Context: an optimization exercise on an open-source flow, tuned for small area and a short achievable clock period. The choices shown serve that exercise and are no tape-out recipe. RTL that was checked went through simulation tests only; none was proved equivalent to the original. Some runs may be left out. An edit can pass the tests and still lose a function that they never use. For runs 2 to 6, only the layout was checked, not whether the RTL still works. No activity file was given, so power comes from the tool's default toggle rates.

### run.sh
#!/bin/bash
# synth_recipe.tcl (not shown) runs the flow's synth.tcl, then flattens the netlist and writes it again
# the make line also repeats each setting of config.mk as NAME=value (left out here)
make -C /OpenROAD-flow-scripts/flow DESIGN_CONFIG=/design/flow/config.mk WORK_HOME=/design/flow/orfs CLKGATE_MAP_FILE= SYNTH_SCRIPT=/design/flow/synth_recipe.tcl finish
### config.mk
export PLATFORM = sky130hd
export DESIGN_NAME = multiplier
export DESIGN_NICKNAME = multiplier
export VERILOG_FILES = /design/flow/design.v
export SDC_FILE = /design/flow/constraint.sdc
export NUM_CORES = 4
export LEC_CHECK = 0
export CAP_MARGIN = 20
export CORE_MARGIN = 2
export CORE_UTILIZATION = 40
export SLEW_MARGIN = 20
### constraint.sdc
create_clock -name core_clock -period 12.0 [get_ports {clk}]
set_input_delay 2.4000 -clock core_clock [delete_from_list [all_inputs] [get_ports {clk}]]
set_output_delay 2.4000 -clock core_clock [all_outputs]
set_load 0.01 [all_outputs]
### design.v
module multiplier (a, b, prod, qnan, infinity, zero, normal, clk);
input [15:0] a,b;
input clk;
output reg [15:0] prod;
output reg qnan, infinity, zero, normal;
reg [15:0] x,y;
wire [15:0] p;
wire qn, inf, zer, norm;
mul DUU (.a(x), .b(y), .p(p), .qnan(qn), .infinity(inf), .zero(zer), .normal(norm));
always @(posedge clk) begin
	x <= a;
	y <= b;
 	qnan <= qn;
	infinity <= inf;
	zero <= zer;
	normal <= norm;
	prod <= p;
end
endmodule
module mul(a, b, p, qnan, infinity, zero, normal);
  input [15:0] a, b;
  output [15:0] p;
  output infinity, zero, normal, qnan;
  reg infinity, zero, normal, qnan;
  wire aInfinity, aZero, aNormal;
  wire bInfinity, bZero, bNormal;
  wire signed [6:0] aExp, bExp;
  reg signed [6:0] pExp, t1Exp, t2Exp;
  wire [10:0] aSig, bSig;
  reg [10:0] pSig, tSig;
  reg [15:0] pTmp;
  wire [21:0] rawSignificand;
  reg pSign;
  fp_class aClass(.f(a), .fExp(aExp), .fSig(aSig), .isInfinity(aInfinity), .isZero(aZero), .isNormal(aNormal));
  fp_class bClass(.f(b), .fExp(bExp), .fSig(bSig), .isInfinity(bInfinity), .isZero(bZero), .isNormal(bNormal));
  WTM multiplier (.result(rawSignificand), .a(aSig), .b(bSig));
  always @(*)
  begin
    pSign = a[15] ^ b[15];
    pTmp = {pSign, {5{1'b1}}, 1'b0, {9{1'b1}}};   
    {infinity, zero, qnan, normal} = 6'b0000;
    t1Exp = 7'd0; t2Exp = 7'd0; tSig = 11'd0; pExp = 7'd0; pSig = 11'd0;
    if (((aInfinity & bZero) == 1'b1) || ((bInfinity & aZero) == 1'b1))
      begin
			pTmp = {pSign, {5{1'b1}}, 1'b1, 9'h2A};  
         qnan = 1;
      end
	 else if (((aInfinity & ~bZero) == 1'b1) || ((bInfinity & ~aZero) == 1'b1))
		begin
			pTmp = {pSign, {5{1'b1}}, {10{1'b0}}};
         infinity = 1;
		end
    else if ((aZero | bZero) == 1'b1)
      begin
        pTmp = {pSign, {15{1'b0}}};
        zero = 1;
      end
    else    
      begin  
        t1Exp = aExp + bExp;
        if (rawSignificand[21] == 1'b1)  
          begin
            tSig = rawSignificand[21:11];
            t2Exp = t1Exp + 1;
          end
        else
          begin
            tSig = rawSignificand[20:10];
            t2Exp = t1Exp;
          end
		  if (t2Exp > 15)  
          begin
            pTmp = {pSign, {5{1'b1}}, {10{1'b0}}};
            infinity = 1;
          end
        else  
          begin
            pExp = t2Exp + 15;
            pSig = tSig;
            pTmp = {pSign, pExp[4:0], pSig[9:0]};
            normal = 1;
          end
      end
  end
  assign p = pTmp;
endmodule
module fa (
    input x,y,cin,
    output sum,cout
);
assign sum = x ^ y ^ cin;
assign cout = (x&y) | (y&cin) | (x&cin);
endmodule
module ha (
    input x,y,
    output sum,cout
);
assign sum = x ^ y;
assign cout = (x&y);
endmodule
module WTM (result, a, b);
input [10:0] a, b;
output [21:0] result;
reg         a0b0,a1b0,a2b0,a3b0,a4b0,a5b0,a6b0,a7b0,a8b0,a9b0,a10b0,
            a0b1,a1b1,a2b1,a3b1,a4b1,a5b1,a6b1,a7b1,a8b1,a9b1,a10b1,
            a0b2,a1b2,a2b2,a3b2,a4b2,a5b2,a6b2,a7b2,a8b2,a9b2,a10b2,
            a0b3,a1b3,a2b3,a3b3,a4b3,a5b3,a6b3,a7b3,a8b3,a9b3,a10b3,
            a0b4,a1b4,a2b4,a3b4,a4b4,a5b4,a6b4,a7b4,a8b4,a9b4,a10b4,
            a0b5,a1b5,a2b5,a3b5,a4b5,a5b5,a6b5,a7b5,a8b5,a9b5,a10b5,
            a0b6,a1b6,a2b6,a3b6,a4b6,a5b6,a6b6,a7b6,a8b6,a9b6,a10b6,
            a0b7,a1b7,a2b7,a3b7,a4b7,a5b7,a6b7,a7b7,a8b7,a9b7,a10b7,
            a0b8,a1b8,a2b8,a3b8,a4b8,a5b8,a6b8,a7b8,a8b8,a9b8,a10b8,
            a0b9,a1b9,a2b9,a3b9,a4b9,a5b9,a6b9,a7b9,a8b9,a9b9,a10b9,
            a0b10,a1b10,a2b10,a3b10,a4b10,a5b10,a6b10,a7b10, a8b10,a9b10,a10b10;
wire [34:1] s1, c1;  
wire [23:1] s2, c2;  
wire [15:1] s3, c3;   
wire [14:1] s4, c4;   
wire [11:1] s5, c5;   
wire [15:0] add;
always @(*) begin
    a0b0 = a[0] & b[0];
    a1b0 = a[1] & b[0];
    a2b0 = a[2] & b[0];
    a3b0 = a[3] & b[0];
    a4b0 = a[4] & b[0];
    a5b0 = a[5] & b[0];
    a6b0 = a[6] & b[0];
    a7b0 = a[7] & b[0];
    a8b0 = a[8] & b[0];
    a9b0 = a[9] & b[0];
    a10b0 = a[10] & b[0];
    a0b1 = a[0] & b[1];
    a1b1 = a[1] & b[1];
    a2b1 = a[2] & b[1];
    a3b1 = a[3] & b[1];
    a4b1 = a[4] & b[1];
    a5b1 = a[5] & b[1];
    a6b1 = a[6] & b[1];
    a7b1 = a[7] & b[1];
    a8b1 = a[8] & b[1];
    a9b1 = a[9] & b[1];
    a10b1 = a[10] & b[1];
    a0b2 = a[0] & b[2];
    a1b2 = a[1] & b[2];
    a2b2 = a[2] & b[2];
    a3b2 = a[3] & b[2];
    a4b2 = a[4] & b[2];
    a5b2 = a[5] & b[2];
    a6b2 = a[6] & b[2];
    a7b2 = a[7] & b[2];
    a8b2 = a[8] & b[2];
    a9b2 = a[9] & b[2];
    a10b2 = a[10] & b[2];
    a0b3 = a[0] & b[3];
    a1b3 = a[1] & b[3];
    a2b3 = a[2] & b[3];
    a3b3 = a[3] & b[3];
    a4b3 = a[4] & b[3];
    a5b3 = a[5] & b[3];
    a6b3 = a[6] & b[3];
    a7b3 = a[7] & b[3];
    a8b3 = a[8] & b[3];
    a9b3 = a[9] & b[3];
    a10b3 = a[10] & b[3];
    a0b4 = a[0] & b[4];
    a1b4 = a[1] & b[4];
    a2b4 = a[2] & b[4];
    a3b4 = a[3] & b[4];
    a4b4 = a[4] & b[4];
    a5b4 = a[5] & b[4];
    a6b4 = a[6] & b[4];
    a7b4 = a[7] & b[4];
    a8b4 = a[8] & b[4];
    a9b4 = a[9] & b[4];
    a10b4 = a[10] & b[4];
    a0b5 = a[0] & b[5];
    a1b5 = a[1] & b[5];
    a2b5 = a[2] & b[5];
    a3b5 = a[3] & b[5];
    a4b5 = a[4] & b[5];
    a5b5 = a[5] & b[5];
    a6b5 = a[6] & b[5];
    a7b5 = a[7] & b[5];
    a8b5 = a[8] & b[5];
    a9b5 = a[9] & b[5];
    a10b5 = a[10] & b[5];
    a0b6 = a[0] & b[6];
    a1b6 = a[1] & b[6];
    a2b6 = a[2] & b[6];
    a3b6 = a[3] & b[6];
    a4b6 = a[4] & b[6];
    a5b6 = a[5] & b[6];
    a6b6 = a[6] & b[6];
    a7b6 = a[7] & b[6];
    a8b6 = a[8] & b[6];
    a9b6 = a[9] & b[6];
    a10b6 = a[10] & b[6];
    a0b7 = a[0] & b[7];
    a1b7 = a[1] & b[7];
    a2b7 = a[2] & b[7];
    a3b7 = a[3] & b[7];
    a4b7 = a[4] & b[7];
    a5b7 = a[5] & b[7];
    a6b7 = a[6] & b[7];
    a7b7 = a[7] & b[7];
    a8b7 = a[8] & b[7];
    a9b7 = a[9] & b[7];
    a10b7 = a[10] & b[7];
    a0b8 = a[0] & b[8];
    a1b8 = a[1] & b[8];
    a2b8 = a[2] & b[8];
    a3b8 = a[3] & b[8];
    a4b8 = a[4] & b[8];
    a5b8 = a[5] & b[8];
    a6b8 = a[6] & b[8];
    a7b8 = a[7] & b[8];
    a8b8 = a[8] & b[8];
    a9b8 = a[9] & b[8];
    a10b8 = a[10] & b[8];
    a0b9 = a[0] & b[9];
    a1b9 = a[1] & b[9];
    a2b9 = a[2] & b[9];
    a3b9 = a[3] & b[9];
    a4b9 = a[4] & b[9];
    a5b9 = a[5] & b[9];
    a6b9 = a[6] & b[9];
    a7b9 = a[7] & b[9];
    a8b9 = a[8] & b[9];
    a9b9 = a[9] & b[9];
    a10b9 = a[10] & b[9];
    a0b10 = a[0] & b[10];
    a1b10 = a[1] & b[10];
    a2b10 = a[2] & b[10];
    a3b10 = a[3] & b[10];
    a4b10 = a[4] & b[10];
    a5b10 = a[5] & b[10];
    a6b10 = a[6] & b[10];
    a7b10 = a[7] & b[10];
    a8b10 = a[8] & b[10];
    a9b10 = a[9] & b[10];
    a10b10 = a[10] & b[10];
end
ha ha11 (.sum(s1[1]), .cout(c1[1]), .x(a1b0), .y(a0b1));
fa fa11 (.sum(s1[2]), .cout(c1[2]), .x(a2b0), .y(a1b1), .cin(a0b2));
fa fa12 (.sum(s1[3]), .cout(c1[3]), .x(a3b0), .y(a2b1), .cin(a1b2));
fa fa13 (.sum(s1[4]), .cout(c1[4]), .x(a4b0), .y(a3b1), .cin(a2b2));
fa fa14 (.sum(s1[5]), .cout(c1[5]), .x(a5b0), .y(a4b1), .cin(a3b2));
fa fa15 (.sum(s1[6]), .cout(c1[6]), .x(a2b3), .y(a1b4), .cin(a0b5));
fa fa16 (.sum(s1[7]), .cout(c1[7]), .x(a6b0), .y(a5b1), .cin(a4b2));
fa fa17 (.sum(s1[8]), .cout(c1[8]), .x(a3b3), .y(a2b4), .cin(a1b5));
fa fa18 (.sum(s1[9]), .cout(c1[9]), .x(a7b0), .y(a6b1), .cin(a5b2)); 
fa fa19 (.sum(s1[10]), .cout(c1[10]), .x(a4b3), .y(a3b4), .cin(a2b5)); 
fa fa110 (.sum(s1[11]), .cout(c1[11]), .x(a8b0), .y(a7b1), .cin(a6b2)); 
fa fa111 (.sum(s1[12]), .cout(c1[12]), .x(a5b3), .y(a4b4), .cin(a3b5)); 
fa fa112 (.sum(s1[13]), .cout(c1[13]), .x(a2b6), .y(a1b7), .cin(a0b8)); 
fa fa113 (.sum(s1[14]), .cout(c1[14]), .x(a9b0), .y(a8b1), .cin(a7b2));
fa fa114 (.sum(s1[15]), .cout(c1[15]), .x(a6b3), .y(a5b4), .cin(a4b5));
fa fa115 (.sum(s1[16]), .cout(c1[16]), .x(a3b6), .y(a2b7), .cin(a1b8));
fa fa116 (.sum(s1[17]), .cout(c1[17]), .x(a10b0), .y(a9b1), .cin(a8b2));
fa fa117 (.sum(s1[18]), .cout(c1[18]), .x(a7b3), .y(a6b4), .cin(a5b5));
fa fa118 (.sum(s1[19]), .cout(c1[19]), .x(a4b6), .y(a3b7), .cin(a2b8));
fa fa119 (.sum(s1[20]), .cout(c1[20]), .x(a10b1), .y(a9b2), .cin(a8b3));
fa fa120 (.sum(s1[21]), .cout(c1[21]), .x(a7b4), .y(a6b5), .cin(a5b6));
fa fa121 (.sum(s1[22]), .cout(c1[22]), .x(a4b7), .y(a3b8), .cin(a2b9));
fa fa122 (.sum(s1[23]), .cout(c1[23]), .x(a10b2), .y(a9b3), .cin(a8b4));
fa fa123 (.sum(s1[24]), .cout(c1[24]), .x(a7b5), .y(a6b6), .cin(a5b7));
fa fa124 (.sum(s1[25]), .cout(c1[25]), .x(a4b8), .y(a3b9), .cin(a2b10));
fa fa125 (.sum(s1[26]), .cout(c1[26]), .x(a10b3), .y(a9b4), .cin(a8b5));
fa fa126 (.sum(s1[27]), .cout(c1[27]), .x(a7b6), .y(a6b7), .cin(a5b8));
fa fa127 (.sum(s1[28]), .cout(c1[28]), .x(a10b4), .y(a9b5), .cin(a8b6));
fa fa128 (.sum(s1[29]), .cout(c1[29]), .x(a7b7), .y(a6b8), .cin(a5b9));
fa fa129 (.sum(s1[30]), .cout(c1[30]), .x(a10b5), .y(a9b6), .cin(a8b7));
fa fa130 (.sum(s1[31]), .cout(c1[31]), .x(a7b8), .y(a6b9), .cin(a5b10));
fa fa131 (.sum(s1[32]), .cout(c1[32]), .x(a10b6), .y(a9b7), .cin(a8b8));
fa fa132 (.sum(s1[33]), .cout(c1[33]), .x(a10b7), .y(a9b8), .cin(a8b9));
fa fa133 (.sum(s1[34]), .cout(c1[34]), .x(a10b8), .y(a9b9), .cin(a8b10));
ha ha21 (.sum(s2[1]), .cout(c2[1]), .x(c1[1]), .y(s1[2]));
fa fa21 (.sum(s2[2]), .cout(c2[2]), .x(c1[2]), .y(s1[3]), .cin(a0b3));
fa fa22 (.sum(s2[3]), .cout(c2[3]), .x(c1[3]), .y(s1[4]), .cin(a1b3));
fa fa23 (.sum(s2[4]), .cout(c2[4]), .x(c1[4]), .y(s1[5]), .cin(s1[6]));
fa fa24 (.sum(s2[5]), .cout(c2[5]), .x(c1[5]), .y(c1[6]), .cin(s1[7]));
fa fa25 (.sum(s2[6]), .cout(c2[6]), .x(c1[7]), .y(c1[8]), .cin(s1[9]));
fa fa26 (.sum(s2[7]), .cout(c2[7]), .x(s1[10]), .y(a1b6), .cin(a0b7));
fa fa27 (.sum(s2[8]), .cout(c2[8]), .x(c1[9]), .y(c1[10]), .cin(s1[11]));
fa fa28 (.sum(s2[9]), .cout(c2[9]), .x(c1[11]), .y(c1[12]), .cin(c1[13])); 
fa fa29 (.sum(s2[10]), .cout(c2[10]), .x(s1[14]), .y(s1[15]), .cin(s1[16]));
fa fa210 (.sum(s2[11]), .cout(c2[11]), .x(c1[14]), .y(c1[15]), .cin(c1[16]));
fa fa211 (.sum(s2[12]), .cout(c2[12]), .x(s1[17]), .y(s1[18]), .cin(s1[19]));
fa fa212 (.sum(s2[13]), .cout(c2[13]), .x(c1[17]), .y(c1[18]), .cin(c1[19]));
fa fa213 (.sum(s2[14]), .cout(c2[14]), .x(s1[20]), .y(s1[21]), .cin(s1[22]));
fa fa214 (.sum(s2[15]), .cout(c2[15]), .x(c1[20]), .y(c1[21]), .cin(c1[22]));
fa fa215 (.sum(s2[16]), .cout(c2[16]), .x(s1[23]), .y(s1[24]), .cin(s1[25]));
fa fa216 (.sum(s2[17]), .cout(c2[17]), .x(c1[23]), .y(c1[24]), .cin(c1[25]));
fa fa217 (.sum(s2[18]), .cout(c2[18]), .x(s1[26]), .y(s1[27]), .cin(a4b9));
fa fa218 (.sum(s2[19]), .cout(c2[19]), .x(c1[26]), .y(c1[27]), .cin(s1[28]));
fa fa219 (.sum(s2[20]), .cout(c2[20]), .x(c1[28]), .y(c1[29]), .cin(s1[30]));
fa fa220 (.sum(s2[21]), .cout(c2[21]), .x(c1[30]), .y(c1[31]), .cin(s1[32]));
fa fa221 (.sum(s2[22]), .cout(c2[22]), .x(c1[32]), .y(s1[33]), .cin(a7b10));
fa fa222 (.sum(s2[23]), .cout(c2[23]), .x(c1[34]), .y(a10b9), .cin(a9b10));
ha ha31 (.sum(s3[1]), .cout(c3[1]), .x(c2[1]), .y(s2[2]));
fa fa31 (.sum(s3[2]), .cout(c3[2]), .x(c2[2]), .y(s2[3]), .cin(a0b4));
fa fa32 (.sum(s3[3]), .cout(c3[3]), .x(c2[4]), .y(s2[5]), .cin(s1[8]));
fa fa33 (.sum(s3[4]), .cout(c3[4]), .x(c2[5]), .y(s2[6]), .cin(s2[7]));
fa fa34 (.sum(s3[5]), .cout(c3[5]), .x(c2[6]), .y(c2[7]), .cin(s2[8]));
fa fa35 (.sum(s3[6]), .cout(c3[6]), .x(c2[8]), .y(s2[9]), .cin(s2[10]));
fa fa36 (.sum(s3[7]), .cout(c3[7]), .x(c2[9]), .y(c2[10]), .cin(s2[11]));
fa fa37 (.sum(s3[8]), .cout(c3[8]), .x(s2[12]), .y(a1b9), .cin(a0b10));
fa fa38 (.sum(s3[9]), .cout(c3[9]), .x(c2[11]), .y(c2[12]), .cin(s2[13]));
fa fa39 (.sum(s3[10]), .cout(c3[10]), .x(c2[13]), .y(c2[14]), .cin(s2[15]));
fa fa310 (.sum(s3[11]), .cout(c3[11]), .x(c2[15]), .y(c2[16]), .cin(s2[17]));
fa fa311 (.sum(s3[12]), .cout(c3[12]), .x(c2[17]), .y(c2[18]), .cin(s2[19]));
fa fa312 (.sum(s3[13]), .cout(c3[13]), .x(c2[19]), .y(s2[20]), .cin(s1[31]));
fa fa313 (.sum(s3[14]), .cout(c3[14]), .x(c2[20]), .y(s2[21]), .cin(a7b9));
fa fa314 (.sum(s3[15]), .cout(c3[15]), .x(c2[22]), .y(c1[33]), .cin(s1[34]));
ha ha41 (.sum(s4[1]), .cout(c4[1]), .x(c3[1]), .y(s3[2]));
fa fa41 (.sum(s4[2]), .cout(c4[2]), .x(c3[2]), .y(c2[3]), .cin(s2[4]));
ha ha42 (.sum(s4[3]), .cout(c4[3]), .x(s3[3]), .y(a0b6));
ha ha43 (.sum(s4[4]), .cout(c4[4]), .x(c3[3]), .y(s3[4]));
fa fa42 (.sum(s4[5]), .cout(c4[5]), .x(c3[4]), .y(s3[5]), .cin(s1[12]));
fa fa43 (.sum(s4[6]), .cout(c4[6]), .x(c3[5]), .y(s3[6]), .cin(a0b9));
fa fa44 (.sum(s4[7]), .cout(c4[7]), .x(c3[6]), .y(s3[7]), .cin(s3[8]));
fa fa45 (.sum(s4[8]), .cout(c4[8]), .x(c3[7]), .y(c3[8]), .cin(s2[14]));
ha ha44 (.sum(s4[9]), .cout(c4[9]), .x(a1b10), .y(s3[9]));
fa fa46 (.sum(s4[10]), .cout(c4[10]), .x(c3[9]), .y(s2[16]), .cin(s3[10]));
fa fa47 (.sum(s4[11]), .cout(c4[11]), .x(c3[10]), .y(s2[18]), .cin(a3b10));
fa fa48 (.sum(s4[12]), .cout(c4[12]), .x(c3[11]), .y(s1[29]), .cin(a4b10));
fa fa49 (.sum(s4[13]), .cout(c4[13]), .x(c3[13]), .y(a6b10), .cin(s3[14]));
fa fa410 (.sum(s4[14]), .cout(c4[14]), .x(c3[14]), .y(c2[21]), .cin(s2[22]));
ha ha51 (.sum(s5[1]), .cout(c5[1]), .x(c4[1]), .y(s4[2]));
ha ha52 (.sum(s5[2]), .cout(c5[2]), .x(c4[2]), .y(s4[3]));
ha ha53 (.sum(s5[3]), .cout(c5[3]), .x(c4[3]), .y(s4[4]));
fa fa51 (.sum(s5[4]), .cout(c5[4]), .x(c4[4]), .y(s1[13]), .cin(s4[5]));
ha ha54 (.sum(s5[5]), .cout(c5[5]), .x(c4[5]), .y(s4[6]));
ha ha55 (.sum(s5[6]), .cout(c5[6]), .x(c4[6]), .y(s4[7]));
fa fa52 (.sum(s5[7]), .cout(c5[7]), .x(c4[7]), .y(s4[8]), .cin(s4[9]));
fa fa53 (.sum(s5[8]), .cout(c5[8]), .x(c4[8]), .y(c4[9]), .cin(s4[10]));
fa fa54 (.sum(s5[9]), .cout(c5[9]), .x(c4[10]), .y(s3[11]), .cin(s4[11]));
fa fa55 (.sum(s5[10]), .cout(c5[10]), .x(c4[11]), .y(s3[12]), .cin(s4[12]));
fa fa56 (.sum(s5[11]), .cout(c5[11]), .x(c4[12]), .y(c3[12]), .cin(s3[13]));
CLA adder (.result(add), .a({a10b10,c3[15],c4[14],c4[13],c5[11],c5[10],c5[9],c5[8],c5[7],c5[6],c5[5],c5[4],c5[3],c5[2],c5[1]}), .b({c2[23],s2[23],s3[15],s4[14],s4[13],s5[11],s5[10],s5[9],s5[8],s5[7],s5[6],s5[5],s5[4],s5[3],s5[2]}), .carry_in(1'b0));
assign result = {add, {s5[1],s4[1],s3[1],s2[1],s1[1],a0b0}};
endmodule
module CLA (
    input [14:0] a,         
    input [14:0] b,         
    input carry_in,         
    output [15:0] result      
);
    wire [14:0] p;          
    wire [14:0] g;          
    wire [15:0] c;          
    assign p = a ^ b;       
    assign g = a & b;       
    assign c[0] = carry_in;  
    assign c[1] = g[0] | (p[0] & c[0]);
    assign c[2] = g[1] | (p[1] & c[1]);
    assign c[3] = g[2] | (p[2] & c[2]);
    assign c[4] = g[3] | (p[3] & c[3]);
    assign c[5] = g[4] | (p[4] & c[4]);
    assign c[6] = g[5] | (p[5] & c[5]);
    assign c[7] = g[6] | (p[6] & c[6]);
    assign c[8] = g[7] | (p[7] & c[7]);
    assign c[9] = g[8] | (p[8] & c[8]);
    assign c[10] = g[9] | (p[9] & c[9]);
    assign c[11] = g[10] | (p[10] & c[10]);
    assign c[12] = g[11] | (p[11] & c[11]);
    assign c[13] = g[12] | (p[12] & c[12]);
    assign c[14] = g[13] | (p[13] & c[13]);
    assign c[15] = g[14] | (p[14] & c[14]);  
	 assign result = {c[15], p ^ c[14:0]};
endmodule
module fp_class(f, fExp, fSig, isInfinity, isZero, isNormal);
    input [15:0] f;
    output signed [6:0] fExp;
    reg signed [6:0] fExp;
    output [10:0] fSig;
    reg [10:0] fSig;
    output  isInfinity, isZero, isNormal;
    wire expOnes, expZeroes, sigZeroes;
    assign expOnes   =  &f[14:10];
    assign expZeroes = ~|f[14:10];
    assign sigZeroes = ~|f[9:0];
    assign isInfinity  =  expOnes   &  sigZeroes;
    assign isZero      =  expZeroes &  sigZeroes;
    assign isNormal    = ~expOnes   & ~expZeroes;
    always @(*)
      begin
        fExp = f[14:10];
        fSig = f[9:0];
        if (isNormal) {fExp, fSig} = {f[14:10] - 15, 1'b1, f[9:0]};
    end
endmodule
==> metrics.md, run 1 <==
| Metric | Value |
|---|---|
| Outcome | complete, no violations |
| Die X | 121 um |
| Number of routed nets with antenna violations | 0 |
| Largest area contributor in the netlist | fa_1 |
| Comb pwr share | about two thirds |
| Final setup fails | 0 |
| Ranking of synthesized cells by area | fa_1, dfxtp_1, inv_1, and2_1, ha_1 |
| Switching share of total power | a little over two fifths |
| Ys async rst share | 0% |
| Flops & latches, synth | 52 |
| IO Port Bufs | 52 |
| Netlist cell types | 54 |
| Fin nets | 762 |
| DP HPWL | 9530 um |
| Most frequent cells in the layout | inv_1, fa_1, nand2_1, and2_1 |
| Die H | around 120 um |
| Synthesized area | about 0.0055 mm^2 |
| Root buffer cell | clkbuf_16 |
| Max-Cap Viols | 0 |
| Clk slew on worst S/H paths | around 0.07 ns |
| Worst-Margin Slew | just over 0.7 ns |
| CP arrival | approximately 10 ns |
| Leakage | 0.00281 uW |
| Final worst-path cycle share | approximately 82% |
| Cells after DPL | approximately 780 |
| Endpoint class of the critical path | flip-flop |
| HP Class | flip-flop to flip-flop |
| Tot GR Track Use | between 10% and 20% |
| Number of global-route vias before repair | 4421 |
| Hold_buf cts | 0 |
| Via count | 3824 |
| CP delay by family, top | adder cells |
| Seq pwr share | about a fifth |
| Cts repair resizes | 0 |
| Sw power | 495 uW |
| Ratio of cells with drive above 1 in the final layout | approximately 5.4% |
| Wire length per cell | about 15 um |
| Area growth syn-to-layout | 14.4% |
| Clk_skew | 0.00594 ns |
| DRC Markers | 0 |
| Average cell area after synthesis | 9.54 um^2 |
| GP Congestion | 0.835 |
| Adder-cell area share of the yosys netlist | between 40% and 50% |
| Setup bufs post-CTS | 0 |
| Final Instance Count excl. Fillers | 784 |
| Slowest stage delay, CP | 0.54 ns |
| Yosys top cell area share | 35.5% |
| Die Footprint | approximately 0.015 mm^2 |
| Max Slew Vio Count | 0 |
| Tmin final | about 9.8 ns |
| Worst VDD drop | 0.119 mV |
| # IOs | 53 |
| Commonest non-fill, non-tap cell in the layout | inv_1 |
| Multiplexer area fraction after synthesis | ~1.2% |
| Post-synthesis compound-gate area fraction | a little over 8% |
| Main flop type after synthesis | dfxtp_1 |
| Setup CP Type | flip-flop to flip-flop |
| RSZ-0062 raised after global routing | no |
| Cells after Synth | 573 |
| Detailed Route WL | between 10000 and 15000 um |
| Std-Cell Rows | 42 |
| DRT iter0 DRCs | around 140 |
| Worst Path Max Fanout | 26 |
| PwrDens | 184 mW/mm^2 |
| H-tree levels | 2 |
| Main combinational cell family by area after synthesis | adder cells |
| Fmax | a little over 0.1 GHz |
| Setup TNS Final | 0 ns |
| First-pass detailed-route iteration total | 4 |
| Fin. Hold Viols | 0 |
| Xor/xnor cell area share of the yosys netlist | 3.02% |
| Slowest CP cell | nor4b_1 |
| Yosys warnings | 4 |
| Clk pwr share | between 10% and 20% |
| EDFF count, synth | 0 |
| Core Area | about 0.013 mm^2 |
| Most frequent cell on the critical path | fa_1 |
| Largest net degree at the start of global routing | 27 |
| Simple-gate area share of the yosys netlist | about 18% |
| Clk buf depth | 2 |
| Max_slew headroom | 51.1% |
| First-pass GRT wire length | ~21000 um |
| Clk sink count | 52 |
| Starting density of the core | 41.1% |
| Net Count, Synth | between 700 and 800 |
| Pint | 658 uW |
| Grt total ovfl | 0 |
| WP buf/inv | 12 |
| Sequential area share after synthesis | around a fifth |
| Type of element launching the critical path | flip-flop |
| Via density | about 4.9 |
| TritonCTS clock tree | yes |
| Initial antenna violation count | 0 |
| Diodes inserted | 0 |
| Critical path required time | 12.16 ns |
==> run 1: path summary, 6_finish.rpt <==
path | depth (start not counted) | from | to | slack, ns
worst max-delay path | 40 | x[10] | prod[3] | 2.17
worst max register to register | 40 | x[10] | prod[3] | 2.17
worst min-delay path | 1 | x[15] | prod[15] | 0.42
worst min register to register | 1 | x[15] | prod[15] | 0.42
==> run 1: worst reg2reg max path, delay by kind of cell, from the launching register on <==
kind	cells	cell delay [ns]
AOI/OAI and AO/OA	4	0.79
adders and majority gates	18	5.86
buffers and inverters	12	1.10
DFF	1	0.32
muxes	1	0.40
and+or+nand+nor	5	1.23
==> run 1: cell families after synthesis <==
group	after synthesis
muxes	6
AOI/OAI and AO/OA	53
adders and majority gates	122
buffers and inverters	135
xor gates and xnor gates	16
DFF	52
and+or+nand+nor	189
==> run 1: routing by layer <==
layer,GRT usage [%],vias to the layer above,part of all wire (%)
met3,1.64,16,3.6
met5,0,-,0
met1,21.3,1928,40
met2,35.7,65,55
li1,-,1815,-
met4,5.16,0,1.9
==> run 1: layout make-up <==
cell class / count / area [um^2]
multi-input cells: 386 / 3900
clock inverters: 3 / 21.3
fillers: 1279 / 7040
flip-flops and latches: 52 / 1040
clock buffers: 5 / 125
inverters: 107 / 402
well taps: 176 / 220
repair buffers: 55 / 543
==> run 1: power groups by stage <==
stage	sequential, uW	combinational, uW	clock [uW]
after CTS	228	800	147
after detailed placement	232	788	0
after global routing	231	916	155
after floorplan	229	585	0
after global placement	232	784	0
final	227	783	144
==> run 1: state kept, by name, summed over array words and instances (netlist names) <==
| name | cells |
|---|---|
| y | 16 |
| infinity | 1 |
| normal | 1 |
| x | 16 |
| prod | 16 |
| qnan | 1 |
| zero | 1 |
==> run 1: Yosys cell counts, types with 4 or more instances <==
library cell and n:
a21oi_1 7, a22o_1 4, and2_1 62, and3_1 4, clkbuf_1 25, dfxtp_1 52
fa_1 97, ha_1 25, inv_1 107, nand2_1 64, nand3_1 6, nor2_1 29
nor4_1 4, o21ai_0 8, o21ai_1 4, o31a_1 5, xnor2_1 10, xor2_1 4
==> run 1: per-stage QoR <==
stage	power (uW)	util [%]	instance area, um^2	setup WS, ns	hold slack (ns)
floorplan	813	-	5470	2.33	0.406
global placement	1020	46.0	6110	2.33	0.406
finish	1150	47.1	6260	2.17	0.421
CTS	1170	47.1	6260	2.12	0.425
detailed placement	1020	46.0	6110	2.10	0.415
global route	1300	47.1	6260	1.56	0.440
==> run_1/m4.png <==
Scale bar: 20 um.
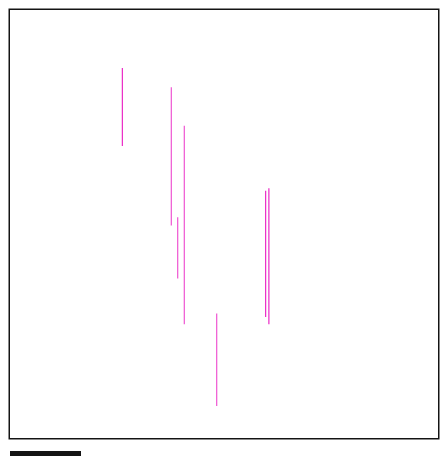
- nets with wire on the layer: 7
- main direction: vertical
- share of all routed wire: 1.9%
- longest straight run: 55.8 um
- wire length on this layer: 233 um

==> run_1/gates.png <==
Scale bar: 20 um.
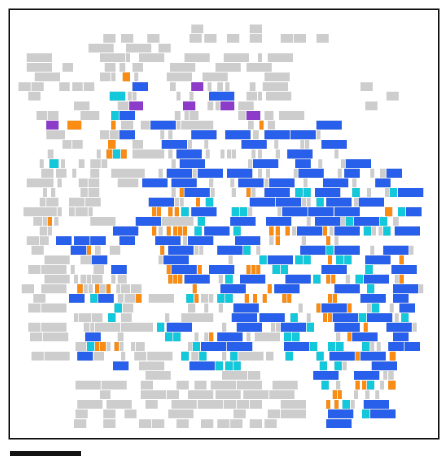
- fa/ha/maj cells: blue (cells 122; most used fa_1)
- and/or cells: cyan (cells 71; most used and2_1)
- nand cells: orange (cells 75; most used nand2_1)
- mux cells: purple (cells 6)

==> run_1/clock_nets.png <==
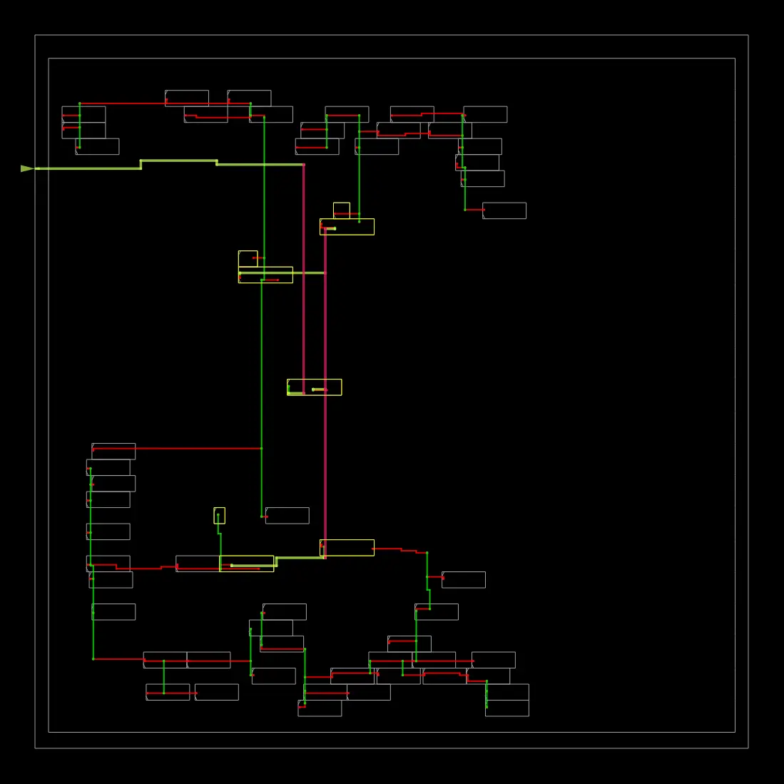
TritonCTS Buffers: 5
worst skew pair latency: 0.29 ns
P_clk: 144 uW
layout clock buffer count: 5

==> run_1/pinout.png <==
Scale bar: 20 um. Pins as bars across the die edge, other pins in gray.
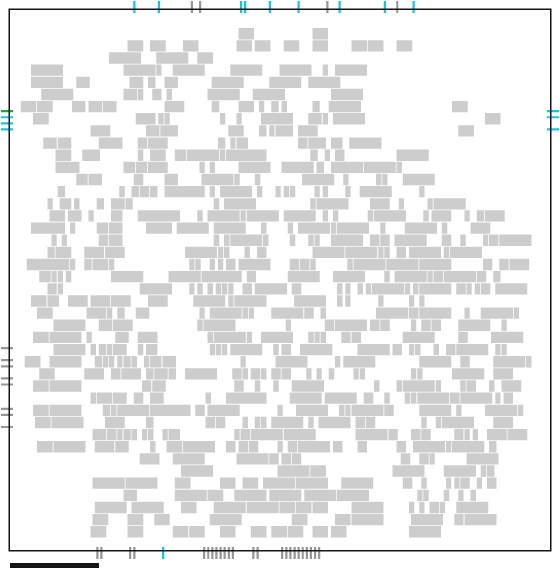
- clk: green (pins 1; direction input; edge west)
- prod: cyan (pins 16; direction output; edge 9 north, 3 east, 3 west, 1 south)
- all pins by edge: 25 south, 13 north, 12 west, 3 east

## Run 2: files that changed since run 1, shown whole
==> design.v <==
module multiplier (a, b, prod, qnan, infinity, zero, normal, clk);
input [15:0] a, b;
input clk;
output [15:0] prod;
output qnan, infinity, zero, normal;
wire [4:0] ea = a[14:10], eb = b[14:10];
wire a_m0 = ~|a[9:0], b_m0 = ~|b[9:0];
wire a_e1 = &ea, b_e1 = &eb;
wire a_e0 = ~|ea, b_e0 = ~|eb;
wire a_n = ~a_e1 & ~a_e0, b_n = ~b_e1 & ~b_e0;
wire a_inf = a_e1 & a_m0, b_inf = b_e1 & b_m0;
wire a_zero = a_e0 & a_m0, b_zero = b_e0 & b_m0;
wire c_qnan = (a_inf & b_zero) | (b_inf & a_zero);
wire c_zero = ~a_inf & ~b_inf & (a_zero | b_zero);
wire c_fin = ~a_e1 & ~b_e1 & ~a_zero & ~b_zero;
wire [5:0] esum = ea + eb;
wire [4:0] pe_nn = ea + eb + 5'd17;
wire [4:0] c_pe0 = (a_n & b_n) ? pe_nn : a_n ? ea : b_n ? eb : 5'd15;
wire c_f0 = c_fin & (~(a_n & b_n) | (esum <= 6'd45));
wire c_f1 = c_fin & ((a_n & b_n) ? (esum <= 6'd44) : a_n ? (ea != 5'd30) : b_n ? (eb != 5'd30) : 1'b1);
reg [10:0] sa, sb;
reg sgn1, qn1, zr1, f01, f11;
reg [4:0] pe1;
always @(posedge clk) begin
  sa <= {a_n, a[9:0]};
  sb <= {b_n, b[9:0]};
  sgn1 <= a[15] ^ b[15];
  qn1 <= c_qnan;
  zr1 <= c_zero;
  f01 <= c_f0;
  f11 <= c_f1;
  pe1 <= c_pe0;
end
wire [12:0] bx = {1'b0, sb, 1'b0};
wire [11:0] ax = {1'b0, sa};
wire [12:0] ax2 = {1'b0, sa, 1'b0};
wire bn0 = bx[2];
wire b1_0 = bx[1] ^ bx[0];
wire b2_0 = (bx[2] & ~bx[1] & ~bx[0]) | (~bx[2] & bx[1] & bx[0]);
wire bp_0_0 = bn0 ^ ((b1_0 & ax[0]));
wire bp_0_1 = bn0 ^ ((b1_0 & ax[1]) | (b2_0 & ax2[1]));
wire bp_0_2 = bn0 ^ ((b1_0 & ax[2]) | (b2_0 & ax2[2]));
wire bp_0_3 = bn0 ^ ((b1_0 & ax[3]) | (b2_0 & ax2[3]));
wire bp_0_4 = bn0 ^ ((b1_0 & ax[4]) | (b2_0 & ax2[4]));
wire bp_0_5 = bn0 ^ ((b1_0 & ax[5]) | (b2_0 & ax2[5]));
wire bp_0_6 = bn0 ^ ((b1_0 & ax[6]) | (b2_0 & ax2[6]));
wire bp_0_7 = bn0 ^ ((b1_0 & ax[7]) | (b2_0 & ax2[7]));
wire bp_0_8 = bn0 ^ ((b1_0 & ax[8]) | (b2_0 & ax2[8]));
wire bp_0_9 = bn0 ^ ((b1_0 & ax[9]) | (b2_0 & ax2[9]));
wire bp_0_10 = bn0 ^ ((b1_0 & ax[10]) | (b2_0 & ax2[10]));
wire bp_0_11 = bn0 ^ ((b2_0 & ax2[11]));
wire bnn0 = ~bn0;
wire bn1 = bx[4];
wire b1_1 = bx[3] ^ bx[2];
wire b2_1 = (bx[4] & ~bx[3] & ~bx[2]) | (~bx[4] & bx[3] & bx[2]);
wire bp_1_0 = bn1 ^ ((b1_1 & ax[0]));
wire bp_1_1 = bn1 ^ ((b1_1 & ax[1]) | (b2_1 & ax2[1]));
wire bp_1_2 = bn1 ^ ((b1_1 & ax[2]) | (b2_1 & ax2[2]));
wire bp_1_3 = bn1 ^ ((b1_1 & ax[3]) | (b2_1 & ax2[3]));
wire bp_1_4 = bn1 ^ ((b1_1 & ax[4]) | (b2_1 & ax2[4]));
wire bp_1_5 = bn1 ^ ((b1_1 & ax[5]) | (b2_1 & ax2[5]));
wire bp_1_6 = bn1 ^ ((b1_1 & ax[6]) | (b2_1 & ax2[6]));
wire bp_1_7 = bn1 ^ ((b1_1 & ax[7]) | (b2_1 & ax2[7]));
wire bp_1_8 = bn1 ^ ((b1_1 & ax[8]) | (b2_1 & ax2[8]));
wire bp_1_9 = bn1 ^ ((b1_1 & ax[9]) | (b2_1 & ax2[9]));
wire bp_1_10 = bn1 ^ ((b1_1 & ax[10]) | (b2_1 & ax2[10]));
wire bp_1_11 = bn1 ^ ((b2_1 & ax2[11]));
wire bnn1 = ~bn1;
wire bn2 = bx[6];
wire b1_2 = bx[5] ^ bx[4];
wire b2_2 = (bx[6] & ~bx[5] & ~bx[4]) | (~bx[6] & bx[5] & bx[4]);
wire bp_2_0 = bn2 ^ ((b1_2 & ax[0]));
wire bp_2_1 = bn2 ^ ((b1_2 & ax[1]) | (b2_2 & ax2[1]));
wire bp_2_2 = bn2 ^ ((b1_2 & ax[2]) | (b2_2 & ax2[2]));
wire bp_2_3 = bn2 ^ ((b1_2 & ax[3]) | (b2_2 & ax2[3]));
wire bp_2_4 = bn2 ^ ((b1_2 & ax[4]) | (b2_2 & ax2[4]));
wire bp_2_5 = bn2 ^ ((b1_2 & ax[5]) | (b2_2 & ax2[5]));
wire bp_2_6 = bn2 ^ ((b1_2 & ax[6]) | (b2_2 & ax2[6]));
wire bp_2_7 = bn2 ^ ((b1_2 & ax[7]) | (b2_2 & ax2[7]));
wire bp_2_8 = bn2 ^ ((b1_2 & ax[8]) | (b2_2 & ax2[8]));
wire bp_2_9 = bn2 ^ ((b1_2 & ax[9]) | (b2_2 & ax2[9]));
wire bp_2_10 = bn2 ^ ((b1_2 & ax[10]) | (b2_2 & ax2[10]));
wire bp_2_11 = bn2 ^ ((b2_2 & ax2[11]));
wire bnn2 = ~bn2;
wire bn3 = bx[8];
wire b1_3 = bx[7] ^ bx[6];
wire b2_3 = (bx[8] & ~bx[7] & ~bx[6]) | (~bx[8] & bx[7] & bx[6]);
wire bp_3_0 = bn3 ^ ((b1_3 & ax[0]));
wire bp_3_1 = bn3 ^ ((b1_3 & ax[1]) | (b2_3 & ax2[1]));
wire bp_3_2 = bn3 ^ ((b1_3 & ax[2]) | (b2_3 & ax2[2]));
wire bp_3_3 = bn3 ^ ((b1_3 & ax[3]) | (b2_3 & ax2[3]));
wire bp_3_4 = bn3 ^ ((b1_3 & ax[4]) | (b2_3 & ax2[4]));
wire bp_3_5 = bn3 ^ ((b1_3 & ax[5]) | (b2_3 & ax2[5]));
wire bp_3_6 = bn3 ^ ((b1_3 & ax[6]) | (b2_3 & ax2[6]));
wire bp_3_7 = bn3 ^ ((b1_3 & ax[7]) | (b2_3 & ax2[7]));
wire bp_3_8 = bn3 ^ ((b1_3 & ax[8]) | (b2_3 & ax2[8]));
wire bp_3_9 = bn3 ^ ((b1_3 & ax[9]) | (b2_3 & ax2[9]));
wire bp_3_10 = bn3 ^ ((b1_3 & ax[10]) | (b2_3 & ax2[10]));
wire bp_3_11 = bn3 ^ ((b2_3 & ax2[11]));
wire bnn3 = ~bn3;
wire bn4 = bx[10];
wire b1_4 = bx[9] ^ bx[8];
wire b2_4 = (bx[10] & ~bx[9] & ~bx[8]) | (~bx[10] & bx[9] & bx[8]);
wire bp_4_0 = bn4 ^ ((b1_4 & ax[0]));
wire bp_4_1 = bn4 ^ ((b1_4 & ax[1]) | (b2_4 & ax2[1]));
wire bp_4_2 = bn4 ^ ((b1_4 & ax[2]) | (b2_4 & ax2[2]));
wire bp_4_3 = bn4 ^ ((b1_4 & ax[3]) | (b2_4 & ax2[3]));
wire bp_4_4 = bn4 ^ ((b1_4 & ax[4]) | (b2_4 & ax2[4]));
wire bp_4_5 = bn4 ^ ((b1_4 & ax[5]) | (b2_4 & ax2[5]));
wire bp_4_6 = bn4 ^ ((b1_4 & ax[6]) | (b2_4 & ax2[6]));
wire bp_4_7 = bn4 ^ ((b1_4 & ax[7]) | (b2_4 & ax2[7]));
wire bp_4_8 = bn4 ^ ((b1_4 & ax[8]) | (b2_4 & ax2[8]));
wire bp_4_9 = bn4 ^ ((b1_4 & ax[9]) | (b2_4 & ax2[9]));
wire bp_4_10 = bn4 ^ ((b1_4 & ax[10]) | (b2_4 & ax2[10]));
wire bp_4_11 = bn4 ^ ((b2_4 & ax2[11]));
wire bnn4 = ~bn4;
wire bn5 = bx[12];
wire b1_5 = bx[11] ^ bx[10];
wire b2_5 = (bx[12] & ~bx[11] & ~bx[10]) | (~bx[12] & bx[11] & bx[10]);
wire bp_5_0 = (b1_5 & ax[0]);
wire bp_5_1 = (b1_5 & ax[1]) | (b2_5 & ax2[1]);
wire bp_5_2 = (b1_5 & ax[2]) | (b2_5 & ax2[2]);
wire bp_5_3 = (b1_5 & ax[3]) | (b2_5 & ax2[3]);
wire bp_5_4 = (b1_5 & ax[4]) | (b2_5 & ax2[4]);
wire bp_5_5 = (b1_5 & ax[5]) | (b2_5 & ax2[5]);
wire bp_5_6 = (b1_5 & ax[6]) | (b2_5 & ax2[6]);
wire bp_5_7 = (b1_5 & ax[7]) | (b2_5 & ax2[7]);
wire bp_5_8 = (b1_5 & ax[8]) | (b2_5 & ax2[8]);
wire bp_5_9 = (b1_5 & ax[9]) | (b2_5 & ax2[9]);
wire bp_5_10 = (b1_5 & ax[10]) | (b2_5 & ax2[10]);
wire bp_5_11 = (b2_5 & ax2[11]);
wire s1 = bn1 ^ bp_0_2;
wire c2 = bn1 & bp_0_2;
wire s3 = bp_0_3 ^ bp_1_1;
wire c4 = bp_0_3 & bp_1_1;
wire s5 = bn2 ^ bp_0_4 ^ bp_1_2;
wire c6 = (bn2 & bp_0_4) | (bn2 & bp_1_2) | (bp_0_4 & bp_1_2);
wire s7 = bp_2_0 ^ c4;
wire c8 = bp_2_0 & c4;
wire s9 = bp_0_5 ^ bp_1_3 ^ bp_2_1;
wire c10 = (bp_0_5 & bp_1_3) | (bp_0_5 & bp_2_1) | (bp_1_3 & bp_2_1);
wire s11 = c6 ^ c8;
wire c12 = c6 & c8;
wire s13 = bn3 ^ bp_0_6 ^ bp_1_4;
wire c14 = (bn3 & bp_0_6) | (bn3 & bp_1_4) | (bp_0_6 & bp_1_4);
wire s15 = bp_2_2 ^ bp_3_0 ^ c10;
wire c16 = (bp_2_2 & bp_3_0) | (bp_2_2 & c10) | (bp_3_0 & c10);
wire s17 = s13 ^ c12;
wire c18 = s13 & c12;
wire s19 = bp_0_7 ^ bp_1_5 ^ bp_2_3;
wire c20 = (bp_0_7 & bp_1_5) | (bp_0_7 & bp_2_3) | (bp_1_5 & bp_2_3);
wire s21 = bp_3_1 ^ c14 ^ s19;
wire c22 = (bp_3_1 & c14) | (bp_3_1 & s19) | (c14 & s19);
wire s23 = c16 ^ c18;
wire c24 = c16 & c18;
wire s25 = bn4 ^ bp_0_8 ^ bp_1_6;
wire c26 = (bn4 & bp_0_8) | (bn4 & bp_1_6) | (bp_0_8 & bp_1_6);
wire s27 = bp_2_4 ^ bp_3_2 ^ bp_4_0;
wire c28 = (bp_2_4 & bp_3_2) | (bp_2_4 & bp_4_0) | (bp_3_2 & bp_4_0);
wire s29 = c20 ^ s25 ^ s27;
wire c30 = (c20 & s25) | (c20 & s27) | (s25 & s27);
wire s31 = c22 ^ s29;
wire c32 = c22 & s29;
wire s33 = bp_0_9 ^ bp_1_7 ^ bp_2_5;
wire c34 = (bp_0_9 & bp_1_7) | (bp_0_9 & bp_2_5) | (bp_1_7 & bp_2_5);
wire s35 = bp_3_3 ^ bp_4_1 ^ c26;
wire c36 = (bp_3_3 & bp_4_1) | (bp_3_3 & c26) | (bp_4_1 & c26);
wire s37 = c28 ^ s33 ^ c30;
wire c38 = (c28 & s33) | (c28 & c30) | (s33 & c30);
wire s39 = s35 ^ c32;
wire c40 = s35 & c32;
wire s41 = bp_0_10 ^ bp_1_8 ^ bp_2_6;
wire c42 = (bp_0_10 & bp_1_8) | (bp_0_10 & bp_2_6) | (bp_1_8 & bp_2_6);
wire s43 = bp_3_4 ^ bp_4_2 ^ bp_5_0;
wire c44 = (bp_3_4 & bp_4_2) | (bp_3_4 & bp_5_0) | (bp_4_2 & bp_5_0);
wire s45 = c34 ^ s41 ^ s43;
wire c46 = (c34 & s41) | (c34 & s43) | (s41 & s43);
wire s47 = c36 ^ s45 ^ c38;
wire c48 = (c36 & s45) | (c36 & c38) | (s45 & c38);
wire s49 = bp_0_11 ^ bp_1_9 ^ bp_2_7;
wire c50 = (bp_0_11 & bp_1_9) | (bp_0_11 & bp_2_7) | (bp_1_9 & bp_2_7);
wire s51 = bp_3_5 ^ bp_4_3 ^ bp_5_1;
wire c52 = (bp_3_5 & bp_4_3) | (bp_3_5 & bp_5_1) | (bp_4_3 & bp_5_1);
wire s53 = c42 ^ c44 ^ s49;
wire c54 = (c42 & c44) | (c42 & s49) | (c44 & s49);
wire s55 = s51 ^ c46 ^ s53;
wire c56 = (s51 & c46) | (s51 & s53) | (c46 & s53);
wire s57 = bn0 ^ bp_1_10 ^ bp_2_8;
wire c58 = (bn0 & bp_1_10) | (bn0 & bp_2_8) | (bp_1_10 & bp_2_8);
wire s59 = bp_3_6 ^ bp_4_4 ^ bp_5_2;
wire c60 = (bp_3_6 & bp_4_4) | (bp_3_6 & bp_5_2) | (bp_4_4 & bp_5_2);
wire s61 = c50 ^ c52 ^ s57;
wire c62 = (c50 & c52) | (c50 & s57) | (c52 & s57);
wire s63 = s59 ^ c54 ^ s61;
wire c64 = (s59 & c54) | (s59 & s61) | (c54 & s61);
wire s65 = bn0 ^ bp_1_11 ^ bp_2_9;
wire c66 = (bn0 & bp_1_11) | (bn0 & bp_2_9) | (bp_1_11 & bp_2_9);
wire s67 = bp_3_7 ^ bp_4_5 ^ bp_5_3;
wire c68 = (bp_3_7 & bp_4_5) | (bp_3_7 & bp_5_3) | (bp_4_5 & bp_5_3);
wire s69 = c58 ^ c60 ^ s65;
wire c70 = (c58 & c60) | (c58 & s65) | (c60 & s65);
wire s71 = s67 ^ c62 ^ s69;
wire c72 = (s67 & c62) | (s67 & s69) | (c62 & s69);
wire s73 = bnn0 ^ bnn1 ^ bp_2_10;
wire c74 = (bnn0 & bnn1) | (bnn0 & bp_2_10) | (bnn1 & bp_2_10);
wire s75 = bp_3_8 ^ bp_4_6 ^ bp_5_4;
wire c76 = (bp_3_8 & bp_4_6) | (bp_3_8 & bp_5_4) | (bp_4_6 & bp_5_4);
wire s77 = c66 ^ c68 ^ s73;
wire c78 = (c66 & c68) | (c66 & s73) | (c68 & s73);
wire s79 = s75 ^ c70 ^ s77;
wire c80 = (s75 & c70) | (s75 & s77) | (c70 & s77);
wire s81 = ~(bp_2_11 ^ bp_3_9);
wire c82 = bp_2_11 | bp_3_9;
wire s83 = bp_4_7 ^ bp_5_5 ^ s81;
wire c84 = (bp_4_7 & bp_5_5) | (bp_4_7 & s81) | (bp_5_5 & s81);
wire s85 = c74 ^ c76 ^ s83;
wire c86 = (c74 & c76) | (c74 & s83) | (c76 & s83);
wire s87 = c78 ^ s85;
wire c88 = c78 & s85;
wire s89 = bnn2 ^ bp_3_10 ^ bp_4_8;
wire c90 = (bnn2 & bp_3_10) | (bnn2 & bp_4_8) | (bp_3_10 & bp_4_8);
wire s91 = bp_5_6 ^ c82 ^ s89;
wire c92 = (bp_5_6 & c82) | (bp_5_6 & s89) | (c82 & s89);
wire s93 = c84 ^ s91 ^ c86;
wire c94 = (c84 & s91) | (c84 & c86) | (s91 & c86);
wire s95 = ~(bp_3_11 ^ bp_4_9);
wire c96 = bp_3_11 | bp_4_9;
wire s97 = bp_5_7 ^ s95 ^ c90;
wire c98 = (bp_5_7 & s95) | (bp_5_7 & c90) | (s95 & c90);
wire s99 = c92 ^ s97;
wire c100 = c92 & s97;
wire s101 = bnn3 ^ bp_4_10 ^ bp_5_8;
wire c102 = (bnn3 & bp_4_10) | (bnn3 & bp_5_8) | (bp_4_10 & bp_5_8);
wire s103 = c96 ^ s101 ^ c98;
wire c104 = (c96 & s101) | (c96 & c98) | (s101 & c98);
wire s105 = ~(bp_4_11 ^ bp_5_9);
wire c106 = bp_4_11 | bp_5_9;
wire s107 = s105 ^ c102;
wire c108 = s105 & c102;
wire s109 = bnn4 ^ bp_5_10 ^ c106;
wire c110 = (bnn4 & bp_5_10) | (bnn4 & c106) | (bp_5_10 & c106);
wire s111 = ~bp_5_11;
wire [21:0] rowa = {s111, c108, s107, c100, s99, c88, c80, c72, c64, c56, s55, c40, s37, c24, s21, s15, s9, s5, c2, bp_1_0, bp_0_1, bn0};
wire [21:0] rowb = {c110, s109, c104, s103, c94, s93, s87, s79, s71, s63, c48, s47, s39, s31, s23, s17, s11, s7, s3, s1, 1'b0, bp_0_0};
wire [21:0] pg_g = rowa & rowb;
wire [21:0] pg_p = rowa ^ rowb;
wire G0_1 = pg_g[1] | (pg_p[1] & pg_g[0]);
wire G0_3 = pg_g[3] | (pg_p[3] & pg_g[2]);
wire P0_3 = pg_p[3] & pg_p[2];
wire G0_5 = pg_g[5] | (pg_p[5] & pg_g[4]);
wire P0_5 = pg_p[5] & pg_p[4];
wire G0_7 = pg_g[7] | (pg_p[7] & pg_g[6]);
wire P0_7 = pg_p[7] & pg_p[6];
wire G0_9 = pg_g[9] | (pg_p[9] & pg_g[8]);
wire P0_9 = pg_p[9] & pg_p[8];
wire G0_11 = pg_g[11] | (pg_p[11] & pg_g[10]);
wire P0_11 = pg_p[11] & pg_p[10];
wire G0_13 = pg_g[13] | (pg_p[13] & pg_g[12]);
wire P0_13 = pg_p[13] & pg_p[12];
wire G0_15 = pg_g[15] | (pg_p[15] & pg_g[14]);
wire P0_15 = pg_p[15] & pg_p[14];
wire G0_17 = pg_g[17] | (pg_p[17] & pg_g[16]);
wire P0_17 = pg_p[17] & pg_p[16];
wire G0_19 = pg_g[19] | (pg_p[19] & pg_g[18]);
wire P0_19 = pg_p[19] & pg_p[18];
wire G0_21 = pg_g[21] | (pg_p[21] & pg_g[20]);
wire P0_21 = pg_p[21] & pg_p[20];
wire G1_2 = pg_g[2] | (pg_p[2] & G0_1);
wire G1_3 = G0_3 | (P0_3 & G0_1);
wire G1_6 = pg_g[6] | (pg_p[6] & G0_5);
wire P1_6 = pg_p[6] & P0_5;
wire G1_7 = G0_7 | (P0_7 & G0_5);
wire P1_7 = P0_7 & P0_5;
wire G1_10 = pg_g[10] | (pg_p[10] & G0_9);
wire P1_10 = pg_p[10] & P0_9;
wire G1_11 = G0_11 | (P0_11 & G0_9);
wire P1_11 = P0_11 & P0_9;
wire G1_14 = pg_g[14] | (pg_p[14] & G0_13);
wire P1_14 = pg_p[14] & P0_13;
wire G1_15 = G0_15 | (P0_15 & G0_13);
wire P1_15 = P0_15 & P0_13;
wire G1_18 = pg_g[18] | (pg_p[18] & G0_17);
wire P1_18 = pg_p[18] & P0_17;
wire G1_19 = G0_19 | (P0_19 & G0_17);
wire P1_19 = P0_19 & P0_17;
wire G2_4 = pg_g[4] | (pg_p[4] & G1_3);
wire G2_5 = G0_5 | (P0_5 & G1_3);
wire G2_6 = G1_6 | (P1_6 & G1_3);
wire G2_7 = G1_7 | (P1_7 & G1_3);
wire G2_12 = pg_g[12] | (pg_p[12] & G1_11);
wire P2_12 = pg_p[12] & P1_11;
wire G2_13 = G0_13 | (P0_13 & G1_11);
wire P2_13 = P0_13 & P1_11;
wire G2_14 = G1_14 | (P1_14 & G1_11);
wire P2_14 = P1_14 & P1_11;
wire G2_15 = G1_15 | (P1_15 & G1_11);
wire P2_15 = P1_15 & P1_11;
wire G2_20 = pg_g[20] | (pg_p[20] & G1_19);
wire P2_20 = pg_p[20] & P1_19;
wire G2_21 = G0_21 | (P0_21 & G1_19);
wire P2_21 = P0_21 & P1_19;
wire G3_8 = pg_g[8] | (pg_p[8] & G2_7);
wire G3_9 = G0_9 | (P0_9 & G2_7);
wire G3_10 = G1_10 | (P1_10 & G2_7);
wire G3_11 = G1_11 | (P1_11 & G2_7);
wire G3_12 = G2_12 | (P2_12 & G2_7);
wire G3_13 = G2_13 | (P2_13 & G2_7);
wire G3_14 = G2_14 | (P2_14 & G2_7);
wire G3_15 = G2_15 | (P2_15 & G2_7);
wire G4_16 = pg_g[16] | (pg_p[16] & G3_15);
wire G4_17 = G0_17 | (P0_17 & G3_15);
wire G4_18 = G1_18 | (P1_18 & G3_15);
wire G4_19 = G1_19 | (P1_19 & G3_15);
wire G4_20 = G2_20 | (P2_20 & G3_15);
wire G4_21 = G2_21 | (P2_21 & G3_15);
wire [22:0] cy;
assign cy[0] = 1'b0;
assign cy[1] = pg_g[0];
assign cy[2] = G0_1;
assign cy[3] = G1_2;
assign cy[4] = G1_3;
assign cy[5] = G2_4;
assign cy[6] = G2_5;
assign cy[7] = G2_6;
assign cy[8] = G2_7;
assign cy[9] = G3_8;
assign cy[10] = G3_9;
assign cy[11] = G3_10;
assign cy[12] = G3_11;
assign cy[13] = G3_12;
assign cy[14] = G3_13;
assign cy[15] = G3_14;
assign cy[16] = G3_15;
assign cy[17] = G4_16;
assign cy[18] = G4_17;
assign cy[19] = G4_18;
assign cy[20] = G4_19;
assign cy[21] = G4_20;
assign cy[22] = G4_21;
wire [21:0] raw = pg_p ^ cy[21:0];
wire [11:0] rhi = raw[21:10];
reg [11:0] r2;
reg sgn2, qn2, zr2, f02, f12;
reg [4:0] pe2;
always @(posedge clk) begin
  r2 <= rhi;
  sgn2 <= sgn1;
  qn2 <= qn1;
  zr2 <= zr1;
  f02 <= f01;
  f12 <= f11;
  pe2 <= pe1;
end
wire hi = r2[11];
wire fin = hi ? f12 : f02;
wire [9:0] sig = hi ? r2[10:1] : r2[9:0];
wire [4:0] pe = pe2 + hi;
assign qnan = qn2;
assign zero = zr2;
assign normal = fin;
assign infinity = ~qn2 & ~zr2 & ~fin;
assign prod[15] = sgn2;
assign prod[14:10] = fin ? pe : {5{~zr2}};
assign prod[9] = fin ? sig[9] : qn2;
assign prod[8:0] = fin ? sig[8:0] : {3'b000, qn2, 1'b0, qn2, 1'b0, qn2, 1'b0};
endmodule
==> run_2/clock_nets.png <==
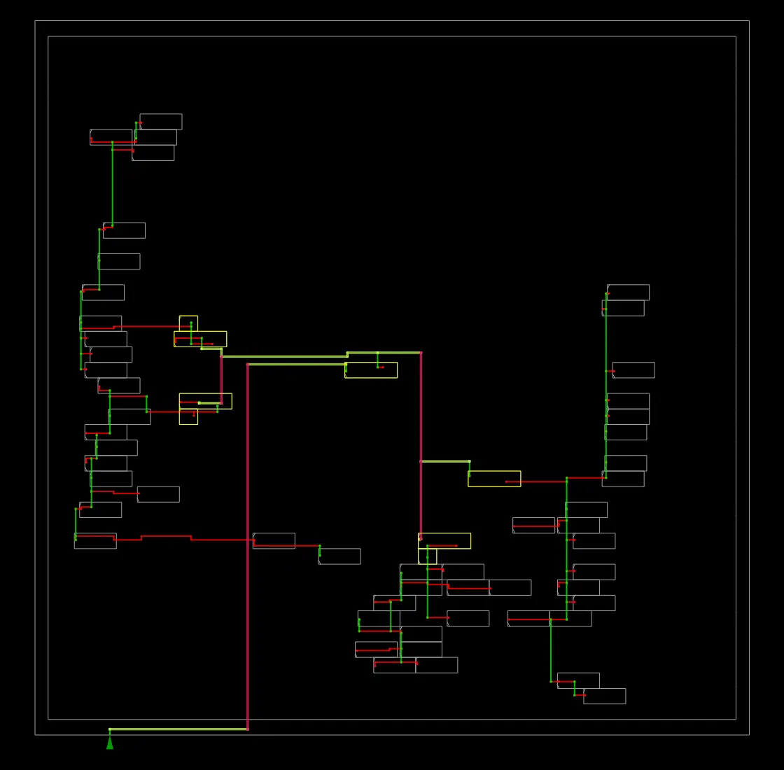
FF+latch count: 54
P_clk: 147 uW
clk_skew: 0.00404 ns

==> run_2/gates.png <==
Scale bar: 50 um.
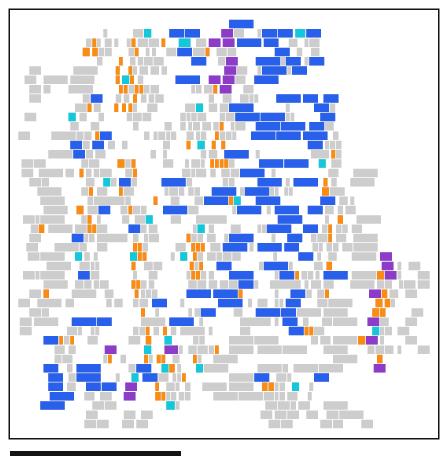
- mux cells: purple (cells 19; most used mux2i_1)
- fa/ha/maj cells: blue (cells 102; most used fa_1)
- nand cells: orange (cells 103; most used nand2_1)
- and/or cells: cyan (cells 23; most used and2_1)

==> run 2 against run 1 <==
Global-route usage increased by 0.33 points. Power increased by 6.3%. Sequential share of layout area decreased by 0.19 points. Synthesized cell count increased by 28%. Combinational power increased by 3.2%. First-iteration DRC count increased to 3.5 times the previous value. Clock-buffer cell count unchanged. Sequential power increased by 19%. Area after synthesis increased by 7.4%. Largest cell class unchanged.
==> metrics.md, run 2 <==
| Metric | Value |
|---|---|
| Setup TNS Final | 0 ns |
| Multiplexer area fraction after synthesis | under 10% |
| Setup CP Type | flip-flop to flip-flop |
| Fin. Hold Viols | 0 |
| R2R Path Start | sb[1] |
| Critical path launch point | sb[1] |
| Adder-cell area share of the yosys netlist | 27.3% |
| RSZ-0062 raised after global routing | no |
| Ys async rst share | 0% |
| Max_slew headroom | roughly 31% |
| PwrDens | around 190 mW/mm^2 |
| Yosys top cell area share | a little under a fifth |
| H-tree levels | 2 |
| Post-synthesis compound-gate area fraction | a little under a quarter |
| IO Port Bufs | 52 |
| Number of routed nets with antenna violations | 0 |
| Final worst-path cycle share | 46.2% |
| Flops & latches, synth | between 50 and 60 |
| Fin nets | 864 |
| Most common library cells after synthesis | nand2_1, a21oi_1, inv_1 |
| Simple-gate area share of the yosys netlist | about 16% |
| Critical path required time | about 12 ns |
| First-pass detailed-route iteration total | 5 |
| Final Util | a little under half |
| GP Congestion | about 0.87 |
| Worst-Margin Slew | 1.03 ns |
| WP buf/inv | 0 |
| Max-Cap Viols | 0 |
| First-pass GRT wire length | between 20000 and 25000 um |
| Largest area contributor in the netlist | dfxtp_1 |
| Cells after Synth | approximately 740 |
| Post-layout power | 1230 uW |
| Ranking of synthesized cells by area | dfxtp_1, fa_1, ha_1, nand2_1, a21oi_1 |
| Diodes inserted | 0 |
| Grt total ovfl | 0 |
| CP arrival | about 5.7 ns |
| Netlist cell types | 52 |
| Pre-CTS WS | roughly 6.6 ns |
| Wire length per cell | around 16 um |
| Max Slew Vio Count | 0 |
| Yosys warnings | 1 |
| Main flop type after synthesis | dfxtp_1 |
| Sequential area share after synthesis | 18.4% |
| Setup crit end | r2[7] |
| Setup bufs post-CTS | 0 |
| Tmin final | about 5.5 ns |
| HP Class | flip-flop to flip-flop |
| Top flop regs | r2 (12), sa (11), sb (11) |
| Commonest non-fill, non-tap cell in the layout | nand2_1 |
| Worst skew pair latency | around 0.29 ns |
| CP delay by family, top | adder cells |
| Slowest stage delay, CP | 0.79 ns |
| Reg2Reg Capture Point | r2[7] |
| Net Count, Synth | 861 |
| Max FFs per register | 12 |
| Main combinational cell family by area after synthesis | adder cells |
| PnR worst setup slack | approximately 6.5 ns |
| Outcome | complete, no violations |
| Leakage | around 0.0028 uW |
| TritonCTS clock tree | yes |
| Initial antenna violation count | 0 |
| Clk buf depth | 2 |
| Die X | 125 um |
| EDFF count, synth | 0 |
| Area growth syn-to-layout | 11.9% |
| Via density | 5.66 |
| Type of element launching the critical path | flip-flop |
| Most frequent cells in the layout | nand2_1, a21oi_1, inv_1, dfxtp_1, nor2_1 |
| Cts repair resizes | 0 |
| Endpoint class of the critical path | flip-flop |
| Clk slew on worst S/H paths | 0.07 ns |
| Synthesized area | 0.00587 mm^2 |
| Slowest CP cell | dfxtp_1 |
| Die Footprint | between 0.015 and 0.02 mm^2 |
| Number of global-route vias before repair | ~4800 |
| Clk sink count | 54 |
| Hold_buf cts | 0 |
| # IOs | between 50 and 60 |
| Starting density of the core | between 40% and 50% |
| Largest net degree at the start of global routing | a little under 50 |
| Average cell area after synthesis | around 8.0 um^2 |
| Root buffer cell | clkbuf_16 |
| Most frequent cell on the critical path | fa_1 |
| Fmax | 0.180 GHz |
| Std-Cell Rows | 44 |
| Xor/xnor cell area share of the yosys netlist | ~4.3% |
| Detailed Route WL | between 15000 and 20000 um |
| DRT iter0 DRCs | between 400 and 500 |
| Critical Path Stages | 15 |
| Tot GR Track Use | around a fifth |
| Worst VDD drop | 0.0892 mV |
| Worst Path Max Fanout | 22 |
| DP HPWL | around 12000 um |
| Final setup fails | 0 |
## run 2: worst min-delay path by stage
stage,from,to,slack (ns),cells past startpoint
4_1_cts,qn1,qn2,0.33,0
2_1_floorplan,f01,f02,0.31,0
5_1_grt,qn1,qn2,0.33,0
6_report,qn1,qn2,0.33,0
3_5_place_dp,pe1[2],pe2[2],0.31,0
3_3_place_gp,sgn1,sgn2,0.31,0
## run 2: final cells by class
cell class              count  area [um^2]
multi-input cells         567         4350
well taps                 184          230
inverters                  56          210
clock inverters             3         26.3
repair buffers             55          543
flip-flops and latches     54         1080
clock buffers               5          125
fillers                  1454         7850
## run 2: cell families (layout without fill, tap and decap cells)
family / Yosys count / count (layout)
simple gates: 204 / 204
compound gates: 213 / 213
mux: 19 / 19
buf+inv: 115 / 119
fa+ha+maj: 102 / 102
flops: 54 / 54
xor+xnor: 29 / 29
## run 2: routing by layer
| metal | part of all wire [%] | vias to the layer above | global-route usage, % |
|---|---|---|---|
| li1 | - | 2570 | - |
| met1 | 48 | 2472 | 27.0 |
| met2 | 45 | 171 | 29.7 |
| met3 | 5.8 | 15 | 2.70 |
| met4 | 1.3 | 0 | 4.38 |
| met5 | 0 | - | 0 |
## run 2: through the flow
stage / instances / area (um^2) / hold slack, ns
2_1_floorplan: 736 / 5870 / 0.310
3_3_place_gp: 916 / 6420 / 0.311
3_5_place_dp: 916 / 6420 / 0.312
4_1_cts: 924 / 6570 / 0.328
5_1_grt: 924 / 6570 / 0.333
6_report: 924 / 6570 / 0.327
## run 2: power breakdown
group / switching (uW) / internal (uW) / leakage, uW
combinational: 429 / 379 / 0.00229
clock: 67.4 / 79.2 / 0.0000748
sequential: 43.8 / 227 / 0.000453
total: 540 / 685 / 0.00282
--- run 3 (changed files replaced; the others as in run 2) ---
==> design.v <==
module multiplier (a, b, prod, qnan, infinity, zero, normal, clk);
input [15:0] a, b;
input clk;
output [15:0] prod;
output qnan, infinity, zero, normal;
wire [4:0] ea = a[14:10], eb = b[14:10];
wire a_m0 = ~|a[9:0], b_m0 = ~|b[9:0];
wire a_e1 = &ea, b_e1 = &eb;
wire a_e0 = ~|ea, b_e0 = ~|eb;
wire a_n = ~a_e1 & ~a_e0, b_n = ~b_e1 & ~b_e0;
wire a_inf = a_e1 & a_m0, b_inf = b_e1 & b_m0;
wire a_zero = a_e0 & a_m0, b_zero = b_e0 & b_m0;
wire c_qnan = (a_inf & b_zero) | (b_inf & a_zero);
wire c_zero = ~a_inf & ~b_inf & (a_zero | b_zero);
wire c_fin = ~a_e1 & ~b_e1 & ~a_zero & ~b_zero;
wire [5:0] esum = ea + eb;
wire [4:0] pe_nn = ea + eb + 5'd17;
wire [4:0] c_pe0 = (a_n & b_n) ? pe_nn : a_n ? ea : b_n ? eb : 5'd15;
wire c_f0 = c_fin & (~(a_n & b_n) | (esum <= 6'd45));
wire c_f1 = c_fin & ((a_n & b_n) ? (esum <= 6'd44) : a_n ? (ea != 5'd30) : b_n ? (eb != 5'd30) : 1'b1);
reg [10:0] sa, sb;
reg sgn1, qn1, zr1, f01, f11;
reg [4:0] pe1;
always @(posedge clk) begin
  sa <= {a_n, a[9:0]};
  sb <= {b_n, b[9:0]};
  sgn1 <= a[15] ^ b[15];
  qn1 <= c_qnan;
  zr1 <= c_zero;
  f01 <= c_f0;
  f11 <= c_f1;
  pe1 <= c_pe0;
end
wire pp_0_0 = sa[0] & sb[0];
wire pp_0_1 = sa[0] & sb[1];
wire pp_0_2 = sa[0] & sb[2];
wire pp_0_3 = sa[0] & sb[3];
wire pp_0_4 = sa[0] & sb[4];
wire pp_0_5 = sa[0] & sb[5];
wire pp_0_6 = sa[0] & sb[6];
wire pp_0_7 = sa[0] & sb[7];
wire pp_0_8 = sa[0] & sb[8];
wire pp_0_9 = sa[0] & sb[9];
wire pp_0_10 = sa[0] & sb[10];
wire pp_1_0 = sa[1] & sb[0];
wire pp_1_1 = sa[1] & sb[1];
wire pp_1_2 = sa[1] & sb[2];
wire pp_1_3 = sa[1] & sb[3];
wire pp_1_4 = sa[1] & sb[4];
wire pp_1_5 = sa[1] & sb[5];
wire pp_1_6 = sa[1] & sb[6];
wire pp_1_7 = sa[1] & sb[7];
wire pp_1_8 = sa[1] & sb[8];
wire pp_1_9 = sa[1] & sb[9];
wire pp_1_10 = sa[1] & sb[10];
wire pp_2_0 = sa[2] & sb[0];
wire pp_2_1 = sa[2] & sb[1];
wire pp_2_2 = sa[2] & sb[2];
wire pp_2_3 = sa[2] & sb[3];
wire pp_2_4 = sa[2] & sb[4];
wire pp_2_5 = sa[2] & sb[5];
wire pp_2_6 = sa[2] & sb[6];
wire pp_2_7 = sa[2] & sb[7];
wire pp_2_8 = sa[2] & sb[8];
wire pp_2_9 = sa[2] & sb[9];
wire pp_2_10 = sa[2] & sb[10];
wire pp_3_0 = sa[3] & sb[0];
wire pp_3_1 = sa[3] & sb[1];
wire pp_3_2 = sa[3] & sb[2];
wire pp_3_3 = sa[3] & sb[3];
wire pp_3_4 = sa[3] & sb[4];
wire pp_3_5 = sa[3] & sb[5];
wire pp_3_6 = sa[3] & sb[6];
wire pp_3_7 = sa[3] & sb[7];
wire pp_3_8 = sa[3] & sb[8];
wire pp_3_9 = sa[3] & sb[9];
wire pp_3_10 = sa[3] & sb[10];
wire pp_4_0 = sa[4] & sb[0];
wire pp_4_1 = sa[4] & sb[1];
wire pp_4_2 = sa[4] & sb[2];
wire pp_4_3 = sa[4] & sb[3];
wire pp_4_4 = sa[4] & sb[4];
wire pp_4_5 = sa[4] & sb[5];
wire pp_4_6 = sa[4] & sb[6];
wire pp_4_7 = sa[4] & sb[7];
wire pp_4_8 = sa[4] & sb[8];
wire pp_4_9 = sa[4] & sb[9];
wire pp_4_10 = sa[4] & sb[10];
wire pp_5_0 = sa[5] & sb[0];
wire pp_5_1 = sa[5] & sb[1];
wire pp_5_2 = sa[5] & sb[2];
wire pp_5_3 = sa[5] & sb[3];
wire pp_5_4 = sa[5] & sb[4];
wire pp_5_5 = sa[5] & sb[5];
wire pp_5_6 = sa[5] & sb[6];
wire pp_5_7 = sa[5] & sb[7];
wire pp_5_8 = sa[5] & sb[8];
wire pp_5_9 = sa[5] & sb[9];
wire pp_5_10 = sa[5] & sb[10];
wire pp_6_0 = sa[6] & sb[0];
wire pp_6_1 = sa[6] & sb[1];
wire pp_6_2 = sa[6] & sb[2];
wire pp_6_3 = sa[6] & sb[3];
wire pp_6_4 = sa[6] & sb[4];
wire pp_6_5 = sa[6] & sb[5];
wire pp_6_6 = sa[6] & sb[6];
wire pp_6_7 = sa[6] & sb[7];
wire pp_6_8 = sa[6] & sb[8];
wire pp_6_9 = sa[6] & sb[9];
wire pp_6_10 = sa[6] & sb[10];
wire pp_7_0 = sa[7] & sb[0];
wire pp_7_1 = sa[7] & sb[1];
wire pp_7_2 = sa[7] & sb[2];
wire pp_7_3 = sa[7] & sb[3];
wire pp_7_4 = sa[7] & sb[4];
wire pp_7_5 = sa[7] & sb[5];
wire pp_7_6 = sa[7] & sb[6];
wire pp_7_7 = sa[7] & sb[7];
wire pp_7_8 = sa[7] & sb[8];
wire pp_7_9 = sa[7] & sb[9];
wire pp_7_10 = sa[7] & sb[10];
wire pp_8_0 = sa[8] & sb[0];
wire pp_8_1 = sa[8] & sb[1];
wire pp_8_2 = sa[8] & sb[2];
wire pp_8_3 = sa[8] & sb[3];
wire pp_8_4 = sa[8] & sb[4];
wire pp_8_5 = sa[8] & sb[5];
wire pp_8_6 = sa[8] & sb[6];
wire pp_8_7 = sa[8] & sb[7];
wire pp_8_8 = sa[8] & sb[8];
wire pp_8_9 = sa[8] & sb[9];
wire pp_8_10 = sa[8] & sb[10];
wire pp_9_0 = sa[9] & sb[0];
wire pp_9_1 = sa[9] & sb[1];
wire pp_9_2 = sa[9] & sb[2];
wire pp_9_3 = sa[9] & sb[3];
wire pp_9_4 = sa[9] & sb[4];
wire pp_9_5 = sa[9] & sb[5];
wire pp_9_6 = sa[9] & sb[6];
wire pp_9_7 = sa[9] & sb[7];
wire pp_9_8 = sa[9] & sb[8];
wire pp_9_9 = sa[9] & sb[9];
wire pp_9_10 = sa[9] & sb[10];
wire pp_10_0 = sa[10] & sb[0];
wire pp_10_1 = sa[10] & sb[1];
wire pp_10_2 = sa[10] & sb[2];
wire pp_10_3 = sa[10] & sb[3];
wire pp_10_4 = sa[10] & sb[4];
wire pp_10_5 = sa[10] & sb[5];
wire pp_10_6 = sa[10] & sb[6];
wire pp_10_7 = sa[10] & sb[7];
wire pp_10_8 = sa[10] & sb[8];
wire pp_10_9 = sa[10] & sb[9];
wire pp_10_10 = sa[10] & sb[10];
wire s1 = pp_0_2 ^ pp_1_1;
wire c2 = pp_0_2 & pp_1_1;
wire s3 = pp_0_3 ^ pp_1_2 ^ pp_2_1;
wire c4 = (pp_0_3 & pp_1_2) | (pp_0_3 & pp_2_1) | (pp_1_2 & pp_2_1);
wire s5 = pp_3_0 ^ c2;
wire c6 = pp_3_0 & c2;
wire s7 = pp_0_4 ^ pp_1_3 ^ pp_2_2;
wire c8 = (pp_0_4 & pp_1_3) | (pp_0_4 & pp_2_2) | (pp_1_3 & pp_2_2);
wire s9 = pp_3_1 ^ pp_4_0 ^ c4;
wire c10 = (pp_3_1 & pp_4_0) | (pp_3_1 & c4) | (pp_4_0 & c4);
wire s11 = c6 ^ s7;
wire c12 = c6 & s7;
wire s13 = pp_0_5 ^ pp_1_4 ^ pp_2_3;
wire c14 = (pp_0_5 & pp_1_4) | (pp_0_5 & pp_2_3) | (pp_1_4 & pp_2_3);
wire s15 = pp_3_2 ^ pp_4_1 ^ pp_5_0;
wire c16 = (pp_3_2 & pp_4_1) | (pp_3_2 & pp_5_0) | (pp_4_1 & pp_5_0);
wire s17 = c8 ^ s13 ^ s15;
wire c18 = (c8 & s13) | (c8 & s15) | (s13 & s15);
wire s19 = c12 ^ c10;
wire c20 = c12 & c10;
wire s21 = pp_0_6 ^ pp_1_5 ^ pp_2_4;
wire c22 = (pp_0_6 & pp_1_5) | (pp_0_6 & pp_2_4) | (pp_1_5 & pp_2_4);
wire s23 = pp_3_3 ^ pp_4_2 ^ pp_5_1;
wire c24 = (pp_3_3 & pp_4_2) | (pp_3_3 & pp_5_1) | (pp_4_2 & pp_5_1);
wire s25 = pp_6_0 ^ c14 ^ c16;
wire c26 = (pp_6_0 & c14) | (pp_6_0 & c16) | (c14 & c16);
wire s27 = s21 ^ s23 ^ c18;
wire c28 = (s21 & s23) | (s21 & c18) | (s23 & c18);
wire s29 = s25 ^ c20;
wire c30 = s25 & c20;
wire s31 = pp_0_7 ^ pp_1_6 ^ pp_2_5;
wire c32 = (pp_0_7 & pp_1_6) | (pp_0_7 & pp_2_5) | (pp_1_6 & pp_2_5);
wire s33 = pp_3_4 ^ pp_4_3 ^ pp_5_2;
wire c34 = (pp_3_4 & pp_4_3) | (pp_3_4 & pp_5_2) | (pp_4_3 & pp_5_2);
wire s35 = pp_6_1 ^ pp_7_0 ^ c22;
wire c36 = (pp_6_1 & pp_7_0) | (pp_6_1 & c22) | (pp_7_0 & c22);
wire s37 = c24 ^ s31 ^ s33;
wire c38 = (c24 & s31) | (c24 & s33) | (s31 & s33);
wire s39 = c26 ^ s35 ^ s37;
wire c40 = (c26 & s35) | (c26 & s37) | (s35 & s37);
wire s41 = c28 ^ c30;
wire c42 = c28 & c30;
wire s43 = pp_0_8 ^ pp_1_7 ^ pp_2_6;
wire c44 = (pp_0_8 & pp_1_7) | (pp_0_8 & pp_2_6) | (pp_1_7 & pp_2_6);
wire s45 = pp_3_5 ^ pp_4_4 ^ pp_5_3;
wire c46 = (pp_3_5 & pp_4_4) | (pp_3_5 & pp_5_3) | (pp_4_4 & pp_5_3);
wire s47 = pp_6_2 ^ pp_7_1 ^ pp_8_0;
wire c48 = (pp_6_2 & pp_7_1) | (pp_6_2 & pp_8_0) | (pp_7_1 & pp_8_0);
wire s49 = c32 ^ c34 ^ s43;
wire c50 = (c32 & c34) | (c32 & s43) | (c34 & s43);
wire s51 = s45 ^ s47 ^ c36;
wire c52 = (s45 & s47) | (s45 & c36) | (s47 & c36);
wire s53 = c38 ^ s49 ^ s51;
wire c54 = (c38 & s49) | (c38 & s51) | (s49 & s51);
wire s55 = c40 ^ c42;
wire c56 = c40 & c42;
wire s57 = pp_0_9 ^ pp_1_8 ^ pp_2_7;
wire c58 = (pp_0_9 & pp_1_8) | (pp_0_9 & pp_2_7) | (pp_1_8 & pp_2_7);
wire s59 = pp_3_6 ^ pp_4_5 ^ pp_5_4;
wire c60 = (pp_3_6 & pp_4_5) | (pp_3_6 & pp_5_4) | (pp_4_5 & pp_5_4);
wire s61 = pp_6_3 ^ pp_7_2 ^ pp_8_1;
wire c62 = (pp_6_3 & pp_7_2) | (pp_6_3 & pp_8_1) | (pp_7_2 & pp_8_1);
wire s63 = pp_9_0 ^ c44 ^ c46;
wire c64 = (pp_9_0 & c44) | (pp_9_0 & c46) | (c44 & c46);
wire s65 = c48 ^ s57 ^ s59;
wire c66 = (c48 & s57) | (c48 & s59) | (s57 & s59);
wire s67 = s61 ^ c50 ^ s63;
wire c68 = (s61 & c50) | (s61 & s63) | (c50 & s63);
wire s69 = s65 ^ c52 ^ s67;
wire c70 = (s65 & c52) | (s65 & s67) | (c52 & s67);
wire s71 = c54 ^ c56;
wire c72 = c54 & c56;
wire s73 = pp_0_10 ^ pp_10_0 ^ pp_1_9;
wire c74 = (pp_0_10 & pp_10_0) | (pp_0_10 & pp_1_9) | (pp_10_0 & pp_1_9);
wire s75 = pp_2_8 ^ pp_3_7 ^ pp_4_6;
wire c76 = (pp_2_8 & pp_3_7) | (pp_2_8 & pp_4_6) | (pp_3_7 & pp_4_6);
wire s77 = pp_5_5 ^ pp_6_4 ^ pp_7_3;
wire c78 = (pp_5_5 & pp_6_4) | (pp_5_5 & pp_7_3) | (pp_6_4 & pp_7_3);
wire s79 = pp_8_2 ^ pp_9_1 ^ c58;
wire c80 = (pp_8_2 & pp_9_1) | (pp_8_2 & c58) | (pp_9_1 & c58);
wire s81 = c60 ^ c62 ^ s73;
wire c82 = (c60 & c62) | (c60 & s73) | (c62 & s73);
wire s83 = s75 ^ s77 ^ c64;
wire c84 = (s75 & s77) | (s75 & c64) | (s77 & c64);
wire s85 = c66 ^ s79 ^ s81;
wire c86 = (c66 & s79) | (c66 & s81) | (s79 & s81);
wire s87 = c68 ^ s83 ^ s85;
wire c88 = (c68 & s83) | (c68 & s85) | (s83 & s85);
wire s89 = c70 ^ s87;
wire c90 = c70 & s87;
wire s91 = pp_10_1 ^ pp_1_10 ^ pp_2_9;
wire c92 = (pp_10_1 & pp_1_10) | (pp_10_1 & pp_2_9) | (pp_1_10 & pp_2_9);
wire s93 = pp_3_8 ^ pp_4_7 ^ pp_5_6;
wire c94 = (pp_3_8 & pp_4_7) | (pp_3_8 & pp_5_6) | (pp_4_7 & pp_5_6);
wire s95 = pp_6_5 ^ pp_7_4 ^ pp_8_3;
wire c96 = (pp_6_5 & pp_7_4) | (pp_6_5 & pp_8_3) | (pp_7_4 & pp_8_3);
wire s97 = pp_9_2 ^ c74 ^ c76;
wire c98 = (pp_9_2 & c74) | (pp_9_2 & c76) | (c74 & c76);
wire s99 = c78 ^ s91 ^ s93;
wire c100 = (c78 & s91) | (c78 & s93) | (s91 & s93);
wire s101 = s95 ^ c80 ^ c82;
wire c102 = (s95 & c80) | (s95 & c82) | (c80 & c82);
wire s103 = s97 ^ s99 ^ c84;
wire c104 = (s97 & s99) | (s97 & c84) | (s99 & c84);
wire s105 = c86 ^ s101 ^ s103;
wire c106 = (c86 & s101) | (c86 & s103) | (s101 & s103);
wire s107 = c88 ^ s105;
wire c108 = c88 & s105;
wire s109 = pp_10_2 ^ pp_2_10 ^ pp_3_9;
wire c110 = (pp_10_2 & pp_2_10) | (pp_10_2 & pp_3_9) | (pp_2_10 & pp_3_9);
wire s111 = pp_4_8 ^ pp_5_7 ^ pp_6_6;
wire c112 = (pp_4_8 & pp_5_7) | (pp_4_8 & pp_6_6) | (pp_5_7 & pp_6_6);
wire s113 = pp_7_5 ^ pp_8_4 ^ pp_9_3;
wire c114 = (pp_7_5 & pp_8_4) | (pp_7_5 & pp_9_3) | (pp_8_4 & pp_9_3);
wire s115 = c92 ^ c94 ^ c96;
wire c116 = (c92 & c94) | (c92 & c96) | (c94 & c96);
wire s117 = s109 ^ s111 ^ s113;
wire c118 = (s109 & s111) | (s109 & s113) | (s111 & s113);
wire s119 = c98 ^ c100 ^ s115;
wire c120 = (c98 & c100) | (c98 & s115) | (c100 & s115);
wire s121 = s117 ^ c102 ^ s119;
wire c122 = (s117 & c102) | (s117 & s119) | (c102 & s119);
wire s123 = c104 ^ s121 ^ c106;
wire c124 = (c104 & s121) | (c104 & c106) | (s121 & c106);
wire s125 = pp_10_3 ^ pp_3_10 ^ pp_4_9;
wire c126 = (pp_10_3 & pp_3_10) | (pp_10_3 & pp_4_9) | (pp_3_10 & pp_4_9);
wire s127 = pp_5_8 ^ pp_6_7 ^ pp_7_6;
wire c128 = (pp_5_8 & pp_6_7) | (pp_5_8 & pp_7_6) | (pp_6_7 & pp_7_6);
wire s129 = pp_8_5 ^ pp_9_4 ^ c110;
wire c130 = (pp_8_5 & pp_9_4) | (pp_8_5 & c110) | (pp_9_4 & c110);
wire s131 = c112 ^ c114 ^ s125;
wire c132 = (c112 & c114) | (c112 & s125) | (c114 & s125);
wire s133 = s127 ^ c116 ^ c118;
wire c134 = (s127 & c116) | (s127 & c118) | (c116 & c118);
wire s135 = s129 ^ s131 ^ c120;
wire c136 = (s129 & s131) | (s129 & c120) | (s131 & c120);
wire s137 = s133 ^ c122 ^ s135;
wire c138 = (s133 & c122) | (s133 & s135) | (c122 & s135);
wire s139 = pp_10_4 ^ pp_4_10 ^ pp_5_9;
wire c140 = (pp_10_4 & pp_4_10) | (pp_10_4 & pp_5_9) | (pp_4_10 & pp_5_9);
wire s141 = pp_6_8 ^ pp_7_7 ^ pp_8_6;
wire c142 = (pp_6_8 & pp_7_7) | (pp_6_8 & pp_8_6) | (pp_7_7 & pp_8_6);
wire s143 = pp_9_5 ^ c126 ^ c128;
wire c144 = (pp_9_5 & c126) | (pp_9_5 & c128) | (c126 & c128);
wire s145 = s139 ^ s141 ^ c130;
wire c146 = (s139 & s141) | (s139 & c130) | (s141 & c130);
wire s147 = c132 ^ s143 ^ c134;
wire c148 = (c132 & s143) | (c132 & c134) | (s143 & c134);
wire s149 = s145 ^ c136 ^ s147;
wire c150 = (s145 & c136) | (s145 & s147) | (c136 & s147);
wire s151 = pp_10_5 ^ pp_5_10 ^ pp_6_9;
wire c152 = (pp_10_5 & pp_5_10) | (pp_10_5 & pp_6_9) | (pp_5_10 & pp_6_9);
wire s153 = pp_7_8 ^ pp_8_7 ^ pp_9_6;
wire c154 = (pp_7_8 & pp_8_7) | (pp_7_8 & pp_9_6) | (pp_8_7 & pp_9_6);
wire s155 = c140 ^ c142 ^ s151;
wire c156 = (c140 & c142) | (c140 & s151) | (c142 & s151);
wire s157 = s153 ^ c144 ^ s155;
wire c158 = (s153 & c144) | (s153 & s155) | (c144 & s155);
wire s159 = c146 ^ s157 ^ c148;
wire c160 = (c146 & s157) | (c146 & c148) | (s157 & c148);
wire s161 = pp_10_6 ^ pp_6_10 ^ pp_7_9;
wire c162 = (pp_10_6 & pp_6_10) | (pp_10_6 & pp_7_9) | (pp_6_10 & pp_7_9);
wire s163 = pp_8_8 ^ pp_9_7 ^ c152;
wire c164 = (pp_8_8 & pp_9_7) | (pp_8_8 & c152) | (pp_9_7 & c152);
wire s165 = c154 ^ s161 ^ c156;
wire c166 = (c154 & s161) | (c154 & c156) | (s161 & c156);
wire s167 = s163 ^ c158 ^ s165;
wire c168 = (s163 & c158) | (s163 & s165) | (c158 & s165);
wire s169 = pp_10_7 ^ pp_7_10 ^ pp_8_9;
wire c170 = (pp_10_7 & pp_7_10) | (pp_10_7 & pp_8_9) | (pp_7_10 & pp_8_9);
wire s171 = pp_9_8 ^ c162 ^ s169;
wire c172 = (pp_9_8 & c162) | (pp_9_8 & s169) | (c162 & s169);
wire s173 = c164 ^ s171 ^ c166;
wire c174 = (c164 & s171) | (c164 & c166) | (s171 & c166);
wire s175 = pp_10_8 ^ pp_8_10 ^ pp_9_9;
wire c176 = (pp_10_8 & pp_8_10) | (pp_10_8 & pp_9_9) | (pp_8_10 & pp_9_9);
wire s177 = c170 ^ s175 ^ c172;
wire c178 = (c170 & s175) | (c170 & c172) | (s175 & c172);
wire s179 = pp_10_9 ^ pp_9_10 ^ c176;
wire c180 = (pp_10_9 & pp_9_10) | (pp_10_9 & c176) | (pp_9_10 & c176);
wire [21:0] rowa = {1'b0, pp_10_10, s179, s177, c168, s167, c150, c138, s137, c108, c90, c72, s69, s53, s39, s29, s17, s11, s3, pp_2_0, pp_0_1, pp_0_0};
wire [21:0] rowb = {1'b0, c180, c178, c174, s173, c160, s159, s149, c124, s123, s107, s89, s71, s55, s41, s27, s19, s9, s5, s1, pp_1_0, 1'b0};
wire [21:0] pg_g = rowa & rowb;
wire [21:0] pg_p = rowa ^ rowb;
wire G0_1 = pg_g[1] | (pg_p[1] & pg_g[0]);
wire G0_3 = pg_g[3] | (pg_p[3] & pg_g[2]);
wire P0_3 = pg_p[3] & pg_p[2];
wire G0_5 = pg_g[5] | (pg_p[5] & pg_g[4]);
wire P0_5 = pg_p[5] & pg_p[4];
wire G0_7 = pg_g[7] | (pg_p[7] & pg_g[6]);
wire P0_7 = pg_p[7] & pg_p[6];
wire G0_9 = pg_g[9] | (pg_p[9] & pg_g[8]);
wire P0_9 = pg_p[9] & pg_p[8];
wire G0_11 = pg_g[11] | (pg_p[11] & pg_g[10]);
wire P0_11 = pg_p[11] & pg_p[10];
wire G0_13 = pg_g[13] | (pg_p[13] & pg_g[12]);
wire P0_13 = pg_p[13] & pg_p[12];
wire G0_15 = pg_g[15] | (pg_p[15] & pg_g[14]);
wire P0_15 = pg_p[15] & pg_p[14];
wire G0_17 = pg_g[17] | (pg_p[17] & pg_g[16]);
wire P0_17 = pg_p[17] & pg_p[16];
wire G0_19 = pg_g[19] | (pg_p[19] & pg_g[18]);
wire P0_19 = pg_p[19] & pg_p[18];
wire G0_21 = pg_g[21] | (pg_p[21] & pg_g[20]);
wire P0_21 = pg_p[21] & pg_p[20];
wire G1_2 = pg_g[2] | (pg_p[2] & G0_1);
wire G1_3 = G0_3 | (P0_3 & G0_1);
wire G1_6 = pg_g[6] | (pg_p[6] & G0_5);
wire P1_6 = pg_p[6] & P0_5;
wire G1_7 = G0_7 | (P0_7 & G0_5);
wire P1_7 = P0_7 & P0_5;
wire G1_10 = pg_g[10] | (pg_p[10] & G0_9);
wire P1_10 = pg_p[10] & P0_9;
wire G1_11 = G0_11 | (P0_11 & G0_9);
wire P1_11 = P0_11 & P0_9;
wire G1_14 = pg_g[14] | (pg_p[14] & G0_13);
wire P1_14 = pg_p[14] & P0_13;
wire G1_15 = G0_15 | (P0_15 & G0_13);
wire P1_15 = P0_15 & P0_13;
wire G1_18 = pg_g[18] | (pg_p[18] & G0_17);
wire P1_18 = pg_p[18] & P0_17;
wire G1_19 = G0_19 | (P0_19 & G0_17);
wire P1_19 = P0_19 & P0_17;
wire G2_4 = pg_g[4] | (pg_p[4] & G1_3);
wire G2_5 = G0_5 | (P0_5 & G1_3);
wire G2_6 = G1_6 | (P1_6 & G1_3);
wire G2_7 = G1_7 | (P1_7 & G1_3);
wire G2_12 = pg_g[12] | (pg_p[12] & G1_11);
wire P2_12 = pg_p[12] & P1_11;
wire G2_13 = G0_13 | (P0_13 & G1_11);
wire P2_13 = P0_13 & P1_11;
wire G2_14 = G1_14 | (P1_14 & G1_11);
wire P2_14 = P1_14 & P1_11;
wire G2_15 = G1_15 | (P1_15 & G1_11);
wire P2_15 = P1_15 & P1_11;
wire G2_20 = pg_g[20] | (pg_p[20] & G1_19);
wire P2_20 = pg_p[20] & P1_19;
wire G2_21 = G0_21 | (P0_21 & G1_19);
wire P2_21 = P0_21 & P1_19;
wire G3_8 = pg_g[8] | (pg_p[8] & G2_7);
wire G3_9 = G0_9 | (P0_9 & G2_7);
wire G3_10 = G1_10 | (P1_10 & G2_7);
wire G3_11 = G1_11 | (P1_11 & G2_7);
wire G3_12 = G2_12 | (P2_12 & G2_7);
wire G3_13 = G2_13 | (P2_13 & G2_7);
wire G3_14 = G2_14 | (P2_14 & G2_7);
wire G3_15 = G2_15 | (P2_15 & G2_7);
wire G4_16 = pg_g[16] | (pg_p[16] & G3_15);
wire G4_17 = G0_17 | (P0_17 & G3_15);
wire G4_18 = G1_18 | (P1_18 & G3_15);
wire G4_19 = G1_19 | (P1_19 & G3_15);
wire G4_20 = G2_20 | (P2_20 & G3_15);
wire G4_21 = G2_21 | (P2_21 & G3_15);
wire [22:0] cy;
assign cy[0] = 1'b0;
assign cy[1] = pg_g[0];
assign cy[2] = G0_1;
assign cy[3] = G1_2;
assign cy[4] = G1_3;
assign cy[5] = G2_4;
assign cy[6] = G2_5;
assign cy[7] = G2_6;
assign cy[8] = G2_7;
assign cy[9] = G3_8;
assign cy[10] = G3_9;
assign cy[11] = G3_10;
assign cy[12] = G3_11;
assign cy[13] = G3_12;
assign cy[14] = G3_13;
assign cy[15] = G3_14;
assign cy[16] = G3_15;
assign cy[17] = G4_16;
assign cy[18] = G4_17;
assign cy[19] = G4_18;
assign cy[20] = G4_19;
assign cy[21] = G4_20;
assign cy[22] = G4_21;
wire [21:0] raw = pg_p ^ cy[21:0];
wire [11:0] rhi = raw[21:10];
reg [11:0] r2;
reg sgn2, qn2, zr2, f02, f12;
reg [4:0] pe2;
always @(posedge clk) begin
  r2 <= rhi;
  sgn2 <= sgn1;
  qn2 <= qn1;
  zr2 <= zr1;
  f02 <= f01;
  f12 <= f11;
  pe2 <= pe1;
end
wire hi = r2[11];
wire fin = hi ? f12 : f02;
wire [9:0] sig = hi ? r2[10:1] : r2[9:0];
wire [4:0] pe = pe2 + hi;
assign qnan = qn2;
assign zero = zr2;
assign normal = fin;
assign infinity = ~qn2 & ~zr2 & ~fin;
assign prod[15] = sgn2;
assign prod[14:10] = fin ? pe : {5{~zr2}};
assign prod[9] = fin ? sig[9] : qn2;
assign prod[8:0] = fin ? sig[8:0] : {3'b000, qn2, 1'b0, qn2, 1'b0, qn2, 1'b0};
endmodule
==> run_3/clock_nets.png <==
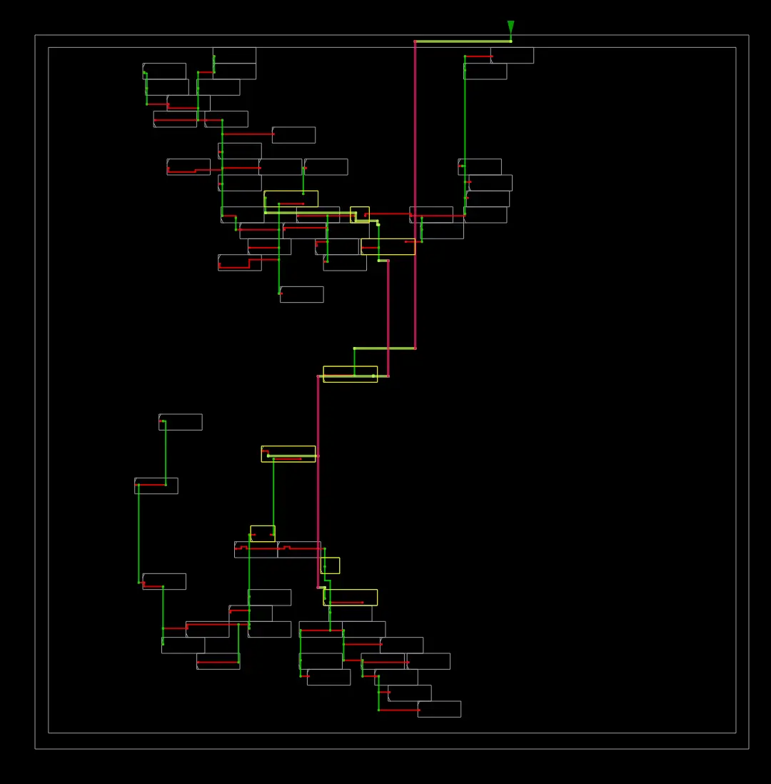
clk sink count: 54
worst skew pair latency: 0.30 ns
clk_skew: 0.00600 ns

==> run_3/pinout.png <==
Scale bar: 20 um. Pins as bars across the die edge, other pins in gray.
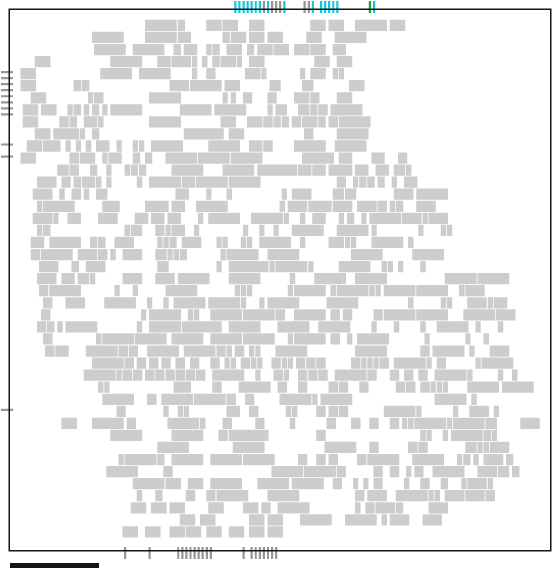
- clk: green (pins 1; direction input; edge north)
- prod: cyan (pins 16; direction output; edge north)

==> run 3 against run 2 <==
Critical path type is now flip-flop to output port. Critical path depth down 11. Non-clock buffer count fell by 3. Combinational power down 0.6%. Largest cell class unchanged. Global-route usage is 0.54 points lower.
==> metrics.md, run 3 <==
| Metric | Value |
|---|---|
| CP arrival | about 2.7 ns |
| Number of global-route vias before repair | around 4600 |
| Grt total ovfl | 0 |
| Tot GR Track Use | 18.2% |
| Hold_buf cts | 0 |
| Setup bufs post-CTS | 0 |
| Yosys warnings | 1 |
| Top flop regs | r2 (12), sa (11), sb (11) |
| Setup CP Type | flip-flop to output port |
| Largest area contributor in the netlist | fa_1 |
| CP Cell Sequence | mux2i_1 > inv_1 > nor3_1 > clkdlybuf4s50_1 |
| Netlist cell types | 48 |
| Number of routed nets with antenna violations | 0 |
| Tmin final | roughly 5.1 ns |
| H-tree levels | 2 |
| CP delay by family, top | buffers and inverters |
| Worst-Margin Slew | between 0.6 and 0.7 ns |
| Minimum hold slack | about 0.33 ns |
| Via count | between 4000 and 5000 |
| Outcome | complete, no violations |
| Fin. Hold Viols | 0 |
| HP Class | flip-flop to flip-flop |
| Clk slew on worst S/H paths | ~0.070 ns |
| PwrDens | 190 mW/mm^2 |
| Fmax | 0.197 GHz |
| Max FFs per register | 12 |
| Final non-filler cell area | ~0.0064 mm^2 |
| # IOs | 53 |
| GP Congestion | ~1 |
| Post-layout power | roughly 1200 uW |
| Core Area | approximately 0.014 mm^2 |
| Leakage | just under 0.003 uW |
| Synthesized area | about 0.0056 mm^2 |
| Max Slew Vio Count | 0 |
| RSZ-0062 raised after global routing | no |
| Pre-CTS WS | around 7 ns |
| Slowest stage delay, CP | roughly 0.74 ns |
| Net Count, Synth | 758 |
| Via density | roughly 5.0 |
| Average cell area after synthesis | approximately 9.3 um^2 |
| Yosys top cell area share | a little under a third |
| Critical path required time | roughly 9.6 ns |
| Ranking of synthesized cells by area | fa_1, dfxtp_1, and2_1, ha_1, inv_1 |
| Clk buf depth | 2 |
| Final setup fails | 0 |
| Max-Cap Viols | 0 |
| Most frequent cells in the layout | inv_1, fa_1, and2_1, dfxtp_1 |
| Cts repair resizes | 0 |
| Slowest CP cell | dfxtp_1 |
| Type of element launching the critical path | flip-flop |
| IO Port Bufs | 52 |
| First-pass GRT wire length | about 21000 um |
| Top reg by flops | r2 |
| Setup TNS Final | 0 ns |
| Worst VDD drop | between 0.1 and 0.15 mV |
| First-pass detailed-route iteration total | 4 |
| Initial antenna violation count | 0 |
| Max_slew headroom | roughly 53% |
| Final worst-path cycle share | between 40% and 50% |
| Std-Cell Rows | 43 |
| Endpoint class of the critical path | output port |
| DRC Markers | 0 |
| Area growth syn-to-layout | 14.5% |
| Starting density of the core | approximately 40% |
| DP HPWL | between 10000 and 15000 um |
| Ys async rst share | 0% |
| Fin nets | just under 800 |
| Diodes inserted | 0 |
| WP buf/inv | 2 |
| Cell area after placement | approximately 0.0062 mm^2 |
| PnR worst setup slack | around 6.9 ns |
| Most common library cells after synthesis | inv_1, fa_1, and2_1 |
| Sequential area share after synthesis | about a fifth |
| Die H | 122 um |
| Detailed Route WL | approximately 12000 um |
| Root buffer cell | clkbuf_16 |
| Die Footprint | between 0.01 and 0.015 mm^2 |
| Wire length per cell | 14.6 um |
| Die X | around 120 um |
| DRT iter0 DRCs | ~140 |
| Main flop type after synthesis | dfxtp_1 |
| Most frequent cell after synthesis | inv_1 |
| TritonCTS clock tree | yes |
| TritonCTS Buffers | 5 |
| EDFF count, synth | 0 |
| Cells after Synth | 599 |
| Largest net degree at the start of global routing | 20 |
| Ratio of cells with drive above 1 in the final layout | under 10% |
| Flops & latches, synth | 54 |
| Worst Path Max Fanout | 16 |
| Commonest non-fill, non-tap cell in the layout | inv_1 |
-- run 3: cell count changes after synthesis, moves of 11 or more --
| cell | delta |
|---|---|
| a22oi_1 | -33 |
| inv_1 | +43 |
| and2_1 | +71 |
| a21oi_1 | -45 |
| o21ai_0 | -35 |
| a221oi_1 | -11 |
| nor2_1 | -26 |
| fa_1 | +39 |
| clkbuf_1 | -29 |
| mux2i_1 | -11 |
| o22ai_1 | -11 |
| nand2_1 | -29 |
-- run 3: final timing paths --
kind              end    from  cells after the start  slack [ns]
max          infinity  r2[11]                      4        6.94
max reg2reg     r2[7]   sb[1]                     15        6.97
min reg2reg      sgn2    sgn1                      0        0.33
min              sgn2    sgn1                      0        0.33
-- run 3: per-layer routing --
metal | wire [um] | part of all wire, % | vias to the layer above | track usage (%)
li1 | - | - | 1954 | -
met1 | 4930 | 41 | 1984 | 21.3
met2 | 6220 | 52 | 75 | 33.3
met3 | 340 | 2.8 | 23 | 1.87
met4 | 447 | 3.7 | 0 | 8.19
met5 | 0 | 0 | - | 0
-- run 3: cell type report --
type / instances / area (um^2)
repair buffers: 52 / 520
inverters: 98 / 368
clock inverters: 3 / 28.8
clock buffers: 5 / 125
multi-input cells: 423 / 4010
flip-flops and latches: 54 / 1080
well taps: 180 / 225
fillers: 1335 / 7360
-- run 3: per-stage QoR --
stage | utilization [%] | instances
2_1_floorplan | - | 599
3_3_place_gp | 45.2 | 807
3_5_place_dp | 45.2 | 807
4_1_cts | 46.3 | 815
5_1_grt | 46.3 | 815
6_report | 46.3 | 815
-- run 3: kinds of logic after synthesis --
family,synth area share [%]
fa+ha+maj,40.0
buf+inv,8.34
xor+xnor,2.52
mux,1.26
simple gates,20.5
compound gates,7.82
flops,19.5
-- run 3: report_power, final --
part | internal (uW) | total (uW) | switching, uW
Combinational | 379 | 803 | 424
Clock | 79.5 | 147 | 67.7
Sequential | 225 | 258 | 32.1
-- run 3: worst reg2reg max path: stages, from the launching register on --
cell and delay [ns]:
dfxtp_1 0.56, and2_1 0.21, fa_1 0.43, fa_1 0.44, fa_1 0.48, fa_1 0.49, inv_1 0.05, fa_1 0.49
inv_1 0.04, ha_1 0.36, and4_2 0.28, nand4_1 0.13, o21ai_2 0.31, inv_1 0.10, fa_1 0.41, xnor2_1 0.13
## Run 4: large edit since run 3, in outline
design.v: 458 -> 460 lines; modules unchanged: 0
  multiplier: edited, 458 -> 444 lines
  nhs: new, 5 lines
  nhc: new, 5 lines
  fa: new, 6 lines
==> module nhc as of run 4 <==
module nhc (a, b, y);
input a, b;
output y;
assign y = a | b;
endmodule
==> module nhs as of run 4 <==
module nhs (a, b, y);
input a, b;
output y;
assign y = ~(a ^ b);
endmodule
==> module fa as of run 4 <==
module fa (x, y, cin, sum, cout);
input x, y, cin;
output sum, cout;
assign sum = x ^ y ^ cin;
assign cout = (x & y) | (x & cin) | (y & cin);
endmodule
--- a/config.mk
+++ b/config.mk
@@ -10,2 +10,3 @@
 export CORE_UTILIZATION = 40
 export SLEW_MARGIN = 20
+export SYNTH_HIERARCHICAL = 1
==> run_4/placed.png <==
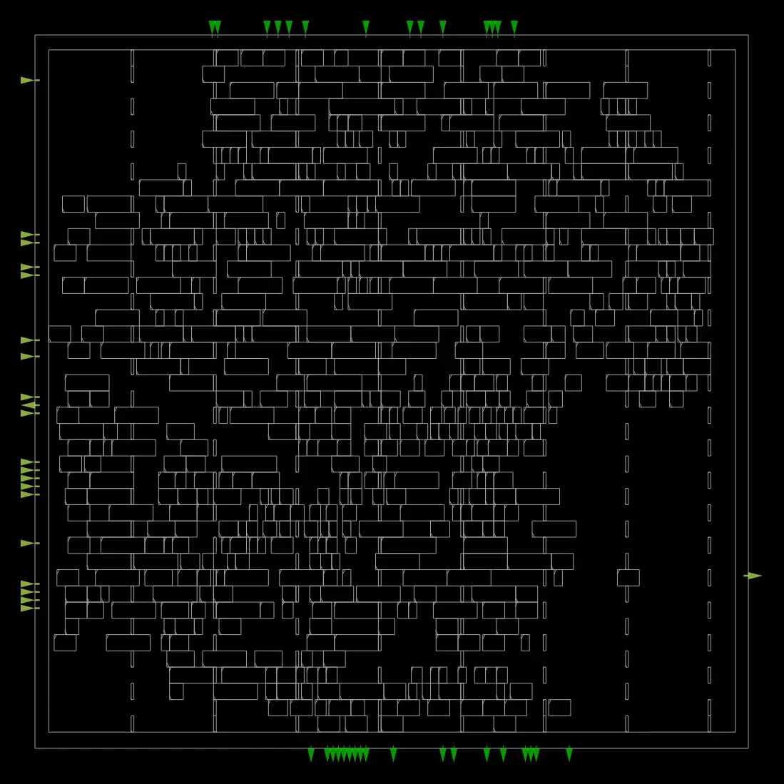
Seq area share: 18.3%
FILL cells: 1288
Final Util: 46.6%
Final Instance Count excl. Fillers: 781
well-tap cell count: 176

==> run_4/pinout.png <==
Scale bar: 20 um. Pins as bars across the die edge, other pins in gray.
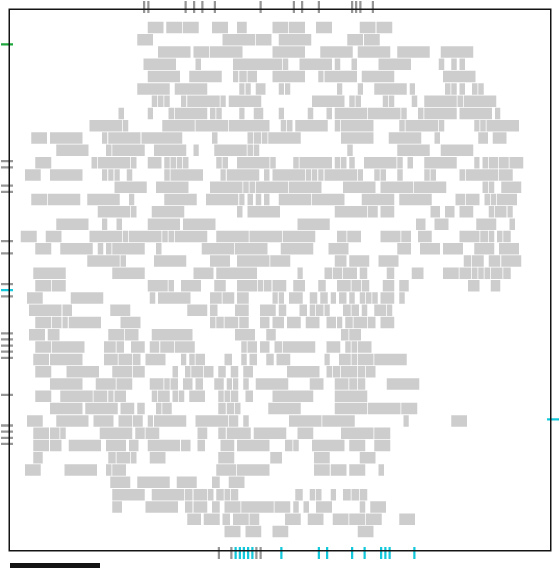
- prod: cyan (pins 16; direction output; edge 14 south, 1 east, 1 west)
- clk: green (pins 1; direction input; edge west)
- all pins by edge: 20 west, 18 south, 14 north, 1 east

==> run 4 against run 3 <==
Still clean. Sequential share of layout area rose by 1.3 points. Synthesized cell count fell by 3.7%. Non-clock buffer count did not move. Register-to-register slack got worse by 0.13 ns. Area after synthesis fell by 3.9%. Critical path depth rose by 2. Critical endpoint is now prod[9]. Highest routed layer unchanged.
==> metrics.md, run 4 <==
| Metric | Value |
|---|---|
| Outcome | complete, no violations |
| CP arrival | roughly 2.9 ns |
| Tot GR Track Use | 17.6% |
| Worst VDD drop | about 0.14 mV |
| Fin. Hold Viols | 0 |
| Diodes inserted | 0 |
| Post-layout power | between 1000 and 1500 uW |
| Fmax | roughly 0.19 GHz |
| Hold_buf cts | 0 |
| Grt total ovfl | 0 |
| Yosys warnings | 7 |
| Cts repair resizes | 0 |
| Worst skew pair latency | 0.30 ns |
| Most common library cells after synthesis | nand2_1, fa_1, dfxtp_1 |
| RSZ-0062 raised after global routing | no |
| H-tree levels | 2 |
| Endpoint class of the critical path | output port |
| EDFF count, synth | 0 |
| Largest area contributor in the netlist | fa_1 |
| Average cell area after synthesis | roughly 9 um^2 |
| Via count | 4148 |
| R2R Path Start | sa[10] |
| Max FFs per register | 12 |
| Max Slew Vio Count | 0 |
| Worst-Margin Slew | about 0.95 ns |
| Setup CP Type | flip-flop to output port |
| Number of global-route vias before repair | between 4000 and 5000 |
| Starting density of the core | approximately two fifths |
| Die Footprint | approximately 0.014 mm^2 |
| Fin nets | roughly 750 |
| DRT iter0 DRCs | roughly 220 |
| Die H | 119 um |
| Area growth syn-to-layout | 14.7% |
| Leakage | around 0.0024 uW |
| Flops & latches, synth | 56 |
| Clk buf depth | 2 |
| Clk sink count | 56 |
| Most frequent cell after synthesis | nand2_1 |
| Netlist cell types | 48 |
| Sequential area share after synthesis | between 20% and 30% |
| Final setup fails | 0 |
| Setup bufs post-CTS | 0 |
| Std-Cell Rows | 42 |
| Core Area | between 0.01 and 0.015 mm^2 |
| TritonCTS Buffers | 5 |
| Main flop type after synthesis | dfxtp_1 |
| Setup crit end | prod[9] |
| TritonCTS clock tree | yes |
| Final worst-path cycle share | 43.7% |
| Critical path required time | 9.60 ns |
| Initial antenna violation count | 0 |
| Detailed Route WL | roughly 12000 um |
| Net Count, Synth | about 730 |
| Top reg by flops | r2 |
| Max_slew headroom | a little under two fifths |
| Commonest non-fill, non-tap cell in the layout | nand2_1 |
| Number of routed nets with antenna violations | 0 |
| Wire length per cell | between 15 and 20 um |
| First-pass GRT wire length | between 20000 and 25000 um |
| Cells after Synth | between 500 and 600 |
| First-pass detailed-route iteration total | 4 |
| Reg2reg path depth | 12 |
| Synthesized area | 0.00533 mm^2 |
| PwrDens | 243 mW/mm^2 |
| Worst Path Max Fanout | 13 |
| Setup TNS Final | 0 ns |
| GP Congestion | 0.840 |
| Ratio of cells with drive above 1 in the final layout | approximately 2% |
| Yosys top cell area share | 31.2% |
| IO Port Bufs | 52 |
| Critical path launch point | r2[11] |
| Tmin final | 5.25 ns |
| Ys async rst share | 0% |
| Max-Cap Viols | 0 |
| HP Class | flip-flop to flip-flop |
| Clk slew on worst S/H paths | around 0.07 ns |
| Clk_skew | ~0.0073 ns |
| Top flop regs | r2 (12), sa (11), sb (11) |
| DP HPWL | 9620 um |
| Type of element launching the critical path | flip-flop |
| Die X | 119 um |
| Reg2Reg Capture Point | r2[7] |
| Ranking of synthesized cells by area | fa_1, dfxtp_1, nand2_1, ha_1, xnor2_1 |
| Via density | 5.31 |
| DRC Markers | 0 |
| R2R setup slack | 6.84 ns |
| Largest net degree at the start of global routing | 28 |
| Most frequent cells in the layout | nand2_1, fa_1, dfxtp_1, clkdlybuf4s50_1 |
| Root buffer cell | clkbuf_16 |
| # IOs | 53 |
## run 4: worst min-delay path by stage
stage / end / from / slack, ns / cells after the start
floorplan: sgn2 / sgn1 / 0.31 / 0
global placement: sgn2 / sgn1 / 0.32 / 0
detailed placement: sgn2 / sgn1 / 0.32 / 0
CTS: sgn2 / sgn1 / 0.34 / 0
global route: sgn2 / sgn1 / 0.35 / 0
finish: sgn2 / sgn1 / 0.34 / 0
## run 4: per-module statistics from Yosys, one instance, submodules excluded
| module | cell area [um^2] | copies in the design | flip-flops and latches |
|---|---|---|---|
| fa | 20.0 | 80 | 0 |
| nhc | 6.26 | 10 | 0 |
| nhs | 8.76 | 10 | 0 |
| multiplier | 3580 | 1 | 56 |
## run 4: logic make-up (layout without fill, tap and decap cells)
kind of cell	Yosys count	in the layout	synth area share [%]
AND/OR/NAND/NOR	223	223	18.2
adder cells (fa/ha/maj)	115	115	38.7
AO/OA/AOI/OAI	89	89	10.7
flip-flops	56	56	21.0
buffers and inverters	48	76	3.45
XOR/XNOR	31	31	5.09
multiplexers	15	15	2.82
## run 4: critical path, stage by stage (launching register included)
cell             delay [ns]
dfxtp_1                0.74
inv_1                  0.09
a21oi_1                0.53
inv_1                  0.34
nor2_1                 0.28
a21oi_1                0.07
clkdlybuf4s50_1        0.49
## run 4: layer usage
| layer | track usage (%) | vias up | part of all wire [%] |
|---|---|---|---|
| met5 | 0 | - | 0 |
| met4 | 5.51 | 0 | 1.9 |
| met3 | 2.06 | 17 | 3.7 |
| met2 | 31.2 | 94 | 52 |
| met1 | 22.4 | 2066 | 42 |
| li1 | - | 1971 | - |
## run 4: power breakdown
group	leakage (uW)	switching [uW]	total (uW)	internal, uW
clock	0.0000815	68.8	168	99.5
combinational	0.00187	573	1050	473
sequential	0.000471	40.2	273	233
total	0.00242	682	1490	806
## run 4: layout make-up
| type | instances | area, um^2 | share of cell area (%) |
|---|---|---|---|
| multi-input cells | 473 | 4030 | 65.8 |
| clock buffers | 6 | 129 | 2.11 |
| inverters | 16 | 60.1 | 0.982 |
| well taps | 176 | 220 | 3.60 |
| flip-flops and latches | 56 | 1120 | 18.3 |
| repair buffers | 52 | 520 | 8.51 |
| clock inverters | 2 | 38.8 | 0.634 |
## run 4: metrics by stage
stage               util (%)  hold WS (ns)  worst slack [ns]  instances  area (um^2)
floorplan                  -         0.310              7.00        577         5330
global placement        45.3         0.318              6.94        773         5950
detailed placement      45.3         0.323              6.88        773         5950
CTS                     46.6         0.342              6.68        781         6120
global route            46.6         0.347              6.44        781         6120
finish                  46.6         0.339              6.75        781         6120
==> run 4 -> run 5 <==
--- a/config.mk
+++ b/config.mk
@@ -11,2 +11 @@
 export SLEW_MARGIN = 20
-export SYNTH_HIERARCHICAL = 1
==> run_5/gates.png <==
Scale bar: 20 um.
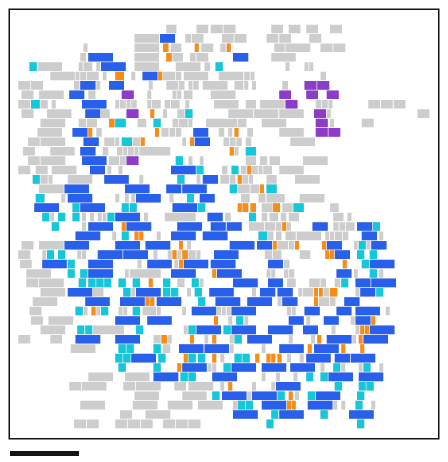
- and/or cells: cyan (cells 99; most used and2_1)
- fa/ha/maj cells: blue (cells 127; most used fa_1)
- nand cells: orange (cells 67; most used nand2_1)
- mux cells: purple (cells 13; most used mux2i_1)

==> run_5/placed.png <==
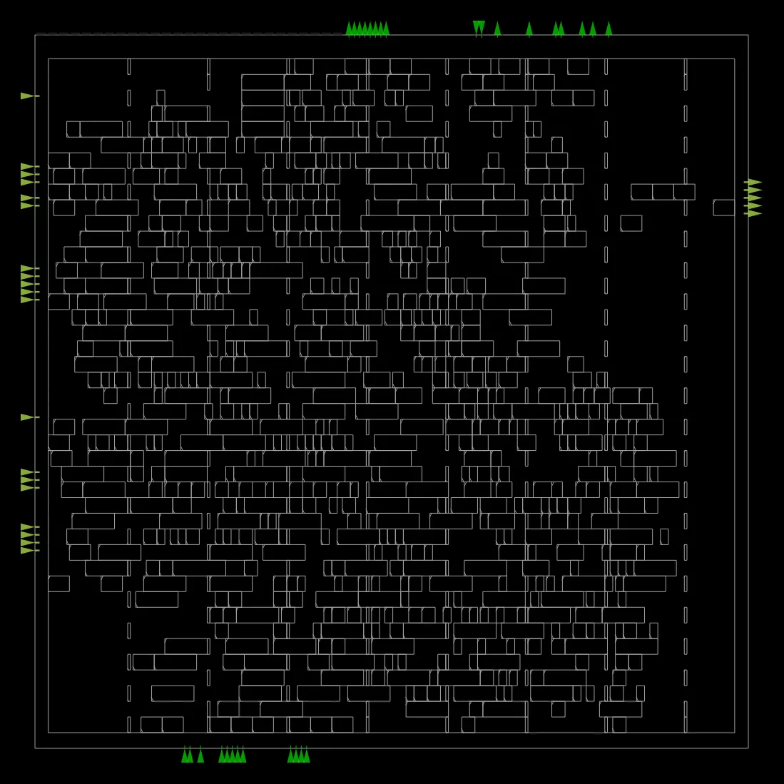
Core Area: 0.0139 mm^2
Final Instance Count excl. Fillers: 850
FILL cells: 1334

==> run 5 against run 4 <==
Non-clock buffer count unchanged. Sequential power about the same. First-iteration DRC count down 27%. Sequential share of layout area down 1.2 points. Die area up 7.4%. Global-route usage up 1.3 points. Clock-buffer cell count down 1. Maximum frequency down 0.50%. Still clean. Hold slack worse by 0.0093 ns. Routed wire length up 6.0%. Cell count up 8.8%. Final area up 6.9%.
==> metrics.md, run 5 <==
| Metric | Value |
|---|---|
| Largest net degree at the start of global routing | 23 |
| Die Footprint | between 0.015 and 0.02 mm^2 |
| Clk_skew | around 0.005 ns |
| IO Port Bufs | 52 |
| Flops & latches, synth | 56 |
| EDFF count, synth | 0 |
| Top flop regs | r2 (12), sa (11), sb (11) |
| Area growth syn-to-layout | 13.8% |
| Max FFs per register | 12 |
| Grt total ovfl | 0 |
| Final worst-path cycle share | between 40% and 50% |
| # IOs | 53 |
| Outcome | complete, no violations |
| Post-layout power | around 1400 uW |
| Worst Path Max Fanout | 13 |
| Fin. Hold Viols | 0 |
| Cts repair resizes | 0 |
| Multiplexer area fraction after synthesis | under 10% |
| RSZ-0062 raised after global routing | no |
| Fmax | roughly 0.19 GHz |
| Most frequent cell after synthesis | inv_1 |
| Ys async rst share | 0% |
| Tot GR Track Use | 18.9% |
| Setup bufs post-CTS | 0 |
| Final non-filler cell area | 0.00654 mm^2 |
| Pre-CTS WS | 7.01 ns |
| PnR worst setup slack | a little under 7 ns |
| DRT iter0 DRCs | roughly 160 |
| Net Count, Synth | between 700 and 800 |
| Average cell area after synthesis | around 9 um^2 |
| Synthesized area | roughly 0.0057 mm^2 |
| Leakage | just over 0.003 uW |
| PwrDens | between 200 and 250 mW/mm^2 |
| Wire length per cell | around 15 um |
| Type of element launching the critical path | flip-flop |
| Std-Cell Rows | between 40 and 50 |
| HP Class | flip-flop to flip-flop |
| CP Cell Sequence | inv_1 > a21oi_1 > inv_1 > nor2_1 > a21oi_1 > clkdlybuf4s50_1 |
| Starting density of the core | around two fifths |
| Initial antenna violation count | 0 |
| Number of global-route vias before repair | about 4700 |
| Largest area contributor in the netlist | fa_1 |
| Worst skew pair latency | roughly 0.30 ns |
| TritonCTS Buffers | 5 |
| Number of routed nets with antenna violations | 0 |
| Diodes inserted | 0 |
| Max_slew headroom | 47.4% |
| Final setup fails | 0 |
| Cells after DPL | ~840 |
| Hold_buf cts | 0 |
| Die X | approximately 120 um |
| Ratio of cells with drive above 1 in the final layout | between 2 and 2.5% |
| Most frequent cells in the layout | inv_1, and2_1, fa_1, nand2_1, dfxtp_1 |
| Clk buf depth | 2 |
| Worst VDD drop | 0.142 mV |
| DP HPWL | 10400 um |
| First-pass detailed-route iteration total | 4 |
| WP buf/inv | 3 |
| Setup TNS Final | 0 ns |
| Worst-Margin Slew | roughly 0.79 ns |
| H-tree levels | 2 |
| Top reg by flops | r2 |
| Root buffer cell | clkbuf_16 |
| Netlist cell types | 48 |
| GP Congestion | 0.845 |
| Via count | 4295 |
| TritonCTS clock tree | yes |
| CP delay by family, top | buffers and inverters |
| DRC Markers | 0 |
| Yosys warnings | 1 |
| Endpoint class of the critical path | output port |
| Main flop type after synthesis | dfxtp_1 |
| Cell area after placement | about 0.0064 mm^2 |
| Simple-gate area share of the yosys netlist | a little under a fifth |
| Max-Cap Viols | 0 |
| Sequential area share after synthesis | 19.5% |
| Adder-cell area share of the yosys netlist | a little under 40% |
| Slowest stage delay, CP | approximately 0.73 ns |
| Critical path required time | between 9 and 10 ns |
| Tmin final | about 5.3 ns |
| First-pass GRT wire length | ~23000 um |
| Yosys top cell area share | around 30% |
| Commonest non-fill, non-tap cell in the layout | inv_1 |
| Slowest CP cell | dfxtp_1 |
| Detailed Route WL | between 10000 and 15000 um |
| Most common library cells after synthesis | inv_1, and2_1, fa_1 |
| Setup CP Type | flip-flop to output port |
| Cells after Synth | about 640 |
| Ranking of synthesized cells by area | fa_1, dfxtp_1, and2_1, ha_1, inv_1 |
| Clk slew on worst S/H paths | about 0.070 ns |
| Post-synthesis compound-gate area fraction | roughly 8.9% |
| Clk sink count | 56 |
| Xor/xnor cell area share of the yosys netlist | under 10% |
| Via density | a little over 5 |
| Main combinational cell family by area after synthesis | adder cells |
| Die H | between 100 and 150 um |
| Max Slew Vio Count | 0 |
| CP arrival | ~2.9 ns |
| Fin nets | approximately 830 |
run 5: kinds of logic (layout without fill, tap and decap cells):
logic type                 after synthesis  count (layout)
muxes                                   13              13
DFF                                     56              56
AOI/OAI and AO/OA                       81              81
and+or+nand+nor                        207             207
xor gates and xnor gates                17              17
adders and majority gates              127             127
buffers and inverters                  136             169
run 5: power by group:
part           switching [uW]  leakage [uW]  internal (uW)  total, uW
logic                     521       0.00250            463        984
registers                39.5      0.000471            233        273
clock network            71.9     0.0000719           79.3        151
run 5: final timing paths:
| path | start | to | slack [ns] | depth (start not counted) |
|---|---|---|---|---|
| min reg2reg | sgn1 | sgn2 | 0.33 | 0 |
| max | r2[11] | prod[3] | 6.72 | 6 |
| max reg2reg | sa[10] | r2[9] | 7.05 | 12 |
| min | sgn1 | sgn2 | 0.33 | 0 |
run 5: worst register-to-register path: cells and delay by family (launching register included):
kind | cells | cell delay, ns
adder cells (fa/ha/maj) | 6 | 2.85
AND/OR/NAND/NOR | 2 | 0.26
flip-flops | 1 | 0.84
XOR/XNOR | 1 | 0.16
AO/OA/AOI/OAI | 3 | 0.79
run 5: layout make-up:
class / instances / area [um^2] / area share [%]
Multi-Input combinational cell: 445 / 4110 / 62.8
Clock inverter: 3 / 27.5 / 0.421
Sequential cell: 56 / 1120 / 17.2
Clock buffer: 5 / 125 / 1.91
Tap cell: 180 / 225 / 3.45
Inverter: 109 / 409 / 6.26
Timing Repair Buffer: 52 / 520 / 7.96
run 5: per-stage QoR:
stage	util [%]	hold slack, ns
5_1_grt	46.9	0.351
3_3_place_gp	45.8	0.311
3_5_place_dp	45.8	0.315
2_1_floorplan	-	0.310
6_report	46.9	0.329
4_1_cts	46.9	0.333
run 5: per-layer routing:
metal	global-route usage [%]	routed length (um)
met4	5.11	231
met3	2.34	566
met2	33.8	6500
met5	0	0
met1	24.0	5560
==> run 5 -> run 6 <==
--- a/design.v
+++ b/design.v
@@ -17,3 +17,3 @@
 wire a_e1 = &ea, b_e1 = &eb;
-wire a_n = sa[10], b_n = sb[10];
+wire a_n = ~a_e1 & |ea, b_n = ~b_e1 & |eb;
 wire a_inf = a_e1 & a_m0, b_inf = b_e1 & b_m0;
@@ -417,20 +417,21 @@
 wire [21:0] raw = ~(pg_p ^ ncy[21:0]);
+wire [4:0] c_pe1 = c_pe0 + 5'd1;
 reg [11:0] r2;
-reg sgn2;
-reg [4:0] pe2;
-reg q2, z2, f12, f012, idef2;
+reg sgn2, q2, z2, f02, f12;
+reg [4:0] e02, e12;
+reg hin2;
 always @(posedge clk) begin
   r2 <= raw[21:10];
+  hin2 <= ~raw[21];
   sgn2 <= sgn1;
-  pe2 <= c_pe0;
   q2 <= c_qnan;
   z2 <= c_zero;
+  f02 <= c_f0;
   f12 <= c_f1;
-  f012 <= c_f0 & ~c_f1;
-  idef2 <= ~c_qnan & ~c_zero & ~c_f0;
+  e02 <= c_f0 ? c_pe0 : {5{~c_zero}};
+  e12 <= c_f1 ? c_pe1 : {5{~c_zero}};
 end
 wire hi = r2[11];
-wire fin = f12 | (f012 & ~hi);
-wire [9:0] sig = hi ? r2[10:1] : r2[9:0];
-wire [4:0] pe = pe2 + hi;
+wire lo = hin2;
+wire fin = (hi & f12) | (lo & f02);
 assign qnan = q2;
@@ -438,7 +439,6 @@
 assign normal = fin;
-assign infinity = idef2 | (f012 & hi);
+assign infinity = ~(q2 | z2 | fin);
 assign prod[15] = sgn2;
-assign prod[14:10] = fin ? pe : {5{~z2}};
-assign prod[9] = fin ? sig[9] : q2;
-assign prod[8:0] = fin ? sig[8:0] : {3'b000, q2, 1'b0, q2, 1'b0, q2, 1'b0};
+assign prod[14:10] = ({5{hi}} & e12) | ({5{lo}} & e02);
+assign prod[9:0] = ({10{hi & f12}} & r2[10:1]) | ({10{lo & f02}} & r2[9:0]) | {q2, 3'b000, q2, 1'b0, q2, 1'b0, q2, 1'b0};
 endmodule
--- a/config.mk
+++ b/config.mk
@@ -11 +11,2 @@
 export SLEW_MARGIN = 20
+export SYNTH_HIERARCHICAL = 1
==> run_6/class_map.png <==
Scale bar: 20 um.
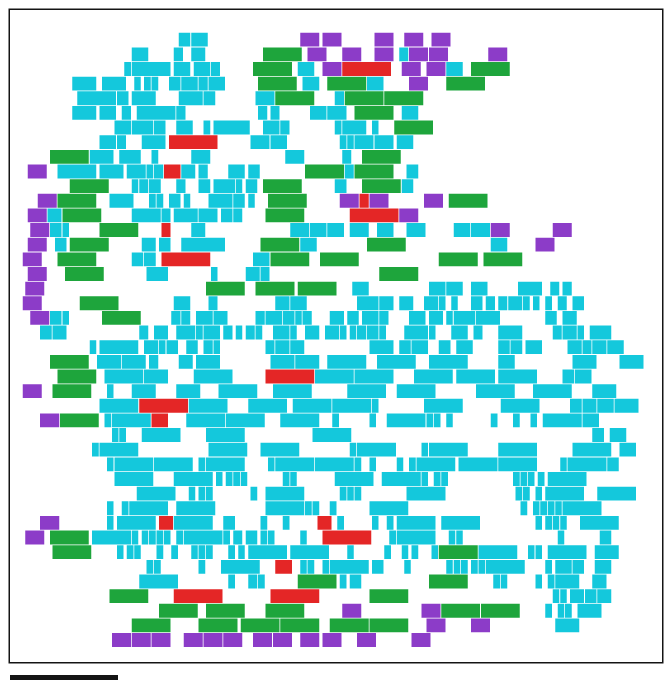
- clock drivers and dummy loads: red (cells 16)
- remaining buffers and delay cells: purple (cells 52)
- remaining logic cells: cyan (cells 473)
- sequential cells: green (cells 61)

==> run_6/pinout.png <==
Scale bar: 20 um. Pins as bars across the die edge, other pins in gray.
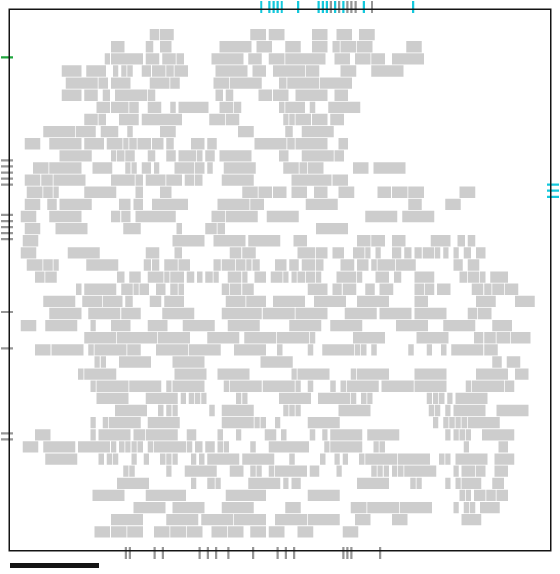
- clk: green (pins 1; direction input; edge west)
- prod: cyan (pins 16; direction output; edge 13 north, 3 east)
- all pins by edge: 19 north, 16 south, 15 west, 3 east

==> run 6 against run 5 <==
Largest power group unchanged. Area after synthesis fell by 4.4%. Core utilization increased by 1.2 points. Critical path type is now flip-flop to flip-flop. Cell count is 8.5% lower. Synthesized cell count decreased by 12%. Clock-buffer cell count grew 4. Register-to-register slack lost 0.16 ns. First-iteration DRC count is 56% higher.
==> metrics.md, run 6 <==
| Metric | Value |
|---|---|
| Cells after Synth | 562 |
| Leakage | ~0.0025 uW |
| Hold Crit Start | sgn1 |
| DRT iter0 DRCs | between 200 and 300 |
| Grt total ovfl | 0 |
| GP Congestion | just under 0.9 |
| Hold_buf cts | 0 |
| Switching share of total power | a little over two fifths |
| Reg2Reg Capture Point | r2[10] |
| Hold path depth | 0 |
| Pre-CTS WS | just under 7 ns |
| HP Class | flip-flop to flip-flop |
| Max_slew headroom | between 40% and 50% |
| Met3 WL | about 570 um |
| Fin nets | about 750 |
| Tot GR Track Use | 18.7% |
| Worst skew pair latency | 0.34 ns |
| Adder-cell area share of the yosys netlist | ~38% |
| TritonCTS Buffers | 9 |
| Die X | around 120 um |
| Cell area after placement | 0.00612 mm^2 |
| Largest net degree at the start of global routing | 13 |
| Clk slew on worst S/H paths | around 0.060 ns |
| Main combinational cell family by area after synthesis | adder cells |
| Commonest non-fill, non-tap cell in the layout | nand2_1 |
| Std-Cell Rows | 42 |
| First-pass detailed-route iteration total | 4 |
| Max Slew Vio Count | 0 |
| Final non-filler cell area | ~0.0064 mm^2 |
| Die H | 121 um |
| Clk pwr share | 15.1% |
| Number of global-route vias before repair | about 4400 |
| Final worst-path cycle share | between 40% and 50% |
| Max-Cap Viols | 0 |
| Cts repair resizes | 0 |
| Fmax | roughly 0.20 GHz |
| CP arrival | around 5.3 ns |
| Starting density of the core | between 40% and 50% |
| CP Cell Sequence | nand2_1 > fa_1 > fa_1 > fa_1 > fa_1 > fa_1 > fa_1 > ha_1 > a21o_1 > a21o_1 > a21o_1 > a21oi_1 > o21ai_0 > a221o_1 > xnor2_1 |
| Pint | 906 uW |
| Die Footprint | roughly 0.015 mm^2 |
| Synthesized area | between 0.005 and 0.006 mm^2 |
| Top flop regs | r2 (12), sa (11), sb (11) |
| Reg2reg path depth | 15 |
| WP buf/inv | 0 |
| Top reg by flops | r2 |
| CP delay by family, top | adder cells |
| Area growth syn-to-layout | 16.5% |
| Sequential area share after synthesis | ~22% |
| Sw power | 679 uW |
| Ys async rst share | 0% |
| Storage cell area | roughly 0.0012 mm^2 |
| Endpoint class of the critical path | flip-flop |
| Comb pwr share | around two thirds |
| Most frequent cells in the layout | nand2_1, fa_1, dfxtp_1, clkdlybuf4s50_1, ha_1 |
| Routed met2 length | 6160 um |
| IO Port Bufs | 52 |
| Slowest stage delay, CP | roughly 0.65 ns |
| Average cell area after synthesis | a little under 10 um^2 |
| Minimum hold slack | between 0.3 and 0.4 ns |
| DP HPWL | between 10000 and 15000 um |
| Outcome | complete, no violations |
| R2R Path Start | sb[5] |
| Post-synthesis compound-gate area fraction | 13.6% |
| Flops & latches, synth | roughly 60 |
| Multi-input gate area | 0.00410 mm^2 |
| Type of element launching the critical path | flip-flop |
| EDFF count, synth | 0 |
| Largest area contributor in the netlist | fa_1 |
| Setup TNS Final | 0 ns |
| Slowest CP cell | dfxtp_1 |
| PwrDens | 248 mW/mm^2 |
| Worst-Margin Slew | approximately 0.81 ns |
| Hold path endpoint | sgn2 |
| Setup bufs post-CTS | 0 |
| Most common library cells after synthesis | nand2_1, fa_1, dfxtp_1 |
| H-tree levels | 3 |
| Final setup fails | 0 |
| Xor/xnor cell area share of the yosys netlist | 4.79% |
| Fin. Hold Viols | 0 |
| Seq pwr share | between 10% and 20% |
| Most frequent cell after synthesis | nand2_1 |
| Setup CP Type | flip-flop to flip-flop |
| M1 WL | 5390 um |
| Via density | between 5 and 6 |
| Main flop type after synthesis | dfxtp_1 |
| TritonCTS clock tree | yes |
| Net Count, Synth | 710 |
| Worst Path Max Fanout | 12 |
| First-pass GRT wire length | ~21000 um |
| Critical path required time | ~12 ns |
| RSZ-0062 raised after global routing | no |
| Clk_skew | around 0.0068 ns |
| DRC Markers | 0 |
| Ranking of synthesized cells by area | fa_1, dfxtp_1, nand2_1, ha_1, xnor2_1 |
| # IOs | 53 |
| PnR worst setup slack | roughly 6.9 ns |
| R2R setup slack | roughly 7 ns |
| Netlist cell types | 60 |
| Initial antenna violation count | 0 |
| Detailed Route WL | about 12000 um |
| Clk buf depth | 2 |
| Max FFs per register | 12 |
| Wire length per cell | around 16 um |
| Simple-gate area share of the yosys netlist | 16.8% |
| Via count | approximately 4200 |
| Core Area | around 0.013 mm^2 |
| Clk sink count | 61 |
| Top Layer Used | met4 |
| Yosys top cell area share | between 30% and 40% |
| Worst VDD drop | between 0.15 and 0.2 mV |
| Tmin final | 5.11 ns |
| Number of routed nets with antenna violations | 0 |
| FILL cells | between 1000 and 1500 |
| Root buffer cell | clkbuf_16 |
| Ratio of cells with drive above 1 in the final layout | between 5 and 6% |
| Multiplexer area fraction after synthesis | 1.73% |
| Most frequent cell on the critical path | fa_1 |
| Diodes inserted | 0 |
| Yosys warnings | 7 |
run 6: cell types whose count changed after synthesis, sizes merged, moves of 11 or more:
cell and delta:
nand2 +76, inv -93, ha -11, a22o +12
xnor2 +15, and2 -82, nor2 -12, or2 +12
a21oi -13
run 6: power by group through the flow:
stage	logic, uW	registers [uW]	clock network, uW
2_1_floorplan	799	279	0
4_1_cts	1050	294	247
3_3_place_gp	1040	298	0
6_report	1050	294	240
5_1_grt	1190	300	256
3_5_place_dp	1050	298	0
run 6: final cells by class:
| type | instances | area share [%] |
|---|---|---|
| clock buffer | 9 | 3.52 |
| clock inverter | 7 | 0.802 |
| inverter | 16 | 0.939 |
| multi-input combinational | 457 | 64.1 |
| sequential | 61 | 19.1 |
| tap | 176 | 3.44 |
| timing repair buffer | 52 | 8.14 |
run 6: per-module statistics from Yosys (local to each module, per instance):
module,copies in the design,flip-flops and latches,cells
nhs,10,0,1
nhc,10,0,1
fa,80,0,1
multiplier,1,61,462
run 6: per-layer routing:
layer	vias to the layer above	GRT usage, %
met5	-	0
met4	0	8.72
met3	24	2.96
met2	114	31.0
met1	2045	24.0
li1	1979	-
run 6: how the worst max path moves through the flow:
stage / startpoint / endpoint / slack [ns] / cells after the start
6_report: sb[5] / r2[10] / 6.89 / 15
5_1_grt: sb[5] / r2[10] / 6.65 / 15
4_1_cts: sb[5] / r2[10] / 6.91 / 15
3_5_place_dp: sb[5] / r2[10] / 6.92 / 15
3_3_place_gp: sb[8] / r2[10] / 7.04 / 15
2_1_floorplan: sb[8] / r2[10] / 7.17 / 16
run 6: metrics by stage:
stage	cells	util, %	power, uW
final	778	48.1	1580
after global routing	778	48.1	1740
after CTS	778	48.1	1590
after detailed placement	762	46.0	1350
after global placement	762	46.0	1340
after floorplan	562	-	1080
run 6: kinds of logic (layout without fill, tap and decap cells):
logic type / Yosys count / count (layout)
adder cells (fa/ha/maj): 115 / 115
XOR/XNOR: 30 / 30
flip-flops: 61 / 61
multiplexers: 8 / 8
buffers and inverters: 44 / 84
AO/OA/AOI/OAI: 98 / 98
AND/OR/NAND/NOR: 206 / 206

[static timing again, ports no longer ideal]
The results above use ideal ports. As a check the final layouts listed here were re-extracted and re-timed, cells and wires unchanged. Step 1, drivers: a clkbuf_16 drives clk and a buf_2 each remaining input, both assumed. Step 2 adds t to the input delays and takes it off the output delays; t is the mean of the earliest and latest rising clock arrival at the registers after step 1. Input paths then give back, and output paths get back, about the clock's delay inside the block. a / b / c = ideal ports / drivers / drivers and shift; a / b = the first two.
| run | t, ns | slack for setup (ns) | clock arrival spread, ns | cell pins on the clock port's net |
|---|---|---|---|---|
| run 1 | 0.331 | 2.171 / 2.171 / 2.171 | 0.007 / 0.007 | 1 |
| run 2 | 0.335 | 6.452 / 6.452 / 6.452 | 0.008 / 0.008 | 1 |
| run 3 | 0.331 | 6.936 / 6.900 / 6.974 | 0.007 / 0.007 | 1 |
| run 4 | 0.334 | 6.751 / 6.712 / 6.844 | 0.008 / 0.008 | 1 |
| run 5 | 0.336 | 6.724 / 6.687 / 7.022 | 0.005 / 0.005 | 1 |
| run 6 | 0.373 | 6.895 / 6.895 / 6.895 | 0.007 / 0.007 | 1 |
After both steps every run listed still meets setup and hold.
